This is an optimization exercise on Yosys and OpenROAD, whose aim is small area and a short achievable clock period, not a production implementation. Function was checked by simulation only, so behaviour that the tests miss may differ from the original. Some runs may be left out. An edit can pass the tests and still lose a function that they never use. Power is estimated from default activity; no workload was simulated.

File: design.v
module  SingleCycleProcessor(DBtheRegVal, PC, DBtheReg, Instr, clk, reset);
	output  [31:0]  DBtheRegVal;
	output  [31:0]  PC;
	input   [3:0]   DBtheReg;
	input   [31:0]  Instr;
	input           clk, reset;
	reg     [31:0]  PC;
	reg     [31:0]  rf [0:14];
	reg     [14:0]  vld;
	reg     [31:0]  mem [0:7];
	reg             N, Z, C, V;
	wire    [3:0]   Rn = Instr[19:16];
	wire    [3:0]   Rd = Instr[15:12];
	wire    [3:0]   Rm = Instr[3:0];
	wire            RegWrite, MemWrite, PCSrc, MemtoReg, Branch, IsStr;
	wire            UseRegB, Sub, IsLogic, FlagNZ, FlagCV;
	wire    [1:0]   LogicOp;
	controlunit u1(.Instr(Instr), .Flags({N, Z, C, V}),
	               .RegWrite(RegWrite), .MemWrite(MemWrite), .PCSrc(PCSrc),
	               .MemtoReg(MemtoReg), .Branch(Branch), .IsStr(IsStr),
	               .UseRegB(UseRegB), .Sub(Sub), .IsLogic(IsLogic), .LogicOp(LogicOp),
	               .FlagNZ(FlagNZ), .FlagCV(FlagCV));
	wire    [28:0]  PCHiInc = PC[31:3] + 29'd1;
	wire    [31:0]  PCPlus8 = {PCHiInc, PC[2:0]};
	wire    [31:0]  PCPlus4 = PC[2] ? {PCHiInc, 1'b0, PC[1:0]} : {PC[31:3], 1'b1, PC[1:0]};
	genvar g;
	wire    [15:0]  selA, selB, selD;
	wire            selImm;
	controlsel  u2(.Instr(Instr), .vld(vld), .DBtheReg(DBtheReg),
	               .selA(selA), .selB(selB), .selD(selD), .selImm(selImm));
	wire    [31:0]  ExtImm;
	extend  u4(.ExtImm(ExtImm), .theData(Instr[23:0]), .ImmSrc(Instr[27:26]));
	wire    [31:0]  SrcA, SrcB, RD2;
	aor16   rda(.s(selA), .d0(rf[0]), .d1(rf[1]), .d2(rf[2]), .d3(rf[3]), .d4(rf[4]),
	            .d5(rf[5]), .d6(rf[6]), .d7(rf[7]), .d8(rf[8]), .d9(rf[9]), .d10(rf[10]),
	            .d11(rf[11]), .d12(rf[12]), .d13(rf[13]), .d14(rf[14]), .d15(PCPlus8), .y(SrcA));
	aor17   rdb(.s(selB), .d0(rf[0]), .d1(rf[1]), .d2(rf[2]), .d3(rf[3]), .d4(rf[4]),
	            .d5(rf[5]), .d6(rf[6]), .d7(rf[7]), .d8(rf[8]), .d9(rf[9]), .d10(rf[10]),
	            .d11(rf[11]), .d12(rf[12]), .d13(rf[13]), .d14(rf[14]), .d15(PCPlus8),
	            .si(selImm), .di(ExtImm), .y(SrcB));
	assign  RD2 = SrcB;
	aor16   rdd(.s(selD), .d0(rf[0]), .d1(rf[1]), .d2(rf[2]), .d3(rf[3]), .d4(rf[4]),
	            .d5(rf[5]), .d6(rf[6]), .d7(rf[7]), .d8(rf[8]), .d9(rf[9]), .d10(rf[10]),
	            .d11(rf[11]), .d12(rf[12]), .d13(rf[13]), .d14(rf[14]), .d15(PCPlus8), .y(DBtheRegVal));
	wire    [31:0]  Sum, Logic;
	wire    [3:0]   ALUFlags;
	alu     u5(.Sum(Sum), .Logic(Logic), .ALUFlags(ALUFlags), .Sub(Sub),
	           .IsLogic(IsLogic), .LogicOp(LogicOp), .SrcA(SrcA), .SrcB(SrcB));
	wire    [7:0]   selM;
	msel    ms(.a(SrcA[4:0]), .b(Instr[4:0]), .sel(selM));
	wire    [31:0]  ReadData;
	aor8    rdm(.s(selM), .d0(mem[0]), .d1(mem[1]), .d2(mem[2]), .d3(mem[3]),
	            .d4(mem[4]), .d5(mem[5]), .d6(mem[6]), .d7(mem[7]), .y(ReadData));
	wire            uR = MemtoReg;
	wire            uL = IsLogic;
	wire            uS = ~MemtoReg & ~IsLogic;
	wire    [31:0]  Result, PCNext;
	wire    [31:0]  NotSum;
	sel2x32 resn(.y(NotSum), .a(ReadData), .sa(uR), .b(Logic), .sb(uL));
	ao21x32 resw(.y(Result), .a(Sum), .s(uS), .b(NotSum));
	sel4x32 resp(.y(PCNext), .a(Sum), .sa(uS & PCSrc), .b(ReadData), .sb(uR & PCSrc),
	             .c(Logic), .sc(uL & PCSrc), .d(PCPlus4), .sd(~PCSrc));
	always @(posedge clk, posedge reset) begin
		if (reset)
			PC <= 32'b0;
		else
			PC <= PCNext;
	end
	wire    [14:0]  wen;
	generate
		for (g = 0; g < 15; g = g + 1) begin : wr
			assign wen[g] = RegWrite & (Rd == g);
			always @(posedge clk)
				if (wen[g])
					rf[g] <= Result;
		end
		for (g = 0; g < 8; g = g + 1) begin : mw
			always @(posedge clk)
				if (MemWrite & selM[g])
					mem[g] <= RD2;
		end
	endgenerate
	always @(posedge clk, posedge reset) begin
		if (reset)
			vld <= 15'b0;
		else
			vld <= vld | wen;
	end
	always @(posedge clk) begin
		if (FlagNZ) begin
			N <= ALUFlags[3];
			Z <= ALUFlags[2];
		end
		if (FlagCV) begin
			C <= ALUFlags[1];
			V <= ALUFlags[0];
		end
	end
endmodule
module controlunit(Instr, Flags, RegWrite, MemWrite, PCSrc, MemtoReg,
                   Branch, IsStr, UseRegB, Sub, IsLogic, LogicOp, FlagNZ, FlagCV);
	input  [31:0]   Instr;
	input  [3:0]    Flags;
	output          RegWrite, MemWrite, PCSrc, MemtoReg, Branch, IsStr;
	output          UseRegB, Sub, IsLogic, FlagNZ, FlagCV;
	output [1:0]    LogicOp;
	wire            N = Flags[3], Z = Flags[2], C = Flags[1], V = Flags[0];
	reg             CondEx;
	wire   [3:0]    Cond = Instr[31:28];
	wire   [1:0]    Op   = Instr[27:26];
	wire   [3:0]    Cmd  = Instr[24:21];
	wire            S    = Instr[20];
	wire            RdIs15 = &Instr[15:12];
	wire            IsDP  = (Op == 2'b00);
	wire            IsMem = (Op == 2'b01);
	assign          Branch   = (Op == 2'b10);
	assign          MemtoReg = IsMem & S;
	assign          IsStr    = IsMem & ~S;
	assign          UseRegB  = IsDP & ~Instr[25];
	wire            cADD = (Cmd == 4'b0100);
	wire            cSUB = (Cmd == 4'b0010);
	wire            cAND = (Cmd == 4'b0000);
	wire            cORR = (Cmd == 4'b1100);
	wire            cCMP = (Cmd == 4'b1010) & S;
	wire            cEOR = (Cmd == 4'b0001);
	assign          Sub     = IsDP & (cSUB | cCMP);
	assign          IsLogic = IsDP & (cAND | cORR | cEOR);
	assign          LogicOp = {cEOR, cORR};       
	wire            NoWrite = cCMP;
	wire            FW1 = IsDP & ((S & (cADD | cSUB | cAND | cORR | cCMP)) | cEOR);
	wire            FW0 = IsDP & ((S & (cADD | cSUB | cCMP)) | cEOR);
	wire            RegW = IsDP | MemtoReg;
	always @(*) begin
		case (Cond)
			4'b0000:    CondEx = Z;
			4'b0001:    CondEx = !Z;
			4'b0010:    CondEx = C;
			4'b0011:    CondEx = !C;
			4'b0100:    CondEx = N;
			4'b0101:    CondEx = !N;
			4'b0110:    CondEx = V;
			4'b0111:    CondEx = !V;
			4'b1000:    CondEx = (!Z) && C;
			4'b1001:    CondEx = Z || (!C);
			4'b1010:    CondEx = !(N ^ V);
			4'b1011:    CondEx = N ^ V;
			4'b1100:    CondEx = (!Z) && (!(N ^ V));
			4'b1101:    CondEx = Z || (N ^ V);
			default:    CondEx = 1'b1;
		endcase
	end
	assign  FlagNZ   = FW1 & CondEx;
	assign  FlagCV   = FW0 & CondEx;
	assign  PCSrc    = ((RdIs15 & RegW) | Branch) & CondEx;
	assign  RegWrite = RegW & ~(IsDP & NoWrite) & ~RdIs15 & CondEx;
	assign  MemWrite = IsStr & CondEx;
endmodule
module controlsel(Instr, vld, DBtheReg, selA, selB, selD, selImm);
	input   [31:0]  Instr;
	input   [14:0]  vld;
	input   [3:0]   DBtheReg;
	output  [15:0]  selA, selB, selD;
	output          selImm;
	wire    [1:0]   Op = Instr[27:26];
	wire            Branch  = Op[1] & ~Op[0];
	wire            IsStr   = ~Op[1] & Op[0] & ~Instr[20];
	wire            UseRegB = ~Op[1] & ~Op[0] & ~Instr[25];
	assign          selImm  = ~(IsStr | UseRegB);
	wire    [3:0]   loA, loAu, hiA, loD, hiD, loM, hiM, loX, hiX;
	dec2q   p0(.a(Instr[17:16]), .q(~Branch), .y(loA));
	dec2    p1(.a(Instr[17:16]), .y(loAu));
	dec2    p2(.a(Instr[19:18]), .y(hiA));
	dec2q   p3(.a(Instr[13:12]), .q(IsStr),   .y(loD));
	dec2    p4(.a(Instr[15:14]), .y(hiD));
	dec2q   p5(.a(Instr[1:0]),   .q(UseRegB), .y(loM));
	dec2    p6(.a(Instr[3:2]), .y(hiM));
	dec2    p7(.a(DBtheReg[1:0]), .y(loX));
	dec2    p8(.a(DBtheReg[3:2]), .y(hiX));
	genvar g;
	generate
		for (g = 0; g < 15; g = g + 1) begin : s
			and3s  a(.y(selA[g]), .a(loA[g % 4]), .b(hiA[g / 4]), .c(vld[g]));
			selb2  b(.y(selB[g]), .a(loD[g % 4]), .b(hiD[g / 4]), .c(loM[g % 4]), .d(hiM[g / 4]), .v(vld[g]));
			and3s  d(.y(selD[g]), .a(loX[g % 4]), .b(hiX[g / 4]), .c(vld[g]));
		end
	endgenerate
	assign  selA[15] = Branch | (loAu[3] & hiA[3]);
	assign  selB[15] = (loD[3] & hiD[3]) | (loM[3] & hiM[3]);
	assign  selD[15] = loX[3] & hiX[3];
endmodule
module dec2q(a, q, y);
	input   [1:0]   a;
	input           q;
	output  [3:0]   y;
	assign  y = {a[1] & a[0] & q, a[1] & ~a[0] & q, ~a[1] & a[0] & q, ~a[1] & ~a[0] & q};
endmodule
module and3s(y, a, b, c);
	output  y;
	input   a, b, c;
	assign  y = a & b & c;
endmodule
module selb2(y, a, b, c, d, v);
	output  y;
	input   a, b, c, d, v;
	assign  y = v & ((a & b) | (c & d));
endmodule
module dec2(a, y);
	input   [1:0]   a;
	output  [3:0]   y;
	assign  y = {a[1] & a[0], a[1] & ~a[0], ~a[1] & a[0], ~a[1] & ~a[0]};
endmodule
module aor16(s, d0, d1, d2, d3, d4, d5, d6, d7, d8, d9, d10, d11, d12, d13, d14, d15, y);
	input   [15:0]  s;
	input   [31:0]  d0, d1, d2, d3, d4, d5, d6, d7, d8, d9, d10, d11, d12, d13, d14, d15;
	output  [31:0]  y;
	assign  y = ((d0  & {32{s[0]}})  | (d1  & {32{s[1]}}))  | ((d2  & {32{s[2]}})  | (d3  & {32{s[3]}}))
	          | ((d4  & {32{s[4]}})  | (d5  & {32{s[5]}}))  | ((d6  & {32{s[6]}})  | (d7  & {32{s[7]}}))
	          | ((d8  & {32{s[8]}})  | (d9  & {32{s[9]}}))  | ((d10 & {32{s[10]}}) | (d11 & {32{s[11]}}))
	          | ((d12 & {32{s[12]}}) | (d13 & {32{s[13]}})) | ((d14 & {32{s[14]}}) | (d15 & {32{s[15]}}));
endmodule
module sel2x32(y, a, sa, b, sb);
	output  [31:0]  y;
	input   [31:0]  a, b;
	input           sa, sb;
	assign  y = (a & {32{sa}}) | (b & {32{sb}});
endmodule
module ao21x32(y, a, s, b);
	output  [31:0]  y;
	input   [31:0]  a, b;
	input           s;
	assign  y = (a & {32{s}}) | b;
endmodule
module sel4x32(y, a, sa, b, sb, c, sc, d, sd);
	output  [31:0]  y;
	input   [31:0]  a, b, c, d;
	input           sa, sb, sc, sd;
	assign  y = ((a & {32{sa}}) | (b & {32{sb}})) | ((c & {32{sc}}) | (d & {32{sd}}));
endmodule
module aor17(s, d0, d1, d2, d3, d4, d5, d6, d7, d8, d9, d10, d11, d12, d13, d14, d15, si, di, y);
	input   [15:0]  s;
	input           si;
	input   [31:0]  d0, d1, d2, d3, d4, d5, d6, d7, d8, d9, d10, d11, d12, d13, d14, d15, di;
	output  [31:0]  y;
	assign  y = ((d0  & {32{s[0]}})  | (d1  & {32{s[1]}}))  | ((d2  & {32{s[2]}})  | (d3  & {32{s[3]}}))
	          | ((d4  & {32{s[4]}})  | (d5  & {32{s[5]}}))  | ((d6  & {32{s[6]}})  | (d7  & {32{s[7]}}))
	          | ((d8  & {32{s[8]}})  | (d9  & {32{s[9]}}))  | ((d10 & {32{s[10]}}) | (d11 & {32{s[11]}}))
	          | ((d12 & {32{s[12]}}) | (d13 & {32{s[13]}})) | ((d14 & {32{s[14]}}) | (d15 & {32{s[15]}}))
	          | (di & {32{si}});
endmodule
module  extend(ExtImm, theData, ImmSrc);
	output  [31:0]  ExtImm;
	input   [23:0]  theData;
	input   [1:0]   ImmSrc;
	reg     [31:0]  ExtImm;
	always  @(*) begin
		case(ImmSrc)
			2'b00:  ExtImm = {24'b0, theData[7:0]};                      
			2'b01:  ExtImm = {20'b0, theData[11:0]};                     
			2'b10:  ExtImm = { {6{theData[23]}}, theData[23:0], 2'b00};  
			default:  ExtImm = 32'b0;
		endcase
	end
endmodule
module alu(Sum, Logic, ALUFlags, Sub, IsLogic, LogicOp, SrcA, SrcB);
	output  [31:0]  Sum, Logic;
	output  [3:0]   ALUFlags;
	input           Sub, IsLogic;
	input   [1:0]   LogicOp;
	input   [31:0]  SrcA, SrcB;
	wire    [31:0]  B = SrcB ^ {32{Sub}};
	wire    [31:0]  P = SrcA ^ B;
	wire            Cout, C31;
	ksadd   add(.a(SrcA), .b(B), .p(P), .ci(Sub), .s(Sum), .co(Cout), .c31(C31));
	reg     [31:0]  Logic;
	always @(*) begin
		case (LogicOp)
			2'b00:   Logic = SrcA & SrcB;
			2'b01:   Logic = SrcA | SrcB;
			default: Logic = SrcA ^ SrcB;
		endcase
	end
	wire    [31:0]  K = {SrcA[30:0] | B[30:0], Sub};
	wire            ZSum = ~|(P ^ K);
	wire            ZLogic = ~|Logic;
	wire    N = IsLogic ? Logic[31] : Sum[31];
	wire    Z = IsLogic ? ZLogic : ZSum;
	wire    C = ~IsLogic & Cout;
	wire    V = ~IsLogic & (Cout ^ C31);
	assign  ALUFlags = {N, Z, C, V};
endmodule
module ksadd(a, b, p, ci, s, co, c31);
	input   [31:0]  a, b, p;    
	input           ci;
	output  [31:0]  s;
	output          co, c31;
	wire g0_0;
	wire t0_0;
	wire g0_1;
	wire t0_1;
	wire g0_2;
	wire t0_2;
	wire g0_3;
	wire t0_3;
	wire g0_4;
	wire t0_4;
	wire g0_5;
	wire t0_5;
	wire g0_6;
	wire t0_6;
	wire g0_7;
	wire t0_7;
	wire g0_8;
	wire t0_8;
	wire g0_9;
	wire t0_9;
	wire g0_10;
	wire t0_10;
	wire g0_11;
	wire t0_11;
	wire g0_12;
	wire t0_12;
	wire g0_13;
	wire t0_13;
	wire g0_14;
	wire t0_14;
	wire g0_15;
	wire t0_15;
	wire g0_16;
	wire t0_16;
	wire g0_17;
	wire t0_17;
	wire g0_18;
	wire t0_18;
	wire g0_19;
	wire t0_19;
	wire g0_20;
	wire t0_20;
	wire g0_21;
	wire t0_21;
	wire g0_22;
	wire t0_22;
	wire g0_23;
	wire t0_23;
	wire g0_24;
	wire t0_24;
	wire g0_25;
	wire t0_25;
	wire g0_26;
	wire t0_26;
	wire g0_27;
	wire t0_27;
	wire g0_28;
	wire t0_28;
	wire g0_29;
	wire t0_29;
	wire g0_30;
	wire t0_30;
	wire g0_31;
	wire t0_31;
	wire g1_1;
	wire ci_n;
	wire g1_2;
	wire t1_2;
	wire g1_3;
	wire t1_3;
	wire g1_4;
	wire t1_4;
	wire g1_5;
	wire t1_5;
	wire g1_6;
	wire t1_6;
	wire g1_7;
	wire t1_7;
	wire g1_8;
	wire t1_8;
	wire g1_9;
	wire t1_9;
	wire g1_10;
	wire t1_10;
	wire g1_11;
	wire t1_11;
	wire g1_12;
	wire t1_12;
	wire g1_13;
	wire t1_13;
	wire g1_14;
	wire t1_14;
	wire g1_15;
	wire t1_15;
	wire g1_16;
	wire t1_16;
	wire g1_17;
	wire t1_17;
	wire g1_18;
	wire t1_18;
	wire g1_19;
	wire t1_19;
	wire g1_20;
	wire t1_20;
	wire g1_21;
	wire t1_21;
	wire g1_22;
	wire t1_22;
	wire g1_23;
	wire t1_23;
	wire g1_24;
	wire t1_24;
	wire g1_25;
	wire t1_25;
	wire g1_26;
	wire t1_26;
	wire g1_27;
	wire t1_27;
	wire g1_28;
	wire t1_28;
	wire g1_29;
	wire t1_29;
	wire g1_30;
	wire t1_30;
	wire g1_31;
	wire t1_31;
	wire g1_32;
	wire t1_32;
	wire g2_2;
	wire g2_3;
	wire g2_4;
	wire t2_4;
	wire g2_5;
	wire t2_5;
	wire g2_6;
	wire t2_6;
	wire g2_7;
	wire t2_7;
	wire g2_8;
	wire t2_8;
	wire g2_9;
	wire t2_9;
	wire g2_10;
	wire t2_10;
	wire g2_11;
	wire t2_11;
	wire g2_12;
	wire t2_12;
	wire g2_13;
	wire t2_13;
	wire g2_14;
	wire t2_14;
	wire g2_15;
	wire t2_15;
	wire g2_16;
	wire t2_16;
	wire g2_17;
	wire t2_17;
	wire g2_18;
	wire t2_18;
	wire g2_19;
	wire t2_19;
	wire g2_20;
	wire t2_20;
	wire g2_21;
	wire t2_21;
	wire g2_22;
	wire t2_22;
	wire g2_23;
	wire t2_23;
	wire g2_24;
	wire t2_24;
	wire g2_25;
	wire t2_25;
	wire g2_26;
	wire t2_26;
	wire g2_27;
	wire t2_27;
	wire g2_28;
	wire t2_28;
	wire g2_29;
	wire t2_29;
	wire g2_30;
	wire t2_30;
	wire g2_31;
	wire t2_31;
	wire g2_32;
	wire t2_32;
	wire g3_4;
	wire g3_5;
	wire g1_1_n;
	wire g3_6;
	wire g3_7;
	wire g3_8;
	wire t3_8;
	wire g3_9;
	wire t3_9;
	wire g3_10;
	wire t3_10;
	wire g3_11;
	wire t3_11;
	wire g3_12;
	wire t3_12;
	wire g3_13;
	wire t3_13;
	wire g3_14;
	wire t3_14;
	wire g3_15;
	wire t3_15;
	wire g3_16;
	wire t3_16;
	wire g3_17;
	wire t3_17;
	wire g3_18;
	wire t3_18;
	wire g3_19;
	wire t3_19;
	wire g3_20;
	wire t3_20;
	wire g3_21;
	wire t3_21;
	wire g3_22;
	wire t3_22;
	wire g3_23;
	wire t3_23;
	wire g3_24;
	wire t3_24;
	wire g3_25;
	wire t3_25;
	wire g3_26;
	wire t3_26;
	wire g3_27;
	wire t3_27;
	wire g3_28;
	wire t3_28;
	wire g3_29;
	wire t3_29;
	wire g3_30;
	wire t3_30;
	wire g3_31;
	wire t3_31;
	wire g3_32;
	wire t3_32;
	wire g4_8;
	wire g4_9;
	wire g4_10;
	wire g2_2_n;
	wire g4_11;
	wire g2_3_n;
	wire g4_12;
	wire g4_13;
	wire g4_14;
	wire g4_15;
	wire g4_16;
	wire t4_16;
	wire g4_17;
	wire t4_17;
	wire g4_18;
	wire t4_18;
	wire g4_19;
	wire t4_19;
	wire g4_20;
	wire t4_20;
	wire g4_21;
	wire t4_21;
	wire g4_22;
	wire t4_22;
	wire g4_23;
	wire t4_23;
	wire g4_24;
	wire t4_24;
	wire g4_25;
	wire t4_25;
	wire g4_26;
	wire t4_26;
	wire g4_27;
	wire t4_27;
	wire g4_28;
	wire t4_28;
	wire g4_29;
	wire t4_29;
	wire g4_30;
	wire t4_30;
	wire g4_31;
	wire t4_31;
	wire g4_32;
	wire t4_32;
	wire g5_16;
	wire g5_17;
	wire g5_18;
	wire g5_19;
	wire g5_20;
	wire g3_4_n;
	wire g5_21;
	wire g3_5_n;
	wire g5_22;
	wire g3_6_n;
	wire g5_23;
	wire g3_7_n;
	wire g5_24;
	wire g5_25;
	wire g5_26;
	wire g5_27;
	wire g5_28;
	wire g5_29;
	wire g5_30;
	wire g5_31;
	wire g5_32;
	wire t5_32;
	wire g6_32;
	wire g6_32_n;
	c_nand2 k1(.y(g0_0), .a(a[0]), .b(b[0]));
	c_nor2 k2(.y(t0_0), .a(a[0]), .b(b[0]));
	c_nand2 k3(.y(g0_1), .a(a[1]), .b(b[1]));
	c_nor2 k4(.y(t0_1), .a(a[1]), .b(b[1]));
	c_nand2 k5(.y(g0_2), .a(a[2]), .b(b[2]));
	c_nor2 k6(.y(t0_2), .a(a[2]), .b(b[2]));
	c_nand2 k7(.y(g0_3), .a(a[3]), .b(b[3]));
	c_nor2 k8(.y(t0_3), .a(a[3]), .b(b[3]));
	c_nand2 k9(.y(g0_4), .a(a[4]), .b(b[4]));
	c_nor2 k10(.y(t0_4), .a(a[4]), .b(b[4]));
	c_nand2 k11(.y(g0_5), .a(a[5]), .b(b[5]));
	c_nor2 k12(.y(t0_5), .a(a[5]), .b(b[5]));
	c_nand2 k13(.y(g0_6), .a(a[6]), .b(b[6]));
	c_nor2 k14(.y(t0_6), .a(a[6]), .b(b[6]));
	c_nand2 k15(.y(g0_7), .a(a[7]), .b(b[7]));
	c_nor2 k16(.y(t0_7), .a(a[7]), .b(b[7]));
	c_nand2 k17(.y(g0_8), .a(a[8]), .b(b[8]));
	c_nor2 k18(.y(t0_8), .a(a[8]), .b(b[8]));
	c_nand2 k19(.y(g0_9), .a(a[9]), .b(b[9]));
	c_nor2 k20(.y(t0_9), .a(a[9]), .b(b[9]));
	c_nand2 k21(.y(g0_10), .a(a[10]), .b(b[10]));
	c_nor2 k22(.y(t0_10), .a(a[10]), .b(b[10]));
	c_nand2 k23(.y(g0_11), .a(a[11]), .b(b[11]));
	c_nor2 k24(.y(t0_11), .a(a[11]), .b(b[11]));
	c_nand2 k25(.y(g0_12), .a(a[12]), .b(b[12]));
	c_nor2 k26(.y(t0_12), .a(a[12]), .b(b[12]));
	c_nand2 k27(.y(g0_13), .a(a[13]), .b(b[13]));
	c_nor2 k28(.y(t0_13), .a(a[13]), .b(b[13]));
	c_nand2 k29(.y(g0_14), .a(a[14]), .b(b[14]));
	c_nor2 k30(.y(t0_14), .a(a[14]), .b(b[14]));
	c_nand2 k31(.y(g0_15), .a(a[15]), .b(b[15]));
	c_nor2 k32(.y(t0_15), .a(a[15]), .b(b[15]));
	c_nand2 k33(.y(g0_16), .a(a[16]), .b(b[16]));
	c_nor2 k34(.y(t0_16), .a(a[16]), .b(b[16]));
	c_nand2 k35(.y(g0_17), .a(a[17]), .b(b[17]));
	c_nor2 k36(.y(t0_17), .a(a[17]), .b(b[17]));
	c_nand2 k37(.y(g0_18), .a(a[18]), .b(b[18]));
	c_nor2 k38(.y(t0_18), .a(a[18]), .b(b[18]));
	c_nand2 k39(.y(g0_19), .a(a[19]), .b(b[19]));
	c_nor2 k40(.y(t0_19), .a(a[19]), .b(b[19]));
	c_nand2 k41(.y(g0_20), .a(a[20]), .b(b[20]));
	c_nor2 k42(.y(t0_20), .a(a[20]), .b(b[20]));
	c_nand2 k43(.y(g0_21), .a(a[21]), .b(b[21]));
	c_nor2 k44(.y(t0_21), .a(a[21]), .b(b[21]));
	c_nand2 k45(.y(g0_22), .a(a[22]), .b(b[22]));
	c_nor2 k46(.y(t0_22), .a(a[22]), .b(b[22]));
	c_nand2 k47(.y(g0_23), .a(a[23]), .b(b[23]));
	c_nor2 k48(.y(t0_23), .a(a[23]), .b(b[23]));
	c_nand2 k49(.y(g0_24), .a(a[24]), .b(b[24]));
	c_nor2 k50(.y(t0_24), .a(a[24]), .b(b[24]));
	c_nand2 k51(.y(g0_25), .a(a[25]), .b(b[25]));
	c_nor2 k52(.y(t0_25), .a(a[25]), .b(b[25]));
	c_nand2 k53(.y(g0_26), .a(a[26]), .b(b[26]));
	c_nor2 k54(.y(t0_26), .a(a[26]), .b(b[26]));
	c_nand2 k55(.y(g0_27), .a(a[27]), .b(b[27]));
	c_nor2 k56(.y(t0_27), .a(a[27]), .b(b[27]));
	c_nand2 k57(.y(g0_28), .a(a[28]), .b(b[28]));
	c_nor2 k58(.y(t0_28), .a(a[28]), .b(b[28]));
	c_nand2 k59(.y(g0_29), .a(a[29]), .b(b[29]));
	c_nor2 k60(.y(t0_29), .a(a[29]), .b(b[29]));
	c_nand2 k61(.y(g0_30), .a(a[30]), .b(b[30]));
	c_nor2 k62(.y(t0_30), .a(a[30]), .b(b[30]));
	c_nand2 k63(.y(g0_31), .a(a[31]), .b(b[31]));
	c_nor2 k64(.y(t0_31), .a(a[31]), .b(b[31]));
	c_inv k65(.y(ci_n), .a(ci));
	c_oai21 k66(.y(g1_1), .a(g0_0), .b(t0_0), .c(ci_n));
	c_oai21 k67(.y(g1_2), .a(g0_1), .b(t0_1), .c(g0_0));
	c_nor2 k68(.y(t1_2), .a(t0_1), .b(t0_0));
	c_oai21 k69(.y(g1_3), .a(g0_2), .b(t0_2), .c(g0_1));
	c_nor2 k70(.y(t1_3), .a(t0_2), .b(t0_1));
	c_oai21 k71(.y(g1_4), .a(g0_3), .b(t0_3), .c(g0_2));
	c_nor2 k72(.y(t1_4), .a(t0_3), .b(t0_2));
	c_oai21 k73(.y(g1_5), .a(g0_4), .b(t0_4), .c(g0_3));
	c_nor2 k74(.y(t1_5), .a(t0_4), .b(t0_3));
	c_oai21 k75(.y(g1_6), .a(g0_5), .b(t0_5), .c(g0_4));
	c_nor2 k76(.y(t1_6), .a(t0_5), .b(t0_4));
	c_oai21 k77(.y(g1_7), .a(g0_6), .b(t0_6), .c(g0_5));
	c_nor2 k78(.y(t1_7), .a(t0_6), .b(t0_5));
	c_oai21 k79(.y(g1_8), .a(g0_7), .b(t0_7), .c(g0_6));
	c_nor2 k80(.y(t1_8), .a(t0_7), .b(t0_6));
	c_oai21 k81(.y(g1_9), .a(g0_8), .b(t0_8), .c(g0_7));
	c_nor2 k82(.y(t1_9), .a(t0_8), .b(t0_7));
	c_oai21 k83(.y(g1_10), .a(g0_9), .b(t0_9), .c(g0_8));
	c_nor2 k84(.y(t1_10), .a(t0_9), .b(t0_8));
	c_oai21 k85(.y(g1_11), .a(g0_10), .b(t0_10), .c(g0_9));
	c_nor2 k86(.y(t1_11), .a(t0_10), .b(t0_9));
	c_oai21 k87(.y(g1_12), .a(g0_11), .b(t0_11), .c(g0_10));
	c_nor2 k88(.y(t1_12), .a(t0_11), .b(t0_10));
	c_oai21 k89(.y(g1_13), .a(g0_12), .b(t0_12), .c(g0_11));
	c_nor2 k90(.y(t1_13), .a(t0_12), .b(t0_11));
	c_oai21 k91(.y(g1_14), .a(g0_13), .b(t0_13), .c(g0_12));
	c_nor2 k92(.y(t1_14), .a(t0_13), .b(t0_12));
	c_oai21 k93(.y(g1_15), .a(g0_14), .b(t0_14), .c(g0_13));
	c_nor2 k94(.y(t1_15), .a(t0_14), .b(t0_13));
	c_oai21 k95(.y(g1_16), .a(g0_15), .b(t0_15), .c(g0_14));
	c_nor2 k96(.y(t1_16), .a(t0_15), .b(t0_14));
	c_oai21 k97(.y(g1_17), .a(g0_16), .b(t0_16), .c(g0_15));
	c_nor2 k98(.y(t1_17), .a(t0_16), .b(t0_15));
	c_oai21 k99(.y(g1_18), .a(g0_17), .b(t0_17), .c(g0_16));
	c_nor2 k100(.y(t1_18), .a(t0_17), .b(t0_16));
	c_oai21 k101(.y(g1_19), .a(g0_18), .b(t0_18), .c(g0_17));
	c_nor2 k102(.y(t1_19), .a(t0_18), .b(t0_17));
	c_oai21 k103(.y(g1_20), .a(g0_19), .b(t0_19), .c(g0_18));
	c_nor2 k104(.y(t1_20), .a(t0_19), .b(t0_18));
	c_oai21 k105(.y(g1_21), .a(g0_20), .b(t0_20), .c(g0_19));
	c_nor2 k106(.y(t1_21), .a(t0_20), .b(t0_19));
	c_oai21 k107(.y(g1_22), .a(g0_21), .b(t0_21), .c(g0_20));
	c_nor2 k108(.y(t1_22), .a(t0_21), .b(t0_20));
	c_oai21 k109(.y(g1_23), .a(g0_22), .b(t0_22), .c(g0_21));
	c_nor2 k110(.y(t1_23), .a(t0_22), .b(t0_21));
	c_oai21 k111(.y(g1_24), .a(g0_23), .b(t0_23), .c(g0_22));
	c_nor2 k112(.y(t1_24), .a(t0_23), .b(t0_22));
	c_oai21 k113(.y(g1_25), .a(g0_24), .b(t0_24), .c(g0_23));
	c_nor2 k114(.y(t1_25), .a(t0_24), .b(t0_23));
	c_oai21 k115(.y(g1_26), .a(g0_25), .b(t0_25), .c(g0_24));
	c_nor2 k116(.y(t1_26), .a(t0_25), .b(t0_24));
	c_oai21 k117(.y(g1_27), .a(g0_26), .b(t0_26), .c(g0_25));
	c_nor2 k118(.y(t1_27), .a(t0_26), .b(t0_25));
	c_oai21 k119(.y(g1_28), .a(g0_27), .b(t0_27), .c(g0_26));
	c_nor2 k120(.y(t1_28), .a(t0_27), .b(t0_26));
	c_oai21 k121(.y(g1_29), .a(g0_28), .b(t0_28), .c(g0_27));
	c_nor2 k122(.y(t1_29), .a(t0_28), .b(t0_27));
	c_oai21 k123(.y(g1_30), .a(g0_29), .b(t0_29), .c(g0_28));
	c_nor2 k124(.y(t1_30), .a(t0_29), .b(t0_28));
	c_oai21 k125(.y(g1_31), .a(g0_30), .b(t0_30), .c(g0_29));
	c_nor2 k126(.y(t1_31), .a(t0_30), .b(t0_29));
	c_oai21 k127(.y(g1_32), .a(g0_31), .b(t0_31), .c(g0_30));
	c_nor2 k128(.y(t1_32), .a(t0_31), .b(t0_30));
	c_aoi21 k129(.y(g2_2), .a(g1_2), .b(t1_2), .c(ci));
	c_aoi21 k130(.y(g2_3), .a(g1_3), .b(t1_3), .c(g1_1));
	c_aoi21 k131(.y(g2_4), .a(g1_4), .b(t1_4), .c(g1_2));
	c_nand2 k132(.y(t2_4), .a(t1_4), .b(t1_2));
	c_aoi21 k133(.y(g2_5), .a(g1_5), .b(t1_5), .c(g1_3));
	c_nand2 k134(.y(t2_5), .a(t1_5), .b(t1_3));
	c_aoi21 k135(.y(g2_6), .a(g1_6), .b(t1_6), .c(g1_4));
	c_nand2 k136(.y(t2_6), .a(t1_6), .b(t1_4));
	c_aoi21 k137(.y(g2_7), .a(g1_7), .b(t1_7), .c(g1_5));
	c_nand2 k138(.y(t2_7), .a(t1_7), .b(t1_5));
	c_aoi21 k139(.y(g2_8), .a(g1_8), .b(t1_8), .c(g1_6));
	c_nand2 k140(.y(t2_8), .a(t1_8), .b(t1_6));
	c_aoi21 k141(.y(g2_9), .a(g1_9), .b(t1_9), .c(g1_7));
	c_nand2 k142(.y(t2_9), .a(t1_9), .b(t1_7));
	c_aoi21 k143(.y(g2_10), .a(g1_10), .b(t1_10), .c(g1_8));
	c_nand2 k144(.y(t2_10), .a(t1_10), .b(t1_8));
	c_aoi21 k145(.y(g2_11), .a(g1_11), .b(t1_11), .c(g1_9));
	c_nand2 k146(.y(t2_11), .a(t1_11), .b(t1_9));
	c_aoi21 k147(.y(g2_12), .a(g1_12), .b(t1_12), .c(g1_10));
	c_nand2 k148(.y(t2_12), .a(t1_12), .b(t1_10));
	c_aoi21 k149(.y(g2_13), .a(g1_13), .b(t1_13), .c(g1_11));
	c_nand2 k150(.y(t2_13), .a(t1_13), .b(t1_11));
	c_aoi21 k151(.y(g2_14), .a(g1_14), .b(t1_14), .c(g1_12));
	c_nand2 k152(.y(t2_14), .a(t1_14), .b(t1_12));
	c_aoi21 k153(.y(g2_15), .a(g1_15), .b(t1_15), .c(g1_13));
	c_nand2 k154(.y(t2_15), .a(t1_15), .b(t1_13));
	c_aoi21 k155(.y(g2_16), .a(g1_16), .b(t1_16), .c(g1_14));
	c_nand2 k156(.y(t2_16), .a(t1_16), .b(t1_14));
	c_aoi21 k157(.y(g2_17), .a(g1_17), .b(t1_17), .c(g1_15));
	c_nand2 k158(.y(t2_17), .a(t1_17), .b(t1_15));
	c_aoi21 k159(.y(g2_18), .a(g1_18), .b(t1_18), .c(g1_16));
	c_nand2 k160(.y(t2_18), .a(t1_18), .b(t1_16));
	c_aoi21 k161(.y(g2_19), .a(g1_19), .b(t1_19), .c(g1_17));
	c_nand2 k162(.y(t2_19), .a(t1_19), .b(t1_17));
	c_aoi21 k163(.y(g2_20), .a(g1_20), .b(t1_20), .c(g1_18));
	c_nand2 k164(.y(t2_20), .a(t1_20), .b(t1_18));
	c_aoi21 k165(.y(g2_21), .a(g1_21), .b(t1_21), .c(g1_19));
	c_nand2 k166(.y(t2_21), .a(t1_21), .b(t1_19));
	c_aoi21 k167(.y(g2_22), .a(g1_22), .b(t1_22), .c(g1_20));
	c_nand2 k168(.y(t2_22), .a(t1_22), .b(t1_20));
	c_aoi21 k169(.y(g2_23), .a(g1_23), .b(t1_23), .c(g1_21));
	c_nand2 k170(.y(t2_23), .a(t1_23), .b(t1_21));
	c_aoi21 k171(.y(g2_24), .a(g1_24), .b(t1_24), .c(g1_22));
	c_nand2 k172(.y(t2_24), .a(t1_24), .b(t1_22));
	c_aoi21 k173(.y(g2_25), .a(g1_25), .b(t1_25), .c(g1_23));
	c_nand2 k174(.y(t2_25), .a(t1_25), .b(t1_23));
	c_aoi21 k175(.y(g2_26), .a(g1_26), .b(t1_26), .c(g1_24));
	c_nand2 k176(.y(t2_26), .a(t1_26), .b(t1_24));
	c_aoi21 k177(.y(g2_27), .a(g1_27), .b(t1_27), .c(g1_25));
	c_nand2 k178(.y(t2_27), .a(t1_27), .b(t1_25));
	c_aoi21 k179(.y(g2_28), .a(g1_28), .b(t1_28), .c(g1_26));
	c_nand2 k180(.y(t2_28), .a(t1_28), .b(t1_26));
	c_aoi21 k181(.y(g2_29), .a(g1_29), .b(t1_29), .c(g1_27));
	c_nand2 k182(.y(t2_29), .a(t1_29), .b(t1_27));
	c_aoi21 k183(.y(g2_30), .a(g1_30), .b(t1_30), .c(g1_28));
	c_nand2 k184(.y(t2_30), .a(t1_30), .b(t1_28));
	c_aoi21 k185(.y(g2_31), .a(g1_31), .b(t1_31), .c(g1_29));
	c_nand2 k186(.y(t2_31), .a(t1_31), .b(t1_29));
	c_aoi21 k187(.y(g2_32), .a(g1_32), .b(t1_32), .c(g1_30));
	c_nand2 k188(.y(t2_32), .a(t1_32), .b(t1_30));
	c_oai21 k189(.y(g3_4), .a(g2_4), .b(t2_4), .c(ci_n));
	c_inv k190(.y(g1_1_n), .a(g1_1));
	c_oai21 k191(.y(g3_5), .a(g2_5), .b(t2_5), .c(g1_1_n));
	c_oai21 k192(.y(g3_6), .a(g2_6), .b(t2_6), .c(g2_2));
	c_oai21 k193(.y(g3_7), .a(g2_7), .b(t2_7), .c(g2_3));
	c_oai21 k194(.y(g3_8), .a(g2_8), .b(t2_8), .c(g2_4));
	c_nor2 k195(.y(t3_8), .a(t2_8), .b(t2_4));
	c_oai21 k196(.y(g3_9), .a(g2_9), .b(t2_9), .c(g2_5));
	c_nor2 k197(.y(t3_9), .a(t2_9), .b(t2_5));
	c_oai21 k198(.y(g3_10), .a(g2_10), .b(t2_10), .c(g2_6));
	c_nor2 k199(.y(t3_10), .a(t2_10), .b(t2_6));
	c_oai21 k200(.y(g3_11), .a(g2_11), .b(t2_11), .c(g2_7));
	c_nor2 k201(.y(t3_11), .a(t2_11), .b(t2_7));
	c_oai21 k202(.y(g3_12), .a(g2_12), .b(t2_12), .c(g2_8));
	c_nor2 k203(.y(t3_12), .a(t2_12), .b(t2_8));
	c_oai21 k204(.y(g3_13), .a(g2_13), .b(t2_13), .c(g2_9));
	c_nor2 k205(.y(t3_13), .a(t2_13), .b(t2_9));
	c_oai21 k206(.y(g3_14), .a(g2_14), .b(t2_14), .c(g2_10));
	c_nor2 k207(.y(t3_14), .a(t2_14), .b(t2_10));
	c_oai21 k208(.y(g3_15), .a(g2_15), .b(t2_15), .c(g2_11));
	c_nor2 k209(.y(t3_15), .a(t2_15), .b(t2_11));
	c_oai21 k210(.y(g3_16), .a(g2_16), .b(t2_16), .c(g2_12));
	c_nor2 k211(.y(t3_16), .a(t2_16), .b(t2_12));
	c_oai21 k212(.y(g3_17), .a(g2_17), .b(t2_17), .c(g2_13));
	c_nor2 k213(.y(t3_17), .a(t2_17), .b(t2_13));
	c_oai21 k214(.y(g3_18), .a(g2_18), .b(t2_18), .c(g2_14));
	c_nor2 k215(.y(t3_18), .a(t2_18), .b(t2_14));
	c_oai21 k216(.y(g3_19), .a(g2_19), .b(t2_19), .c(g2_15));
	c_nor2 k217(.y(t3_19), .a(t2_19), .b(t2_15));
	c_oai21 k218(.y(g3_20), .a(g2_20), .b(t2_20), .c(g2_16));
	c_nor2 k219(.y(t3_20), .a(t2_20), .b(t2_16));
	c_oai21 k220(.y(g3_21), .a(g2_21), .b(t2_21), .c(g2_17));
	c_nor2 k221(.y(t3_21), .a(t2_21), .b(t2_17));
	c_oai21 k222(.y(g3_22), .a(g2_22), .b(t2_22), .c(g2_18));
	c_nor2 k223(.y(t3_22), .a(t2_22), .b(t2_18));
	c_oai21 k224(.y(g3_23), .a(g2_23), .b(t2_23), .c(g2_19));
	c_nor2 k225(.y(t3_23), .a(t2_23), .b(t2_19));
	c_oai21 k226(.y(g3_24), .a(g2_24), .b(t2_24), .c(g2_20));
	c_nor2 k227(.y(t3_24), .a(t2_24), .b(t2_20));
	c_oai21 k228(.y(g3_25), .a(g2_25), .b(t2_25), .c(g2_21));
	c_nor2 k229(.y(t3_25), .a(t2_25), .b(t2_21));
	c_oai21 k230(.y(g3_26), .a(g2_26), .b(t2_26), .c(g2_22));
	c_nor2 k231(.y(t3_26), .a(t2_26), .b(t2_22));
	c_oai21 k232(.y(g3_27), .a(g2_27), .b(t2_27), .c(g2_23));
	c_nor2 k233(.y(t3_27), .a(t2_27), .b(t2_23));
	c_oai21 k234(.y(g3_28), .a(g2_28), .b(t2_28), .c(g2_24));
	c_nor2 k235(.y(t3_28), .a(t2_28), .b(t2_24));
	c_oai21 k236(.y(g3_29), .a(g2_29), .b(t2_29), .c(g2_25));
	c_nor2 k237(.y(t3_29), .a(t2_29), .b(t2_25));
	c_oai21 k238(.y(g3_30), .a(g2_30), .b(t2_30), .c(g2_26));
	c_nor2 k239(.y(t3_30), .a(t2_30), .b(t2_26));
	c_oai21 k240(.y(g3_31), .a(g2_31), .b(t2_31), .c(g2_27));
	c_nor2 k241(.y(t3_31), .a(t2_31), .b(t2_27));
	c_oai21 k242(.y(g3_32), .a(g2_32), .b(t2_32), .c(g2_28));
	c_nor2 k243(.y(t3_32), .a(t2_32), .b(t2_28));
	c_aoi21 k244(.y(g4_8), .a(g3_8), .b(t3_8), .c(ci));
	c_aoi21 k245(.y(g4_9), .a(g3_9), .b(t3_9), .c(g1_1));
	c_inv k246(.y(g2_2_n), .a(g2_2));
	c_aoi21 k247(.y(g4_10), .a(g3_10), .b(t3_10), .c(g2_2_n));
	c_inv k248(.y(g2_3_n), .a(g2_3));
	c_aoi21 k249(.y(g4_11), .a(g3_11), .b(t3_11), .c(g2_3_n));
	c_aoi21 k250(.y(g4_12), .a(g3_12), .b(t3_12), .c(g3_4));
	c_aoi21 k251(.y(g4_13), .a(g3_13), .b(t3_13), .c(g3_5));
	c_aoi21 k252(.y(g4_14), .a(g3_14), .b(t3_14), .c(g3_6));
	c_aoi21 k253(.y(g4_15), .a(g3_15), .b(t3_15), .c(g3_7));
	c_aoi21 k254(.y(g4_16), .a(g3_16), .b(t3_16), .c(g3_8));
	c_nand2 k255(.y(t4_16), .a(t3_16), .b(t3_8));
	c_aoi21 k256(.y(g4_17), .a(g3_17), .b(t3_17), .c(g3_9));
	c_nand2 k257(.y(t4_17), .a(t3_17), .b(t3_9));
	c_aoi21 k258(.y(g4_18), .a(g3_18), .b(t3_18), .c(g3_10));
	c_nand2 k259(.y(t4_18), .a(t3_18), .b(t3_10));
	c_aoi21 k260(.y(g4_19), .a(g3_19), .b(t3_19), .c(g3_11));
	c_nand2 k261(.y(t4_19), .a(t3_19), .b(t3_11));
	c_aoi21 k262(.y(g4_20), .a(g3_20), .b(t3_20), .c(g3_12));
	c_nand2 k263(.y(t4_20), .a(t3_20), .b(t3_12));
	c_aoi21 k264(.y(g4_21), .a(g3_21), .b(t3_21), .c(g3_13));
	c_nand2 k265(.y(t4_21), .a(t3_21), .b(t3_13));
	c_aoi21 k266(.y(g4_22), .a(g3_22), .b(t3_22), .c(g3_14));
	c_nand2 k267(.y(t4_22), .a(t3_22), .b(t3_14));
	c_aoi21 k268(.y(g4_23), .a(g3_23), .b(t3_23), .c(g3_15));
	c_nand2 k269(.y(t4_23), .a(t3_23), .b(t3_15));
	c_aoi21 k270(.y(g4_24), .a(g3_24), .b(t3_24), .c(g3_16));
	c_nand2 k271(.y(t4_24), .a(t3_24), .b(t3_16));
	c_aoi21 k272(.y(g4_25), .a(g3_25), .b(t3_25), .c(g3_17));
	c_nand2 k273(.y(t4_25), .a(t3_25), .b(t3_17));
	c_aoi21 k274(.y(g4_26), .a(g3_26), .b(t3_26), .c(g3_18));
	c_nand2 k275(.y(t4_26), .a(t3_26), .b(t3_18));
	c_aoi21 k276(.y(g4_27), .a(g3_27), .b(t3_27), .c(g3_19));
	c_nand2 k277(.y(t4_27), .a(t3_27), .b(t3_19));
	c_aoi21 k278(.y(g4_28), .a(g3_28), .b(t3_28), .c(g3_20));
	c_nand2 k279(.y(t4_28), .a(t3_28), .b(t3_20));
	c_aoi21 k280(.y(g4_29), .a(g3_29), .b(t3_29), .c(g3_21));
	c_nand2 k281(.y(t4_29), .a(t3_29), .b(t3_21));
	c_aoi21 k282(.y(g4_30), .a(g3_30), .b(t3_30), .c(g3_22));
	c_nand2 k283(.y(t4_30), .a(t3_30), .b(t3_22));
	c_aoi21 k284(.y(g4_31), .a(g3_31), .b(t3_31), .c(g3_23));
	c_nand2 k285(.y(t4_31), .a(t3_31), .b(t3_23));
	c_aoi21 k286(.y(g4_32), .a(g3_32), .b(t3_32), .c(g3_24));
	c_nand2 k287(.y(t4_32), .a(t3_32), .b(t3_24));
	c_oai21 k288(.y(g5_16), .a(g4_16), .b(t4_16), .c(ci_n));
	c_oai21 k289(.y(g5_17), .a(g4_17), .b(t4_17), .c(g1_1_n));
	c_oai21 k290(.y(g5_18), .a(g4_18), .b(t4_18), .c(g2_2));
	c_oai21 k291(.y(g5_19), .a(g4_19), .b(t4_19), .c(g2_3));
	c_inv k292(.y(g3_4_n), .a(g3_4));
	c_oai21 k293(.y(g5_20), .a(g4_20), .b(t4_20), .c(g3_4_n));
	c_inv k294(.y(g3_5_n), .a(g3_5));
	c_oai21 k295(.y(g5_21), .a(g4_21), .b(t4_21), .c(g3_5_n));
	c_inv k296(.y(g3_6_n), .a(g3_6));
	c_oai21 k297(.y(g5_22), .a(g4_22), .b(t4_22), .c(g3_6_n));
	c_inv k298(.y(g3_7_n), .a(g3_7));
	c_oai21 k299(.y(g5_23), .a(g4_23), .b(t4_23), .c(g3_7_n));
	c_oai21 k300(.y(g5_24), .a(g4_24), .b(t4_24), .c(g4_8));
	c_oai21 k301(.y(g5_25), .a(g4_25), .b(t4_25), .c(g4_9));
	c_oai21 k302(.y(g5_26), .a(g4_26), .b(t4_26), .c(g4_10));
	c_oai21 k303(.y(g5_27), .a(g4_27), .b(t4_27), .c(g4_11));
	c_oai21 k304(.y(g5_28), .a(g4_28), .b(t4_28), .c(g4_12));
	c_oai21 k305(.y(g5_29), .a(g4_29), .b(t4_29), .c(g4_13));
	c_oai21 k306(.y(g5_30), .a(g4_30), .b(t4_30), .c(g4_14));
	c_oai21 k307(.y(g5_31), .a(g4_31), .b(t4_31), .c(g4_15));
	c_oai21 k308(.y(g5_32), .a(g4_32), .b(t4_32), .c(g4_16));
	c_nor2 k309(.y(t5_32), .a(t4_32), .b(t4_16));
	c_aoi21 k310(.y(g6_32), .a(g5_32), .b(t5_32), .c(ci));
	c_xor2 k311(.y(s[0]), .a(p[0]), .b(ci));
	c_xor2 k312(.y(s[1]), .a(p[1]), .b(g1_1));
	c_xnor2 k313(.y(s[2]), .a(p[2]), .b(g2_2));
	c_xnor2 k314(.y(s[3]), .a(p[3]), .b(g2_3));
	c_xor2 k315(.y(s[4]), .a(p[4]), .b(g3_4));
	c_xor2 k316(.y(s[5]), .a(p[5]), .b(g3_5));
	c_xor2 k317(.y(s[6]), .a(p[6]), .b(g3_6));
	c_xor2 k318(.y(s[7]), .a(p[7]), .b(g3_7));
	c_xnor2 k319(.y(s[8]), .a(p[8]), .b(g4_8));
	c_xnor2 k320(.y(s[9]), .a(p[9]), .b(g4_9));
	c_xnor2 k321(.y(s[10]), .a(p[10]), .b(g4_10));
	c_xnor2 k322(.y(s[11]), .a(p[11]), .b(g4_11));
	c_xnor2 k323(.y(s[12]), .a(p[12]), .b(g4_12));
	c_xnor2 k324(.y(s[13]), .a(p[13]), .b(g4_13));
	c_xnor2 k325(.y(s[14]), .a(p[14]), .b(g4_14));
	c_xnor2 k326(.y(s[15]), .a(p[15]), .b(g4_15));
	c_xor2 k327(.y(s[16]), .a(p[16]), .b(g5_16));
	c_xor2 k328(.y(s[17]), .a(p[17]), .b(g5_17));
	c_xor2 k329(.y(s[18]), .a(p[18]), .b(g5_18));
	c_xor2 k330(.y(s[19]), .a(p[19]), .b(g5_19));
	c_xor2 k331(.y(s[20]), .a(p[20]), .b(g5_20));
	c_xor2 k332(.y(s[21]), .a(p[21]), .b(g5_21));
	c_xor2 k333(.y(s[22]), .a(p[22]), .b(g5_22));
	c_xor2 k334(.y(s[23]), .a(p[23]), .b(g5_23));
	c_xor2 k335(.y(s[24]), .a(p[24]), .b(g5_24));
	c_xor2 k336(.y(s[25]), .a(p[25]), .b(g5_25));
	c_xor2 k337(.y(s[26]), .a(p[26]), .b(g5_26));
	c_xor2 k338(.y(s[27]), .a(p[27]), .b(g5_27));
	c_xor2 k339(.y(s[28]), .a(p[28]), .b(g5_28));
	c_xor2 k340(.y(s[29]), .a(p[29]), .b(g5_29));
	c_xor2 k341(.y(s[30]), .a(p[30]), .b(g5_30));
	c_xor2 k342(.y(s[31]), .a(p[31]), .b(g5_31));
	c_inv k343(.y(g6_32_n), .a(g6_32));
	assign co = g6_32_n;
	assign c31 = g5_31;
endmodule
module c_inv(y, a);        output y; input a;       assign y = ~a;              endmodule
module c_nand2(y, a, b);   output y; input a, b;    assign y = ~(a & b);        endmodule
module c_nor2(y, a, b);    output y; input a, b;    assign y = ~(a | b);        endmodule
module c_aoi21(y, a, b, c); output y; input a, b, c; assign y = ~(a | (b & c)); endmodule
module c_oai21(y, a, b, c); output y; input a, b, c; assign y = ~(a & (b | c)); endmodule
module c_xor2(y, a, b);    output y; input a, b;    assign y = a ^ b;           endmodule
module c_xnor2(y, a, b);   output y; input a, b;    assign y = ~(a ^ b);        endmodule
module aor8(s, d0, d1, d2, d3, d4, d5, d6, d7, y);
	input   [7:0]   s;
	input   [31:0]  d0, d1, d2, d3, d4, d5, d6, d7;
	output  [31:0]  y;
	assign  y = ((d0 & {32{s[0]}}) | (d1 & {32{s[1]}})) | ((d2 & {32{s[2]}}) | (d3 & {32{s[3]}}))
	          | ((d4 & {32{s[4]}}) | (d5 & {32{s[5]}})) | ((d6 & {32{s[6]}}) | (d7 & {32{s[7]}}));
endmodule
module msel(a, b, sel);
	input   [4:0]   a, b;
	output  [7:0]   sel;
	wire            c2;
	wire    [7:0]   da, t0, t;
	carry2  u0(.a(a[1:0]), .b(b[1:0]), .c(c2));
	dec3    u1(.a(a[4:2]), .y(da));
	dec3    u2(.a(b[4:2]), .y(t0));
	rot1    u3(.t0(t0), .c(c2), .t(t));
	xbar8   u4(.da(da), .t(t), .sel(sel));
endmodule
module carry2(a, b, c);
	input   [1:0]   a, b;
	output          c;
	assign  c = (a[1] & b[1]) | ((a[1] | b[1]) & a[0] & b[0]);
endmodule
module dec3(a, y);
	input   [2:0]   a;
	output  [7:0]   y;
	genvar k;
	generate
		for (k = 0; k < 8; k = k + 1) begin : d
			assign y[k] = (a == k);
		end
	endgenerate
endmodule
module rot1(t0, c, t);
	input   [7:0]   t0;
	input           c;
	output  [7:0]   t;
	assign  t = c ? {t0[6:0], t0[7]} : t0;
endmodule
module xbar8(da, t, sel);
	input   [7:0]   da, t;
	output  [7:0]   sel;
	genvar j, k;
	generate
		for (j = 0; j < 8; j = j + 1) begin : s
			wire [7:0] p;
			for (k = 0; k < 8; k = k + 1) begin : pk
				assign p[k] = da[k] & t[(j - k) & 7];
			end
			assign sel[j] = |p;
		end
	endgenerate
endmodule
File: flow/run.sh
#!/bin/bash
# The standard layout (standard.sh) with these changes:
#  - plain buffers (sky130_fd_sc_hd__buf_2) on the ports instead of the
#    resizer's default choice (a delay cell);
#  - clock tree synthesis without dummy loads, with clkbuf_8 buffers and
#    sink clusters of up to 20 registers within 50 um (the clock-pin slew
#    stays near 110 ps and the insertion delay near the standard tree's).
# The full output of the flow goes to standard_flow.log (ORFS's own per-step
# logs are under orfs/logs).
set -o pipefail
export BUFFER_PORTS_ARGS="-buffer_cell sky130_fd_sc_hd__buf_2"
export CTS_ARGS="-sink_clustering_enable -repair_clock_nets -dont_use_dummy_load -buf_list sky130_fd_sc_hd__clkbuf_8 -sink_clustering_size 20 -sink_clustering_max_diameter 50"
bash standard.sh > standard_flow.log 2>&1
File: standard.sh
#!/bin/bash
# synth_recipe.tcl (not shown) runs the flow's synth.tcl, then flattens the netlist and writes it again
# the make line also repeats each setting of config.mk as NAME=value (left out here)
make -C /OpenROAD-flow-scripts/flow DESIGN_CONFIG=/design/flow/config.mk WORK_HOME=/design/flow/orfs CLKGATE_MAP_FILE= SYNTH_SCRIPT=/design/flow/synth_recipe.tcl "${@:-finish}"
File: config.mk
export PLATFORM = sky130hd
export DESIGN_NAME = SingleCycleProcessor
export DESIGN_NICKNAME = SingleCycleProcessor
export VERILOG_FILES = /design/flow/design.v
export SDC_FILE = /design/flow/constraint.sdc
export NUM_CORES = 4
export LEC_CHECK = 0
export CAP_MARGIN = 20
export CORE_MARGIN = 2
export CORE_UTILIZATION = 50
export SETUP_SLACK_MARGIN = 5
export SLEW_MARGIN = 20
export SYNTH_HIERARCHICAL = 1
export TNS_END_PERCENT = 0
File: constraint.sdc
create_clock -name core_clock -period 10.0 [get_ports {clk}]
set_input_delay 2.0000 -clock core_clock [delete_from_list [all_inputs] [get_ports {clk}]]
set_output_delay 2.0000 -clock core_clock [all_outputs]
set_load 0.01 [all_outputs]
==> run_1/m4.png <==
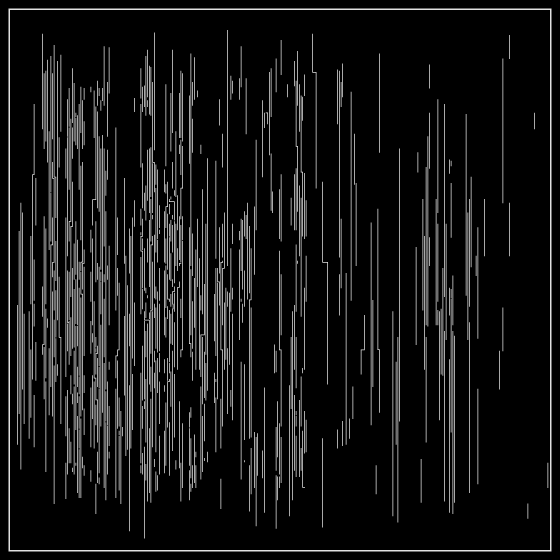
The longest straight run is 153 um. The layer carries 18700 um of wire. The layer holds 8.7% of the routed length. The wires run mostly vertical. 307 nets have wire on it.
DR vias: 39001
final wirelength: 214400 um

==> run_1/clock_nets.png <==
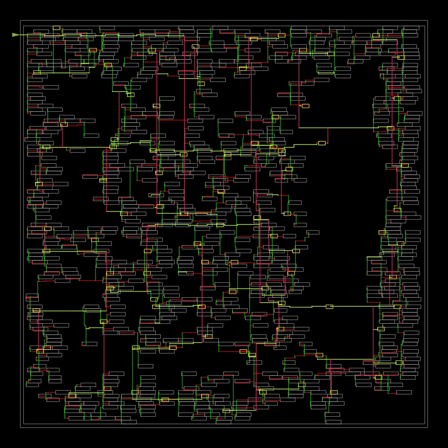
CTS Buf Count: 91
Clock Sink Count: 787
CLK BUF: 91

==> results_dict.tcl, run 1 <==
set metrics [dict create \
    seq_area_share_pct 47.48 \
    first_pass_iters 13 \
    p_leak_uw 0.01705 \
    powerComb_uw 2950 \
    syn_nets 3632 \
    worst_hold_path.num_cells 4 \
    skew_ns 0.1087 \
    multi_input_area_share_pct 38.99 \
    crit_chain "buf_4 > nand2b_4 > and3b_2 > and3_4 > buf_4 > a22o_2 > a221oi_2 > nand4_1 > a31oi_2 > nor2_4 > buf_12 > mux2_4 > a22oi_1 > nand4_1 > buf_4 > buf_6 > buf_6 > a22oi_1 > nand4_1 > a22o_1 > a21o_4" \
    grt_pass1_vias 36696 \
    top_power_group "sequential cells" \
    layout.area.seq_sq_mm 0.02340 \
    n_fill_cell 7121 \
    startpoint_type "primary input" \
    ctsHoldBuffers 0 \
    cp_max_fo 16 \
    hp-start "mem[5][7]" \
    globalRouteMet1Util_pct 56.95 \
    layout_common_cells "edfxtp_1 (740), a22oi_1 (334), a22o_1 (322)" \
    p_clk_uw 1930 \
    clockBufferDepth 3 \
    reg2reg_setup_slack_ns 4.35 \
    postCtsResizedCells 235 \
    core_sq_mm 0.08541 \
    dp_hpwl_um 119700 \
    fin_area_sq_mm 0.04928 \
    nNetsFinal 3859 \
    reg2reg_to "Z" \
    p_per_area_mw_per_mm2 185.3 \
    setup_viol 0 \
    top_layer "met5" \
    dr_wl_met2_um 88380 \
    gp_congestion 1.019 \
    ant_nets 0 \
    grt_pass1_wl_um 286900 \
    nWellTaps 1144 \
    signal_buffers 376 \
    top_regs "rf: 480 flops, mem: 256 flops, PC: 32 flops" \
    largest_register "rf" \
    worstMarginPinSlew_ns 1.019 \
    design.seq.count 787 \
    outcome "complete, no violations" \
    hold_violations 0 \
    r2r_cells 13 \
    comb_power_share_pct 32.4 \
    endpoint "rf[12][23]" \
    path_class "primary input to flip-flop" \
    finalSetupTns_ns 0 \
    max_freq_mhz 164.8 \
]
==> run_1/port_trees.png <==
The bar under the picture is 100 um long.
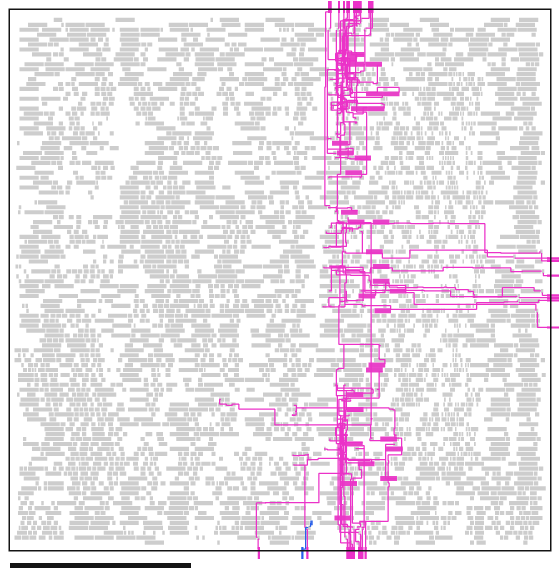
Magenta is PC, bits 32, direction output, end cells 32, buffers 33, wire 4510 um. Blue is reset, bits 1, direction input, end cells 1, buffers 1, wire 17.4 um.
IO Count: 102
Port Buf Inserts: 101

==> inputs of run 2 (changes only) <==
--- a/design.v
+++ b/design.v
@@ -21,5 +21,6 @@
 	               .UseRegB(UseRegB), .Sub(Sub), .IsLogic(IsLogic), .LogicOp(LogicOp),
 	               .FlagNZ(FlagNZ), .FlagCV(FlagCV));
-	wire    [28:0]  PCHiInc = PC[31:3] + 29'd1;
+	wire    [28:0]  PCHiInc;
+	pcinc   u0(.x(PC[31:3]), .y(PCHiInc));
 	wire    [31:0]  PCPlus8 = {PCHiInc, PC[2:0]};
 	wire    [31:0]  PCPlus4 = PC[2] ? {PCHiInc, 1'b0, PC[1:0]} : {PC[31:3], 1'b1, PC[1:0]};
@@ -951,4 +952,281 @@
 	assign c31 = g5_31;
 endmodule
+module pcinc(x, y);
+	input   [28:0]  x;
+	output  [28:0]  y;
+	wire a1_1;
+	wire a1_2;
+	wire a1_3;
+	wire a1_4;
+	wire a1_5;
+	wire a1_6;
+	wire a1_7;
+	wire a1_8;
+	wire a1_9;
+	wire a1_10;
+	wire a1_11;
+	wire a1_12;
+	wire a1_13;
+	wire a1_14;
+	wire a1_15;
+	wire a1_16;
+	wire a1_17;
+	wire a1_18;
+	wire a1_19;
+	wire a1_20;
+	wire a1_21;
+	wire a1_22;
+	wire a1_23;
+	wire a1_24;
+	wire a1_25;
+	wire a1_26;
+	wire a1_27;
+	wire a1_28;
+	wire a2_2;
+	wire x_0_n;
+	wire a2_3;
+	wire a2_4;
+	wire a2_5;
+	wire a2_6;
+	wire a2_7;
+	wire a2_8;
+	wire a2_9;
+	wire a2_10;
+	wire a2_11;
+	wire a2_12;
+	wire a2_13;
+	wire a2_14;
+	wire a2_15;
+	wire a2_16;
+	wire a2_17;
+	wire a2_18;
+	wire a2_19;
+	wire a2_20;
+	wire a2_21;
+	wire a2_22;
+	wire a2_23;
+	wire a2_24;
+	wire a2_25;
+	wire a2_26;
+	wire a2_27;
+	wire a2_28;
+	wire a3_4;
+	wire a3_5;
+	wire a1_1_n;
+	wire a3_6;
+	wire a3_7;
+	wire a3_8;
+	wire a3_9;
+	wire a3_10;
+	wire a3_11;
+	wire a3_12;
+	wire a3_13;
+	wire a3_14;
+	wire a3_15;
+	wire a3_16;
+	wire a3_17;
+	wire a3_18;
+	wire a3_19;
+	wire a3_20;
+	wire a3_21;
+	wire a3_22;
+	wire a3_23;
+	wire a3_24;
+	wire a3_25;
+	wire a3_26;
+	wire a3_27;
+	wire a3_28;
+	wire a4_8;
+	wire a4_9;
+	wire a4_10;
+	wire a2_2_n;
+	wire a4_11;
+	wire a2_3_n;
+	wire a4_12;
+	wire a4_13;
+	wire a4_14;
+	wire a4_15;
+	wire a4_16;
+	wire a4_17;
+	wire a4_18;
+	wire a4_19;
+	wire a4_20;
+	wire a4_21;
+	wire a4_22;
+	wire a4_23;
+	wire a4_24;
+	wire a4_25;
+	wire a4_26;
+	wire a4_27;
+	wire a4_28;
+	wire a5_16;
+	wire a5_17;
+	wire a5_18;
+	wire a5_19;
+	wire a5_20;
+	wire a3_4_n;
+	wire a5_21;
+	wire a3_5_n;
+	wire a5_22;
+	wire a3_6_n;
+	wire a5_23;
+	wire a3_7_n;
+	wire a5_24;
+	wire a5_25;
+	wire a5_26;
+	wire a5_27;
+	wire a5_28;
+	c_nand2 i1(.y(a1_1), .a(x[1]), .b(x[0]));
+	c_nand2 i2(.y(a1_2), .a(x[2]), .b(x[1]));
+	c_nand2 i3(.y(a1_3), .a(x[3]), .b(x[2]));
+	c_nand2 i4(.y(a1_4), .a(x[4]), .b(x[3]));
+	c_nand2 i5(.y(a1_5), .a(x[5]), .b(x[4]));
+	c_nand2 i6(.y(a1_6), .a(x[6]), .b(x[5]));
+	c_nand2 i7(.y(a1_7), .a(x[7]), .b(x[6]));
+	c_nand2 i8(.y(a1_8), .a(x[8]), .b(x[7]));
+	c_nand2 i9(.y(a1_9), .a(x[9]), .b(x[8]));
+	c_nand2 i10(.y(a1_10), .a(x[10]), .b(x[9]));
+	c_nand2 i11(.y(a1_11), .a(x[11]), .b(x[10]));
+	c_nand2 i12(.y(a1_12), .a(x[12]), .b(x[11]));
+	c_nand2 i13(.y(a1_13), .a(x[13]), .b(x[12]));
+	c_nand2 i14(.y(a1_14), .a(x[14]), .b(x[13]));
+	c_nand2 i15(.y(a1_15), .a(x[15]), .b(x[14]));
+	c_nand2 i16(.y(a1_16), .a(x[16]), .b(x[15]));
+	c_nand2 i17(.y(a1_17), .a(x[17]), .b(x[16]));
+	c_nand2 i18(.y(a1_18), .a(x[18]), .b(x[17]));
+	c_nand2 i19(.y(a1_19), .a(x[19]), .b(x[18]));
+	c_nand2 i20(.y(a1_20), .a(x[20]), .b(x[19]));
+	c_nand2 i21(.y(a1_21), .a(x[21]), .b(x[20]));
+	c_nand2 i22(.y(a1_22), .a(x[22]), .b(x[21]));
+	c_nand2 i23(.y(a1_23), .a(x[23]), .b(x[22]));
+	c_nand2 i24(.y(a1_24), .a(x[24]), .b(x[23]));
+	c_nand2 i25(.y(a1_25), .a(x[25]), .b(x[24]));
+	c_nand2 i26(.y(a1_26), .a(x[26]), .b(x[25]));
+	c_nand2 i27(.y(a1_27), .a(x[27]), .b(x[26]));
+	c_nand2 i28(.y(a1_28), .a(x[28]), .b(x[27]));
+	c_inv i29(.y(x_0_n), .a(x[0]));
+	c_nor2 i30(.y(a2_2), .a(a1_2), .b(x_0_n));
+	c_nor2 i31(.y(a2_3), .a(a1_3), .b(a1_1));
+	c_nor2 i32(.y(a2_4), .a(a1_4), .b(a1_2));
+	c_nor2 i33(.y(a2_5), .a(a1_5), .b(a1_3));
+	c_nor2 i34(.y(a2_6), .a(a1_6), .b(a1_4));
+	c_nor2 i35(.y(a2_7), .a(a1_7), .b(a1_5));
+	c_nor2 i36(.y(a2_8), .a(a1_8), .b(a1_6));
+	c_nor2 i37(.y(a2_9), .a(a1_9), .b(a1_7));
+	c_nor2 i38(.y(a2_10), .a(a1_10), .b(a1_8));
+	c_nor2 i39(.y(a2_11), .a(a1_11), .b(a1_9));
+	c_nor2 i40(.y(a2_12), .a(a1_12), .b(a1_10));
+	c_nor2 i41(.y(a2_13), .a(a1_13), .b(a1_11));
+	c_nor2 i42(.y(a2_14), .a(a1_14), .b(a1_12));
+	c_nor2 i43(.y(a2_15), .a(a1_15), .b(a1_13));
+	c_nor2 i44(.y(a2_16), .a(a1_16), .b(a1_14));
+	c_nor2 i45(.y(a2_17), .a(a1_17), .b(a1_15));
+	c_nor2 i46(.y(a2_18), .a(a1_18), .b(a1_16));
+	c_nor2 i47(.y(a2_19), .a(a1_19), .b(a1_17));
+	c_nor2 i48(.y(a2_20), .a(a1_20), .b(a1_18));
+	c_nor2 i49(.y(a2_21), .a(a1_21), .b(a1_19));
+	c_nor2 i50(.y(a2_22), .a(a1_22), .b(a1_20));
+	c_nor2 i51(.y(a2_23), .a(a1_23), .b(a1_21));
+	c_nor2 i52(.y(a2_24), .a(a1_24), .b(a1_22));
+	c_nor2 i53(.y(a2_25), .a(a1_25), .b(a1_23));
+	c_nor2 i54(.y(a2_26), .a(a1_26), .b(a1_24));
+	c_nor2 i55(.y(a2_27), .a(a1_27), .b(a1_25));
+	c_nor2 i56(.y(a2_28), .a(a1_28), .b(a1_26));
+	c_nand2 i57(.y(a3_4), .a(a2_4), .b(x[0]));
+	c_inv i58(.y(a1_1_n), .a(a1_1));
+	c_nand2 i59(.y(a3_5), .a(a2_5), .b(a1_1_n));
+	c_nand2 i60(.y(a3_6), .a(a2_6), .b(a2_2));
+	c_nand2 i61(.y(a3_7), .a(a2_7), .b(a2_3));
+	c_nand2 i62(.y(a3_8), .a(a2_8), .b(a2_4));
+	c_nand2 i63(.y(a3_9), .a(a2_9), .b(a2_5));
+	c_nand2 i64(.y(a3_10), .a(a2_10), .b(a2_6));
+	c_nand2 i65(.y(a3_11), .a(a2_11), .b(a2_7));
+	c_nand2 i66(.y(a3_12), .a(a2_12), .b(a2_8));
+	c_nand2 i67(.y(a3_13), .a(a2_13), .b(a2_9));
+	c_nand2 i68(.y(a3_14), .a(a2_14), .b(a2_10));
+	c_nand2 i69(.y(a3_15), .a(a2_15), .b(a2_11));
+	c_nand2 i70(.y(a3_16), .a(a2_16), .b(a2_12));
+	c_nand2 i71(.y(a3_17), .a(a2_17), .b(a2_13));
+	c_nand2 i72(.y(a3_18), .a(a2_18), .b(a2_14));
+	c_nand2 i73(.y(a3_19), .a(a2_19), .b(a2_15));
+	c_nand2 i74(.y(a3_20), .a(a2_20), .b(a2_16));
+	c_nand2 i75(.y(a3_21), .a(a2_21), .b(a2_17));
+	c_nand2 i76(.y(a3_22), .a(a2_22), .b(a2_18));
+	c_nand2 i77(.y(a3_23), .a(a2_23), .b(a2_19));
+	c_nand2 i78(.y(a3_24), .a(a2_24), .b(a2_20));
+	c_nand2 i79(.y(a3_25), .a(a2_25), .b(a2_21));
+	c_nand2 i80(.y(a3_26), .a(a2_26), .b(a2_22));
+	c_nand2 i81(.y(a3_27), .a(a2_27), .b(a2_23));
+	c_nand2 i82(.y(a3_28), .a(a2_28), .b(a2_24));
+	c_nor2 i83(.y(a4_8), .a(a3_8), .b(x_0_n));
+	c_nor2 i84(.y(a4_9), .a(a3_9), .b(a1_1));
+	c_inv i85(.y(a2_2_n), .a(a2_2));
+	c_nor2 i86(.y(a4_10), .a(a3_10), .b(a2_2_n));
+	c_inv i87(.y(a2_3_n), .a(a2_3));
+	c_nor2 i88(.y(a4_11), .a(a3_11), .b(a2_3_n));
+	c_nor2 i89(.y(a4_12), .a(a3_12), .b(a3_4));
+	c_nor2 i90(.y(a4_13), .a(a3_13), .b(a3_5));
+	c_nor2 i91(.y(a4_14), .a(a3_14), .b(a3_6));
+	c_nor2 i92(.y(a4_15), .a(a3_15), .b(a3_7));
+	c_nor2 i93(.y(a4_16), .a(a3_16), .b(a3_8));
+	c_nor2 i94(.y(a4_17), .a(a3_17), .b(a3_9));
+	c_nor2 i95(.y(a4_18), .a(a3_18), .b(a3_10));
+	c_nor2 i96(.y(a4_19), .a(a3_19), .b(a3_11));
+	c_nor2 i97(.y(a4_20), .a(a3_20), .b(a3_12));
+	c_nor2 i98(.y(a4_21), .a(a3_21), .b(a3_13));
+	c_nor2 i99(.y(a4_22), .a(a3_22), .b(a3_14));
+	c_nor2 i100(.y(a4_23), .a(a3_23), .b(a3_15));
+	c_nor2 i101(.y(a4_24), .a(a3_24), .b(a3_16));
+	c_nor2 i102(.y(a4_25), .a(a3_25), .b(a3_17));
+	c_nor2 i103(.y(a4_26), .a(a3_26), .b(a3_18));
+	c_nor2 i104(.y(a4_27), .a(a3_27), .b(a3_19));
+	c_nor2 i105(.y(a4_28), .a(a3_28), .b(a3_20));
+	c_nand2 i106(.y(a5_16), .a(a4_16), .b(x[0]));
+	c_nand2 i107(.y(a5_17), .a(a4_17), .b(a1_1_n));
+	c_nand2 i108(.y(a5_18), .a(a4_18), .b(a2_2));
+	c_nand2 i109(.y(a5_19), .a(a4_19), .b(a2_3));
+	c_inv i110(.y(a3_4_n), .a(a3_4));
+	c_nand2 i111(.y(a5_20), .a(a4_20), .b(a3_4_n));
+	c_inv i112(.y(a3_5_n), .a(a3_5));
+	c_nand2 i113(.y(a5_21), .a(a4_21), .b(a3_5_n));
+	c_inv i114(.y(a3_6_n), .a(a3_6));
+	c_nand2 i115(.y(a5_22), .a(a4_22), .b(a3_6_n));
+	c_inv i116(.y(a3_7_n), .a(a3_7));
+	c_nand2 i117(.y(a5_23), .a(a4_23), .b(a3_7_n));
+	c_nand2 i118(.y(a5_24), .a(a4_24), .b(a4_8));
+	c_nand2 i119(.y(a5_25), .a(a4_25), .b(a4_9));
+	c_nand2 i120(.y(a5_26), .a(a4_26), .b(a4_10));
+	c_nand2 i121(.y(a5_27), .a(a4_27), .b(a4_11));
+	c_nand2 i122(.y(a5_28), .a(a4_28), .b(a4_12));
+	c_inv o0(.y(y[0]), .a(x[0]));
+	c_xor2 o1(.y(y[1]), .a(x[1]), .b(x[0]));
+	c_xnor2 o2(.y(y[2]), .a(x[2]), .b(a1_1));
+	c_xor2 o3(.y(y[3]), .a(x[3]), .b(a2_2));
+	c_xor2 o4(.y(y[4]), .a(x[4]), .b(a2_3));
+	c_xnor2 o5(.y(y[5]), .a(x[5]), .b(a3_4));
+	c_xnor2 o6(.y(y[6]), .a(x[6]), .b(a3_5));
+	c_xnor2 o7(.y(y[7]), .a(x[7]), .b(a3_6));
+	c_xnor2 o8(.y(y[8]), .a(x[8]), .b(a3_7));
+	c_xor2 o9(.y(y[9]), .a(x[9]), .b(a4_8));
+	c_xor2 o10(.y(y[10]), .a(x[10]), .b(a4_9));
+	c_xor2 o11(.y(y[11]), .a(x[11]), .b(a4_10));
+	c_xor2 o12(.y(y[12]), .a(x[12]), .b(a4_11));
+	c_xor2 o13(.y(y[13]), .a(x[13]), .b(a4_12));
+	c_xor2 o14(.y(y[14]), .a(x[14]), .b(a4_13));
+	c_xor2 o15(.y(y[15]), .a(x[15]), .b(a4_14));
+	c_xor2 o16(.y(y[16]), .a(x[16]), .b(a4_15));
+	c_xnor2 o17(.y(y[17]), .a(x[17]), .b(a5_16));
+	c_xnor2 o18(.y(y[18]), .a(x[18]), .b(a5_17));
+	c_xnor2 o19(.y(y[19]), .a(x[19]), .b(a5_18));
+	c_xnor2 o20(.y(y[20]), .a(x[20]), .b(a5_19));
+	c_xnor2 o21(.y(y[21]), .a(x[21]), .b(a5_20));
+	c_xnor2 o22(.y(y[22]), .a(x[22]), .b(a5_21));
+	c_xnor2 o23(.y(y[23]), .a(x[23]), .b(a5_22));
+	c_xnor2 o24(.y(y[24]), .a(x[24]), .b(a5_23));
+	c_xnor2 o25(.y(y[25]), .a(x[25]), .b(a5_24));
+	c_xnor2 o26(.y(y[26]), .a(x[26]), .b(a5_25));
+	c_xnor2 o27(.y(y[27]), .a(x[27]), .b(a5_26));
+	c_xnor2 o28(.y(y[28]), .a(x[28]), .b(a5_27));
+endmodule
 module c_inv(y, a);        output y; input a;       assign y = ~a;              endmodule
 module c_nand2(y, a, b);   output y; input a, b;    assign y = ~(a & b);        endmodule
==> run_2/clock_nets.png <==
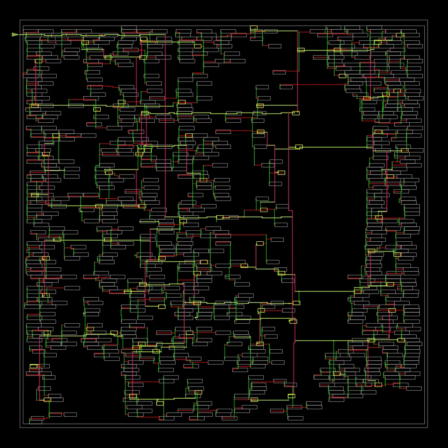
Worst Clk Skew: 0.1506 ns
Clk. pwr: 1850 uW

==> run 2 against run 1 <==
Worst setup slack better by 0.12 ns. Routed wire length is 2.8% lower. Combinational power is 3% lower. Synthesized area hardly changed. Non-clock buffer count is 4 higher.
==> results_dict.tcl, run 2 <==
set metrics [dict create \
    r2r_cells 16 \
    num_io_pins 102 \
    max_freq_mhz 168.2 \
    globalRouteMet1Util_pct 55.33 \
    clockBufferDepth 3 \
    crit_chain "buf_4 > nor3b_4 > and3b_1 > a22oi_1 > nor2b_4 > buf_12 > buf_4 > a221oi_1 > and3_1 > nand3_4 > xor2_2 > nor2_1 > nor2_1 > nand2_1 > nor2_2 > a21oi_4 > o21ai_2 > xor2_1 > a21o_4" \
    port_buffers 101 \
    signal_buffers 380 \
    cp_max_fo 18 \
    core_sq_mm 0.08541 \
    nNetsFinal 3889 \
    wirelength_um 208300 \
    first_pass_iters 15 \
    largest_register "rf" \
    ctsHoldBuffers 0 \
    hold_violations 0 \
    comb_power_share_pct 32.2 \
    setup_viol 0 \
    cts_buffers 84 \
    fin_area_sq_mm 0.04946 \
    seq_area_share_pct 47.31 \
    reg2reg_setup_slack_ns 4.79 \
    ant_nets 0 \
    p_per_area_mw_per_mm2 180.4 \
    multi_input_area_share_pct 39.48 \
    outcome "complete, no violations" \
    path_class "primary input to flip-flop" \
    clock_sinks 787 \
    clockBufferCount 84 \
    worst_hold_path.num_cells 1 \
    syn_nets 3656 \
    grt_pass1_wl_um 282700 \
    worst-endpoint-arrival_ns 6.41 \
    top_layer "met5" \
    grt_pass1_vias 36314 \
    p_leak_uw 0.01713 \
    top_power_group "sequential cells" \
    top_regs "rf: 480 flops, mem: 256 flops, PC: 32 flops" \
    gp_congestion 1.036 \
    layout.area.seq_sq_mm 0.02340 \
    design.seq.count 787 \
    postCtsResizedCells 274 \
    startpoint_type "primary input" \
    endpoint "rf[2][25]" \
    n_fill_cell 7019 \
    vias 38646 \
    powerComb_uw 2870 \
    finalSetupTns_ns 0 \
]
==> run_2/class_map.png <==
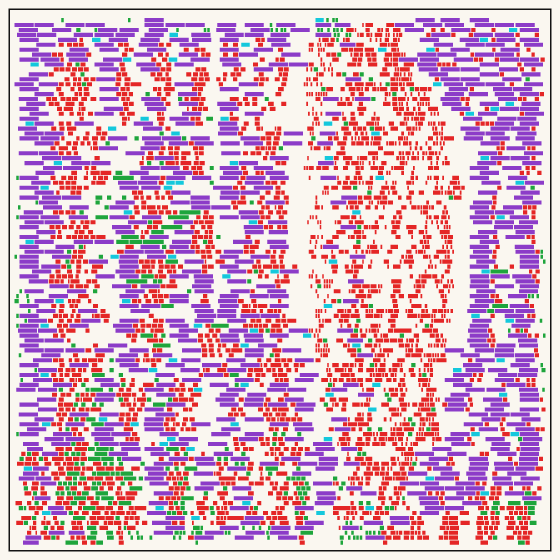
Purple is sequential cells, cells 787, share of their area 49%. Red is remaining logic cells, cells 2503, share of their area 42%. Cyan is clock-net drivers, cells 84, share of their area 2.4%. Green is remaining buffers and delay cells, cells 380, share of their area 7.1%.

==> inputs of run 3 (changes only) <==
==> flow/run.sh (replaced) <==
#!/bin/bash
# The standard layout (standard.sh) with these changes:
#  - plain buffers (sky130_fd_sc_hd__buf_2) on the ports instead of the
#    resizer's default choice (a delay cell);
#  - clock tree synthesis without dummy loads, with clkbuf_8 buffers and
#    sink clusters of up to 20 registers within 40 um (the clock-pin slew
#    stays near 100 ps and the insertion delay near the standard tree's).
# The full output of the flow goes to standard_flow.log (ORFS's own per-step
# logs are under orfs/logs).
set -o pipefail
export BUFFER_PORTS_ARGS="-buffer_cell sky130_fd_sc_hd__buf_2"
export CTS_ARGS="-sink_clustering_enable -repair_clock_nets -dont_use_dummy_load -buf_list sky130_fd_sc_hd__clkbuf_8 -sink_clustering_size 20 -sink_clustering_max_diameter 40"
bash standard.sh > standard_flow.log 2>&1
==> run_3/clock_nets.png <==
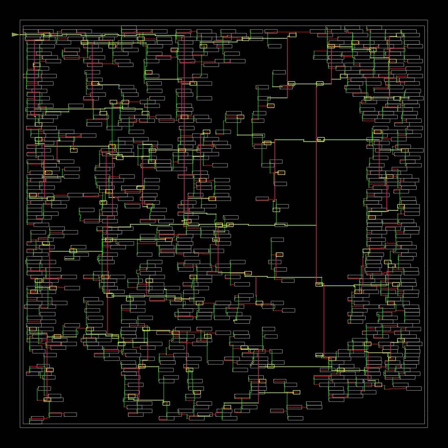
CLK BUF: 111
seq_cells: 787
CTS Buf Count: 111
Clock Latency Late Sink: 0.82 ns
Clk. pwr: 2110 uW

==> run 3 against run 2 <==
Final cell count rose by 0.77%. Global-route usage decreased by 0.54 points. Critical path depth fell by 6. Via count is 0.31% lower. Worst setup slack got worse by 0.037 ns. Hold slack worse by 0.010 ns. Sequential share of layout area fell by 0.71 points.
==> results_dict.tcl, run 3 <==
set metrics [dict create \
    hp-start "vld[10]" \
    vias 38528 \
    top_power_group "sequential cells" \
    hold_violations 0 \
    top_usage_layer "met2" \
    postCtsResizedCells 228 \
    clk_share_pct 3.042 \
    signal_buffers 395 \
    port_buffers 101 \
    skew_ns 0.1396 \
    dp_hpwl_um 118800 \
    nWellTaps 1144 \
    num_io_pins 102 \
    ant_nets 0 \
    grt_pass1_vias 36338 \
    grtUsageMet3_pct 17.58 \
    worst-endpoint-arrival_ns 6.54 \
    syn_nets 3656 \
    max_freq_mhz 167.1 \
    r2r_cells 16 \
    path_class "primary input to flip-flop" \
    top_layer "met5" \
    n_fill_cell 6969 \
    slew-limit-headroom_pct 26.12 \
    finalSetupTns_ns 0 \
    grt_pass1_wl_um 280000 \
    outcome "complete, no violations" \
    dr_wl_met2_um 87160 \
    multi_input_area_share_pct 39.39 \
    p_leak_uw 0.01744 \
    layout.area.seq_sq_mm 0.02340 \
    dieArea_sq_mm 0.08880 \
    cp_max_fo 25 \
    powerComb_uw 2900 \
    layout_common_cells "edfxtp_1 (740), a22oi_1 (343), a22o_1 (322)" \
    largest_register "rf" \
    setup_viol 0 \
    clock_sinks 787 \
    worstMarginPinSlew_ns 1.108 \
    startpoint_type "primary input" \
    dieHeight_um 298.0 \
    top_regs "rf: 480 flops, mem: 256 flops, PC: 32 flops" \
    p_per_area_mw_per_mm2 183.7 \
    core_sq_mm 0.08541 \
    worst_hold_path.num_cells 1 \
    crit_chain "buf_2 > nor2_4 > and3_2 > buf_4 > a221oi_1 > nand4_1 > inv_1 > ha_1 > nand2_1 > o31ai_1 > or4_1 > nor4_2 > a41o_1" \
    seq_power_share_pct 45.6 \
    globalRouteMet1Util_pct 54.99 \
    clockBufferDepth 3 \
    reg2reg_setup_slack_ns 4.80 \
    comb_power_share_pct 31.5 \
    fin_area_sq_mm 0.05021 \
]
==> run_3/layers.png <==
Only two layers are drawn.
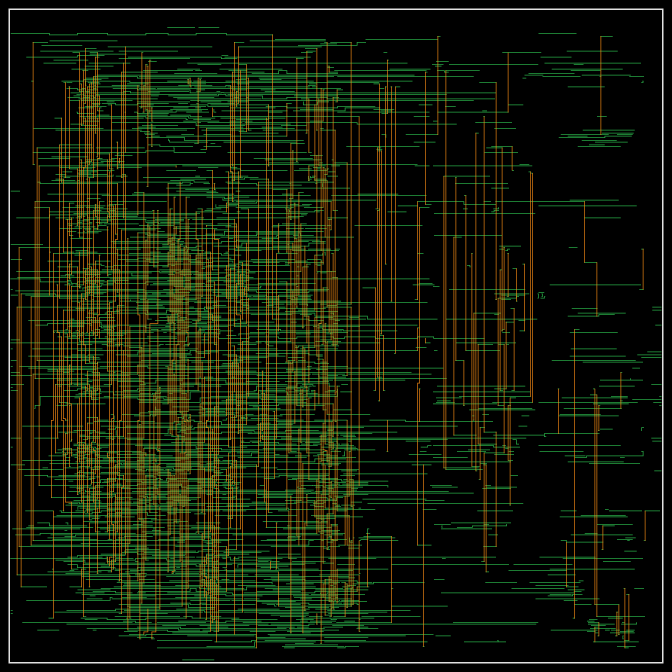
Green is M3, wire length 31.5 mm. Orange is M4, wire length 19900 um.

==> inputs of run 4 (changes only) <==
--- a/design.v
+++ b/design.v
@@ -165,12 +165,12 @@
 	wire    [1:0]   Op = Instr[27:26];
 	wire            Branch  = Op[1] & ~Op[0];
-	wire            IsStr   = ~Op[1] & Op[0] & ~Instr[20];
+	wire            IsMem   = ~Op[1] & Op[0];
 	wire            UseRegB = ~Op[1] & ~Op[0] & ~Instr[25];
-	assign          selImm  = ~(IsStr | UseRegB);
+	assign          selImm  = ~(IsMem | UseRegB);
 	wire    [3:0]   loA, loAu, hiA, loD, hiD, loM, hiM, loX, hiX;
 	dec2q   p0(.a(Instr[17:16]), .q(~Branch), .y(loA));
 	dec2    p1(.a(Instr[17:16]), .y(loAu));
 	dec2    p2(.a(Instr[19:18]), .y(hiA));
-	dec2q   p3(.a(Instr[13:12]), .q(IsStr),   .y(loD));
+	dec2q   p3(.a(Instr[13:12]), .q(IsMem),   .y(loD));
 	dec2    p4(.a(Instr[15:14]), .y(hiD));
 	dec2q   p5(.a(Instr[1:0]),   .q(UseRegB), .y(loM));
@@ -1247,10 +1247,10 @@
 	output  [7:0]   sel;
 	wire            c2;
-	wire    [7:0]   da, t0, t;
+	wire    [7:0]   da, t0, s0;
 	carry2  u0(.a(a[1:0]), .b(b[1:0]), .c(c2));
 	dec3    u1(.a(a[4:2]), .y(da));
 	dec3    u2(.a(b[4:2]), .y(t0));
-	rot1    u3(.t0(t0), .c(c2), .t(t));
-	xbar8   u4(.da(da), .t(t), .sel(sel));
+	xbar8   u4(.da(da), .t(t0), .sel(s0));
+	rot1    u3(.t0(s0), .c(c2), .t(sel));
 endmodule
 module carry2(a, b, c);
==> run_4/m4.png <==
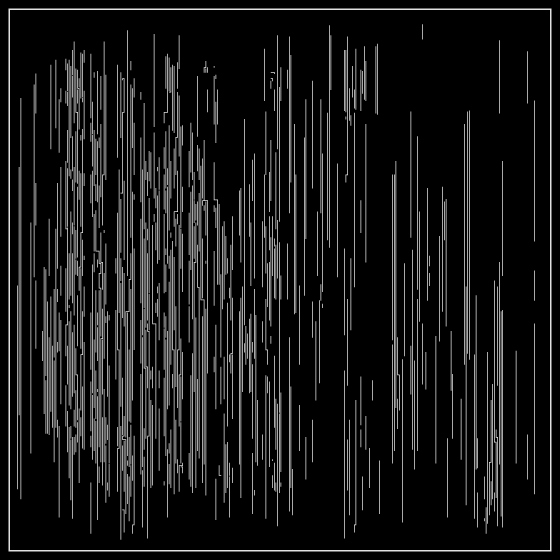
The layer carries 21.0 mm of wire. 316 nets have wire on it. The longest straight run is 221 um. The layer holds 9.7% of the routed length.

==> run 4 against run 3 <==
Clock power about the same. Register-to-register slack improved by 0.11 ns. First-iteration DRC count increased by 5.7%. Clock-buffer cell count unchanged. Hold slack got worse by 0.013 ns. Maximum frequency increased by 0.78%. Routed wire length increased by 3.9%. Via count increased by 2.3%. Core utilization increased by 0.12 points. Sequential power about the same. Critical endpoint is now DBtheRegVal[31]. Largest cell class unchanged. Highest routed layer unchanged.
==> results_dict.tcl, run 4 <==
set metrics [dict create \
    ant_nets 0 \
    worst_hold_path.num_cells 1 \
    syn_nets 3656 \
    layout.area.seq_sq_mm 0.02340 \
    p_leak_uw 0.01740 \
    insertion_delay_ns 0.82 \
    worst-endpoint-arrival_ns 3.94 \
    signal_buffers 371 \
    slew-limit-headroom_pct 25.65 \
    clock_sinks 787 \
    p_per_area_mw_per_mm2 188.4 \
    n_fill_cell 6889 \
    hp-start "vld[7]" \
    layout_common_cells "edfxtp_1 (740), a22oi_1 (344), a22o_1 (322)" \
    setup_viol 0 \
    wirelength_um 217700 \
    path_class "primary input to primary output" \
    top_regs "rf: 480 flops, mem: 256 flops, PC: 32 flops" \
    top_usage_layer "met2" \
    finalSetupTns_ns 0 \
    dp_hpwl_um 118900 \
    clockBufferCount 111 \
    num_io_pins 102 \
    reg2reg_setup_slack_ns 4.91 \
    cp_max_fo 15 \
    grt_pass1_vias 37415 \
    endpoint "DBtheRegVal[31]" \
    gp_congestion 1.004 \
    vias 39407 \
    nNetsFinal 3923 \
    first_pass_iters 15 \
    comb_power_share_pct 33.0 \
    dieHeight_um 298.0 \
    multi_input_area_share_pct 40.03 \
    design.seq.count 787 \
    top_power_group "sequential cells" \
    startpoint_type "primary input" \
    seq_power_share_pct 44.4 \
    dieArea_sq_mm 0.08878 \
    outcome "complete, no violations" \
    hold_violations 0 \
]
==> run_4/class_map.png <==
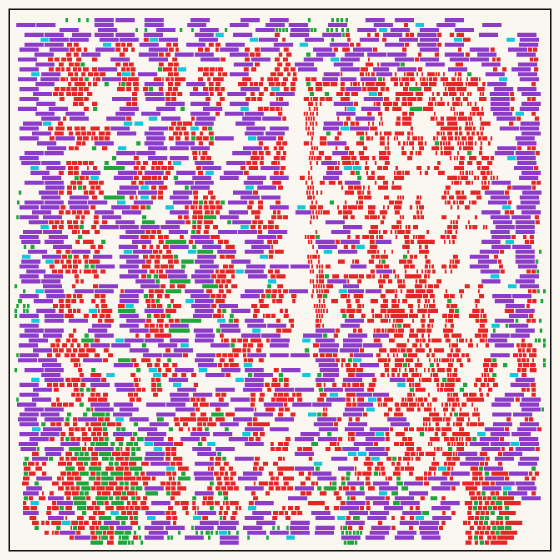
Red is remaining logic cells, cells 2519, share of their area 42%. Cyan is clock-net drivers, cells 111, share of their area 3.1%. Purple is sequential cells, cells 787, share of their area 48%. Green is remaining buffers and delay cells, cells 371, share of their area 6.7%.
fin area: 0.05032 sq mm
core area: 0.08541 sq mm
Util after Layout: 58.91%
Seq area share: 46.50%
Rows: 107

==> inputs of run 5 (changes only) <==
--- a/design.v
+++ b/design.v
@@ -273,13 +273,15 @@
 	wire            Cout, C31;
 	ksadd   add(.a(SrcA), .b(B), .p(P), .ci(Sub), .s(Sum), .co(Cout), .c31(C31));
+	wire    [31:0]  K = {SrcA[30:0] | B[30:0], Sub};
+	wire    [31:0]  AndAB = SrcA & B;
+	wire    [31:0]  OrAB = SrcA | B;
 	reg     [31:0]  Logic;
 	always @(*) begin
 		case (LogicOp)
-			2'b00:   Logic = SrcA & SrcB;
-			2'b01:   Logic = SrcA | SrcB;
-			default: Logic = SrcA ^ SrcB;
+			2'b00:   Logic = AndAB;
+			2'b01:   Logic = OrAB;
+			default: Logic = P;
 		endcase
 	end
-	wire    [31:0]  K = {SrcA[30:0] | B[30:0], Sub};
 	wire            ZSum = ~|(P ^ K);
 	wire            ZLogic = ~|Logic;
==> run_5/m4.png <==
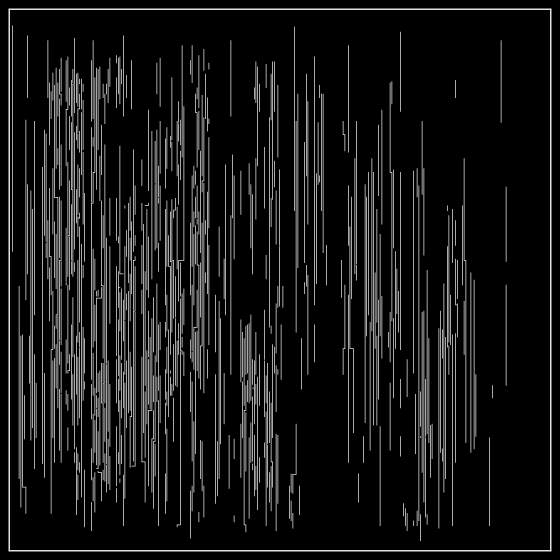
The longest straight run is 184 um. The layer carries 20.3 mm of wire.

==> run 5 against run 4 <==
Maximum frequency grew 0.33%. Synthesized area down 1.4%. Critical path depth down 1. Die area down 1.4%. Non-clock buffer count rose by 4. Still clean. Clock-buffer cell count down 7. Largest power group unchanged.
==> results_dict.tcl, run 5 <==
set metrics [dict create \
    insertion_delay_ns 0.85 \
    syn_nets 3543 \
    crit_chain "buf_2 > and2b_2 > and3_2 > buf_8 > a221oi_2 > nand4_1 > buf_2" \
    dr_wl_met2_um 91910 \
    dp_hpwl_um 123900 \
    reg2reg_to "Z" \
    clockBufferDepth 3 \
    worstMarginPinSlew_ns 1.108 \
    design.seq.count 787 \
    top_power_group "sequential cells" \
    dieHeight_um 295.9 \
    num_io_pins 102 \
    powerComb_uw 3170 \
    hp-start "vld[10]" \
    nNetsFinal 3797 \
    max_freq_mhz 169.0 \
    worst-endpoint-arrival_ns 3.92 \
    reg2reg_setup_slack_ns 4.82 \
    worst_hold_path.num_cells 1 \
    outcome "complete, no violations" \
    r2r_cells 17 \
    postCtsResizedCells 230 \
    ctsHoldBuffers 0 \
    grtUsageMet3_pct 20.09 \
    port_buffers 101 \
    clockBufferCount 104 \
    layout_common_cells "edfxtp_1 (740), a22oi_1 (368), a22o_1 (323)" \
    signal_buffers 375 \
    multi_input_area_share_pct 39.84 \
    grt_pass1_vias 36798 \
    wirelength_um 218100 \
]
==> run_5/class_map.png <==
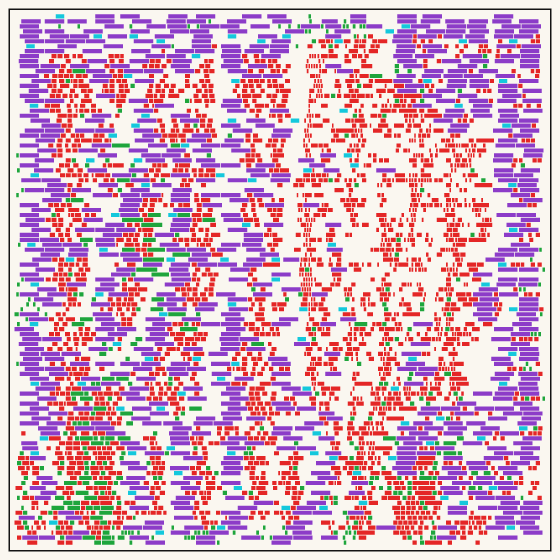
Red is remaining logic cells, cells 2459, share of their area 41%. Green is remaining buffers and delay cells, cells 375, share of their area 7.1%. Purple is sequential cells, cells 787, share of their area 48%. Cyan is clock-net drivers, cells 104, share of their area 3.0%.
core area: 0.08475 sq mm
Seq area share: 47.03%
fin area: 0.04975 sq mm
Util after Layout: 58.71%

==> inputs of run 6 (changes only) <==
--- a/config.mk
+++ b/config.mk
@@ -9,5 +9,5 @@
 export CORE_MARGIN = 2
 export CORE_UTILIZATION = 50
-export SETUP_SLACK_MARGIN = 5
+export SETUP_SLACK_MARGIN = 4.2
 export SLEW_MARGIN = 20
 export SYNTH_HIERARCHICAL = 1
==> run_6/clock_nets.png <==
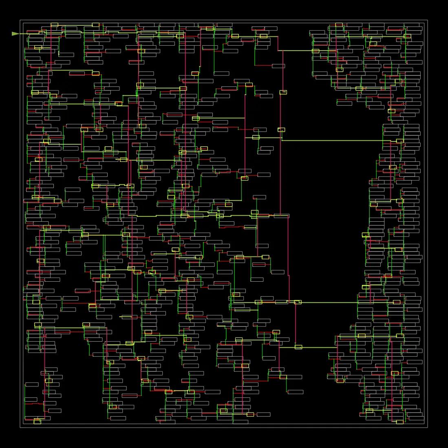
CTS Buf Count: 105
Clock Latency Late Sink: 0.79 ns
CLK BUF: 105
Clk. pwr: 2060 uW

==> run 6 against run 5 <==
Critical path depth up 14. Synthesized cell count is the same. Register-to-register slack lost 0.14 ns. Critical endpoint is now rf[5][23]. Critical path type is now primary input to flip-flop. Final cell count shrank 1.3%. Non-clock buffer count down 37. Sequential power about the same. First-iteration DRC count fell by 7.0%. Maximum frequency decreased by 2.1%. Still clean. Clock-buffer cell count is 1 higher.
==> results_dict.tcl, run 6 <==
set metrics [dict create \
    grt_pass1_vias 35422 \
    worst_hold_path.num_cells 1 \
    dp_hpwl_um 124000 \
    skew_ns 0.1104 \
    largest_register "rf" \
    finalSetupTns_ns 0 \
    syn_nets 3543 \
    gp_congestion 1.026 \
    grt_pass1_wl_um 270500 \
    top_regs "rf: 480 flops, mem: 256 flops, PC: 32 flops" \
    top_power_group "sequential cells" \
    p_per_area_mw_per_mm2 191.2 \
    nWellTaps 1144 \
    fp-row-count 107 \
    fin_util_pct 57.38 \
    dr_wl_met2_um 89610 \
    slew-limit-headroom_pct 26.93 \
    startpoint_type "primary input" \
    design.seq.count 787 \
    crit_chain "buf_2 > inv_1 > nor2_2 > and3_2 > a22o_4 > buf_6 > a22o_1 > a221oi_1 > and3_1 > nand3_4 > xnor2_4 > inv_1 > nor2_1 > nor2_1 > nand2_1 > nor2_1 > nand2_1 > o21ai_1 > xor2_1 > a21o_2 > buf_4" \
    clock_sinks 787 \
    grtUsageMet3_pct 15.17 \
    r2r_cells 16 \
    num_io_pins 102 \
    hold_violations 0 \
    seq_area_share_pct 48.12 \
    multi_input_area_share_pct 39.72 \
    ctsHoldBuffers 0 \
    top_usage_layer "met2" \
    core_sq_mm 0.08475 \
    p_leak_uw 0.01678 \
    clk_share_pct 2.972 \
    top_layer "met4" \
    fin_area_sq_mm 0.04863 \
    max_freq_mhz 165.5 \
    dieHeight_um 295.9 \
    layout.area.seq_sq_mm 0.02340 \
    seq_power_share_pct 44.8 \
    outcome "complete, no violations" \
    comb_power_share_pct 33.1 \
    worst-endpoint-arrival_ns 6.56 \
    layout_common_cells "edfxtp_1 (740), a22oi_1 (365), a22o_1 (323)" \
    cp_max_fo 19 \
    n_fill_cell 6933 \
    ant_nets 0 \
    endpoint "rf[5][23]" \
    reg2reg_to "rf[10][29]" \
]
==> run_6/port_trees.png <==
The bar under the picture is 100 um long.
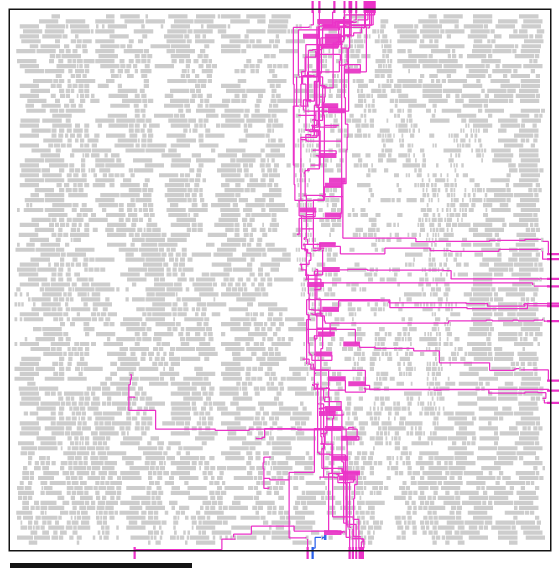
Magenta is PC, bits 32, direction output, end cells 32, buffers 33, wire 5010 um. Blue is reset, bits 1, direction input, end cells 1, buffers 1, wire 12.8 um.

==> inputs of run 7 (changes only) <==
--- a/config.mk
+++ b/config.mk
@@ -9,5 +9,5 @@
 export CORE_MARGIN = 2
 export CORE_UTILIZATION = 50
-export SETUP_SLACK_MARGIN = 4.2
+export SETUP_SLACK_MARGIN = 3.5
 export SLEW_MARGIN = 20
 export SYNTH_HIERARCHICAL = 1
==> run_7/layers.png <==
Only two layers are drawn.
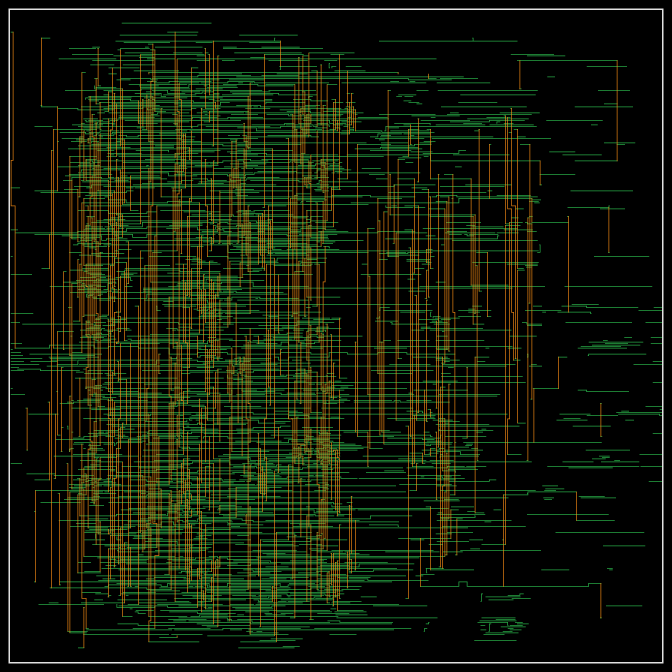
Green is M3, wire length 31.4 mm. Orange is M4, wire length 18000 um.

==> run 7 against run 6 <==
Clock skew grew 0.061 ns. Worst setup slack lost 0.68 ns. Largest power group unchanged. Sequential cell count is the same. Via count shrank 1.3%. Clock-buffer cell count is the same. Global-route usage shrank 0.75 points. Still clean.
==> results_dict.tcl, run 7 <==
set metrics [dict create \
    hold_violations 0 \
    setup_viol 0 \
    slew-limit-headroom_pct 7.119 \
    dieArea_sq_mm 0.08758 \
    outcome "complete, no violations" \
    reg2reg_setup_slack_ns 3.64 \
    crit_chain "buf_2 > inv_1 > nor2_1 > and3b_1 > a22oi_1 > nor2b_4 > buf_6 > a22o_1 > a221oi_2 > and3_1 > nand3_2 > xor2_1 > nor2_1 > nor2_1 > nand2_1 > o21ai_1 > a21oi_2 > xnor2_1 > a21o_1" \
    top_layer "met5" \
    endpoint "rf[12][11]" \
    dieHeight_um 295.9 \
    ctsHoldBuffers 0 \
    grt_pass1_vias 35948 \
    clockBufferCount 105 \
    clockBufferDepth 3 \
    dr_wl_met2_um 80770 \
    largest_register "rf" \
    core_sq_mm 0.08475 \
    fin_area_sq_mm 0.04629 \
    cp_max_fo 24 \
    top_power_group "sequential cells" \
    wirelength_um 196500 \
    vias 37802 \
    fin_util_pct 54.63 \
    nNetsFinal 3654 \
    clk_share_pct 3.122 \
    grtUsageMet3_pct 17.68 \
    clock_sinks 787 \
    globalRouteMet1Util_pct 53.58 \
    top_regs "rf: 480 flops, mem: 256 flops, PC: 32 flops" \
    layout.area.seq_sq_mm 0.02340 \
]
==> run_7/clock_nets.png <==
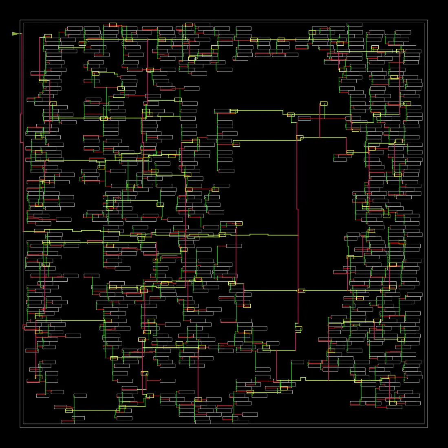
Clock Latency Late Sink: 0.81 ns
Clk. pwr: 2030 uW
Worst Clk Skew: 0.1712 ns

==> inputs of run 8 (changes only) <==
==> flow/run.sh (replaced) <==
#!/bin/bash
# The standard layout (standard.sh) with these changes:
#  - plain buffers (sky130_fd_sc_hd__buf_2) on the ports instead of the
#    resizer's default choice (a delay cell);
#  - clock tree synthesis without dummy loads, with clkbuf_8 buffers and
#    sink clusters of up to 20 registers within 45 um (the clock-pin slew
#    stays near 110 ps and the insertion delay near the standard tree's).
# The full output of the flow goes to standard_flow.log (ORFS's own per-step
# logs are under orfs/logs).
set -o pipefail
export BUFFER_PORTS_ARGS="-buffer_cell sky130_fd_sc_hd__buf_2"
export CTS_ARGS="-sink_clustering_enable -repair_clock_nets -dont_use_dummy_load -buf_list sky130_fd_sc_hd__clkbuf_8 -sink_clustering_size 20 -sink_clustering_max_diameter 45"
bash standard.sh > standard_flow.log 2>&1
--- a/config.mk
+++ b/config.mk
@@ -9,5 +9,5 @@
 export CORE_MARGIN = 2
 export CORE_UTILIZATION = 50
-export SETUP_SLACK_MARGIN = 3.5
+export SETUP_SLACK_MARGIN = 5
 export SLEW_MARGIN = 20
 export SYNTH_HIERARCHICAL = 1
==> run_8/m4.png <==
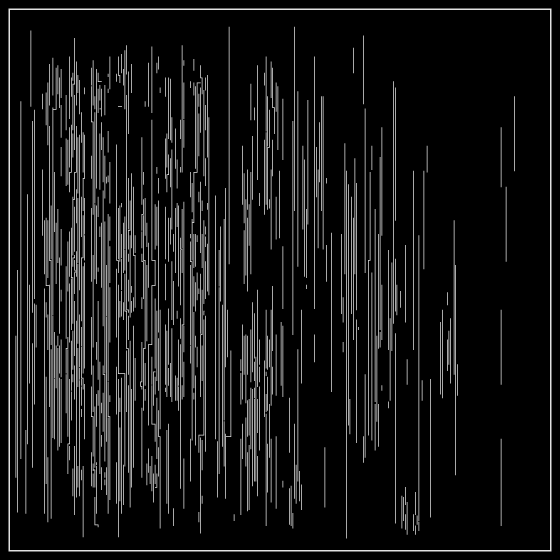
The layer carries 19400 um of wire. The wires run mostly vertical. The layer holds 9.0% of the routed length. 314 nets have wire on it.
final wirelength: 214600 um
DR vias: 39637

==> run 8 against run 7 <==
Still clean. Global-route usage is 3.3 points higher. Total power is 3.6% higher. Via count is 4.9% higher. Sequential power hardly changed. Clock skew is 0.037 ns lower. Core utilization is 3.9 points higher. Critical path type unchanged. Largest cell class unchanged. Highest routed layer unchanged.
==> results_dict.tcl, run 8 <==
set metrics [dict create \
    outcome "complete, no violations" \
    layout.area.seq_sq_mm 0.02340 \
    seq_area_share_pct 47.17 \
    reg2reg_setup_slack_ns 4.80 \
    p_leak_uw 0.01708 \
    postCtsResizedCells 269 \
    powerComb_uw 3080 \
    clk_share_pct 2.580 \
    grt_pass1_vias 37051 \
    skew_ns 0.1339 \
    startpoint_type "primary input" \
    endpoint "rf[0][18]" \
    ant_nets 0 \
    top_regs "rf: 480 flops, mem: 256 flops, PC: 32 flops" \
    top_layer "met5" \
    comb_power_share_pct 33.5 \
    num_io_pins 102 \
    nNetsFinal 3770 \
    multi_input_area_share_pct 40.10 \
    first_pass_iters 11 \
    finalSetupTns_ns 0 \
    port_buffers 101 \
    path_class "primary input to flip-flop" \
    layout_common_cells "edfxtp_1 (740), a22oi_1 (365), a22o_1 (323)" \
    dr_wl_met2_um 89510 \
    worstMarginPinSlew_ns 1.082 \
    cp_max_fo 22 \
    worst_hold_path.num_cells 1 \
]
==> run_8/port_trees.png <==
The bar under the picture is 100 um long.
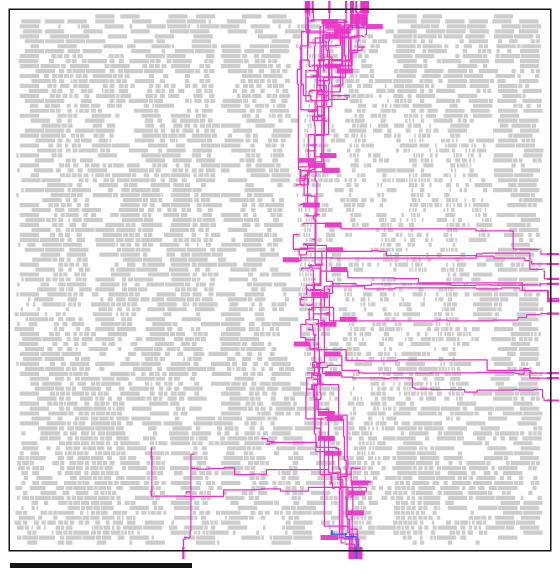
Blue is reset, bits 1, direction input, end cells 1, buffers 1, wire 24.4 um. Magenta is PC, bits 32, direction output, end cells 32, buffers 33, wire 4840 um.

==> static timing again, ports no longer ideal <==
No port has a modelled driver above. Below, the same layouts with a new extraction and two added sets of constraints.
Step 1 sets driving cells, clkbuf_16 on the clock port and buf_2 on the other inputs (assumed; they add their load-dependent delay and slew).
Step 2, shift: input delay + t, output delay - t, t = (earliest + latest rising clock arrival at the registers) / 2. This alone moves slack from input paths to output paths.
Slacks: ideal ports / drivers / drivers and shift; pairs: ideal ports / drivers.
run | t (ns) | setup WS [ns] | slew at the worst register clock pin (ns) | cell pins on the clock port's net
run 1 | 0.798 | 3.932 / 3.922 / 3.124 | 0.12 / 0.12 | 1
run 2 | 0.788 | 4.054 / 4.014 / 3.308 | 0.11 / 0.11 | 1
run 3 | 0.826 | 4.017 / 3.955 / 3.238 | 0.09 / 0.09 | 1
run 4 | 0.825 | 4.063 / 4.009 / 3.301 | 0.09 / 0.09 | 1
run 5 | 0.849 | 4.082 / 4.032 / 3.290 | 0.10 / 0.10 | 1
run 6 | 0.808 | 3.958 / 3.941 / 3.196 | 0.09 / 0.09 | 1
run 7 | 0.798 | 3.275 / 3.317 / 2.519 | 0.10 / 0.10 | 1
run 8 | 0.783 | 4.024 / 4.031 / 3.278 | 0.12 / 0.12 | 1
After both steps setup and hold are still met in every run listed. For run 1, which loses most, drivers alone change the setup slack by -0.010 ns; drivers and shift together by -0.808 ns.
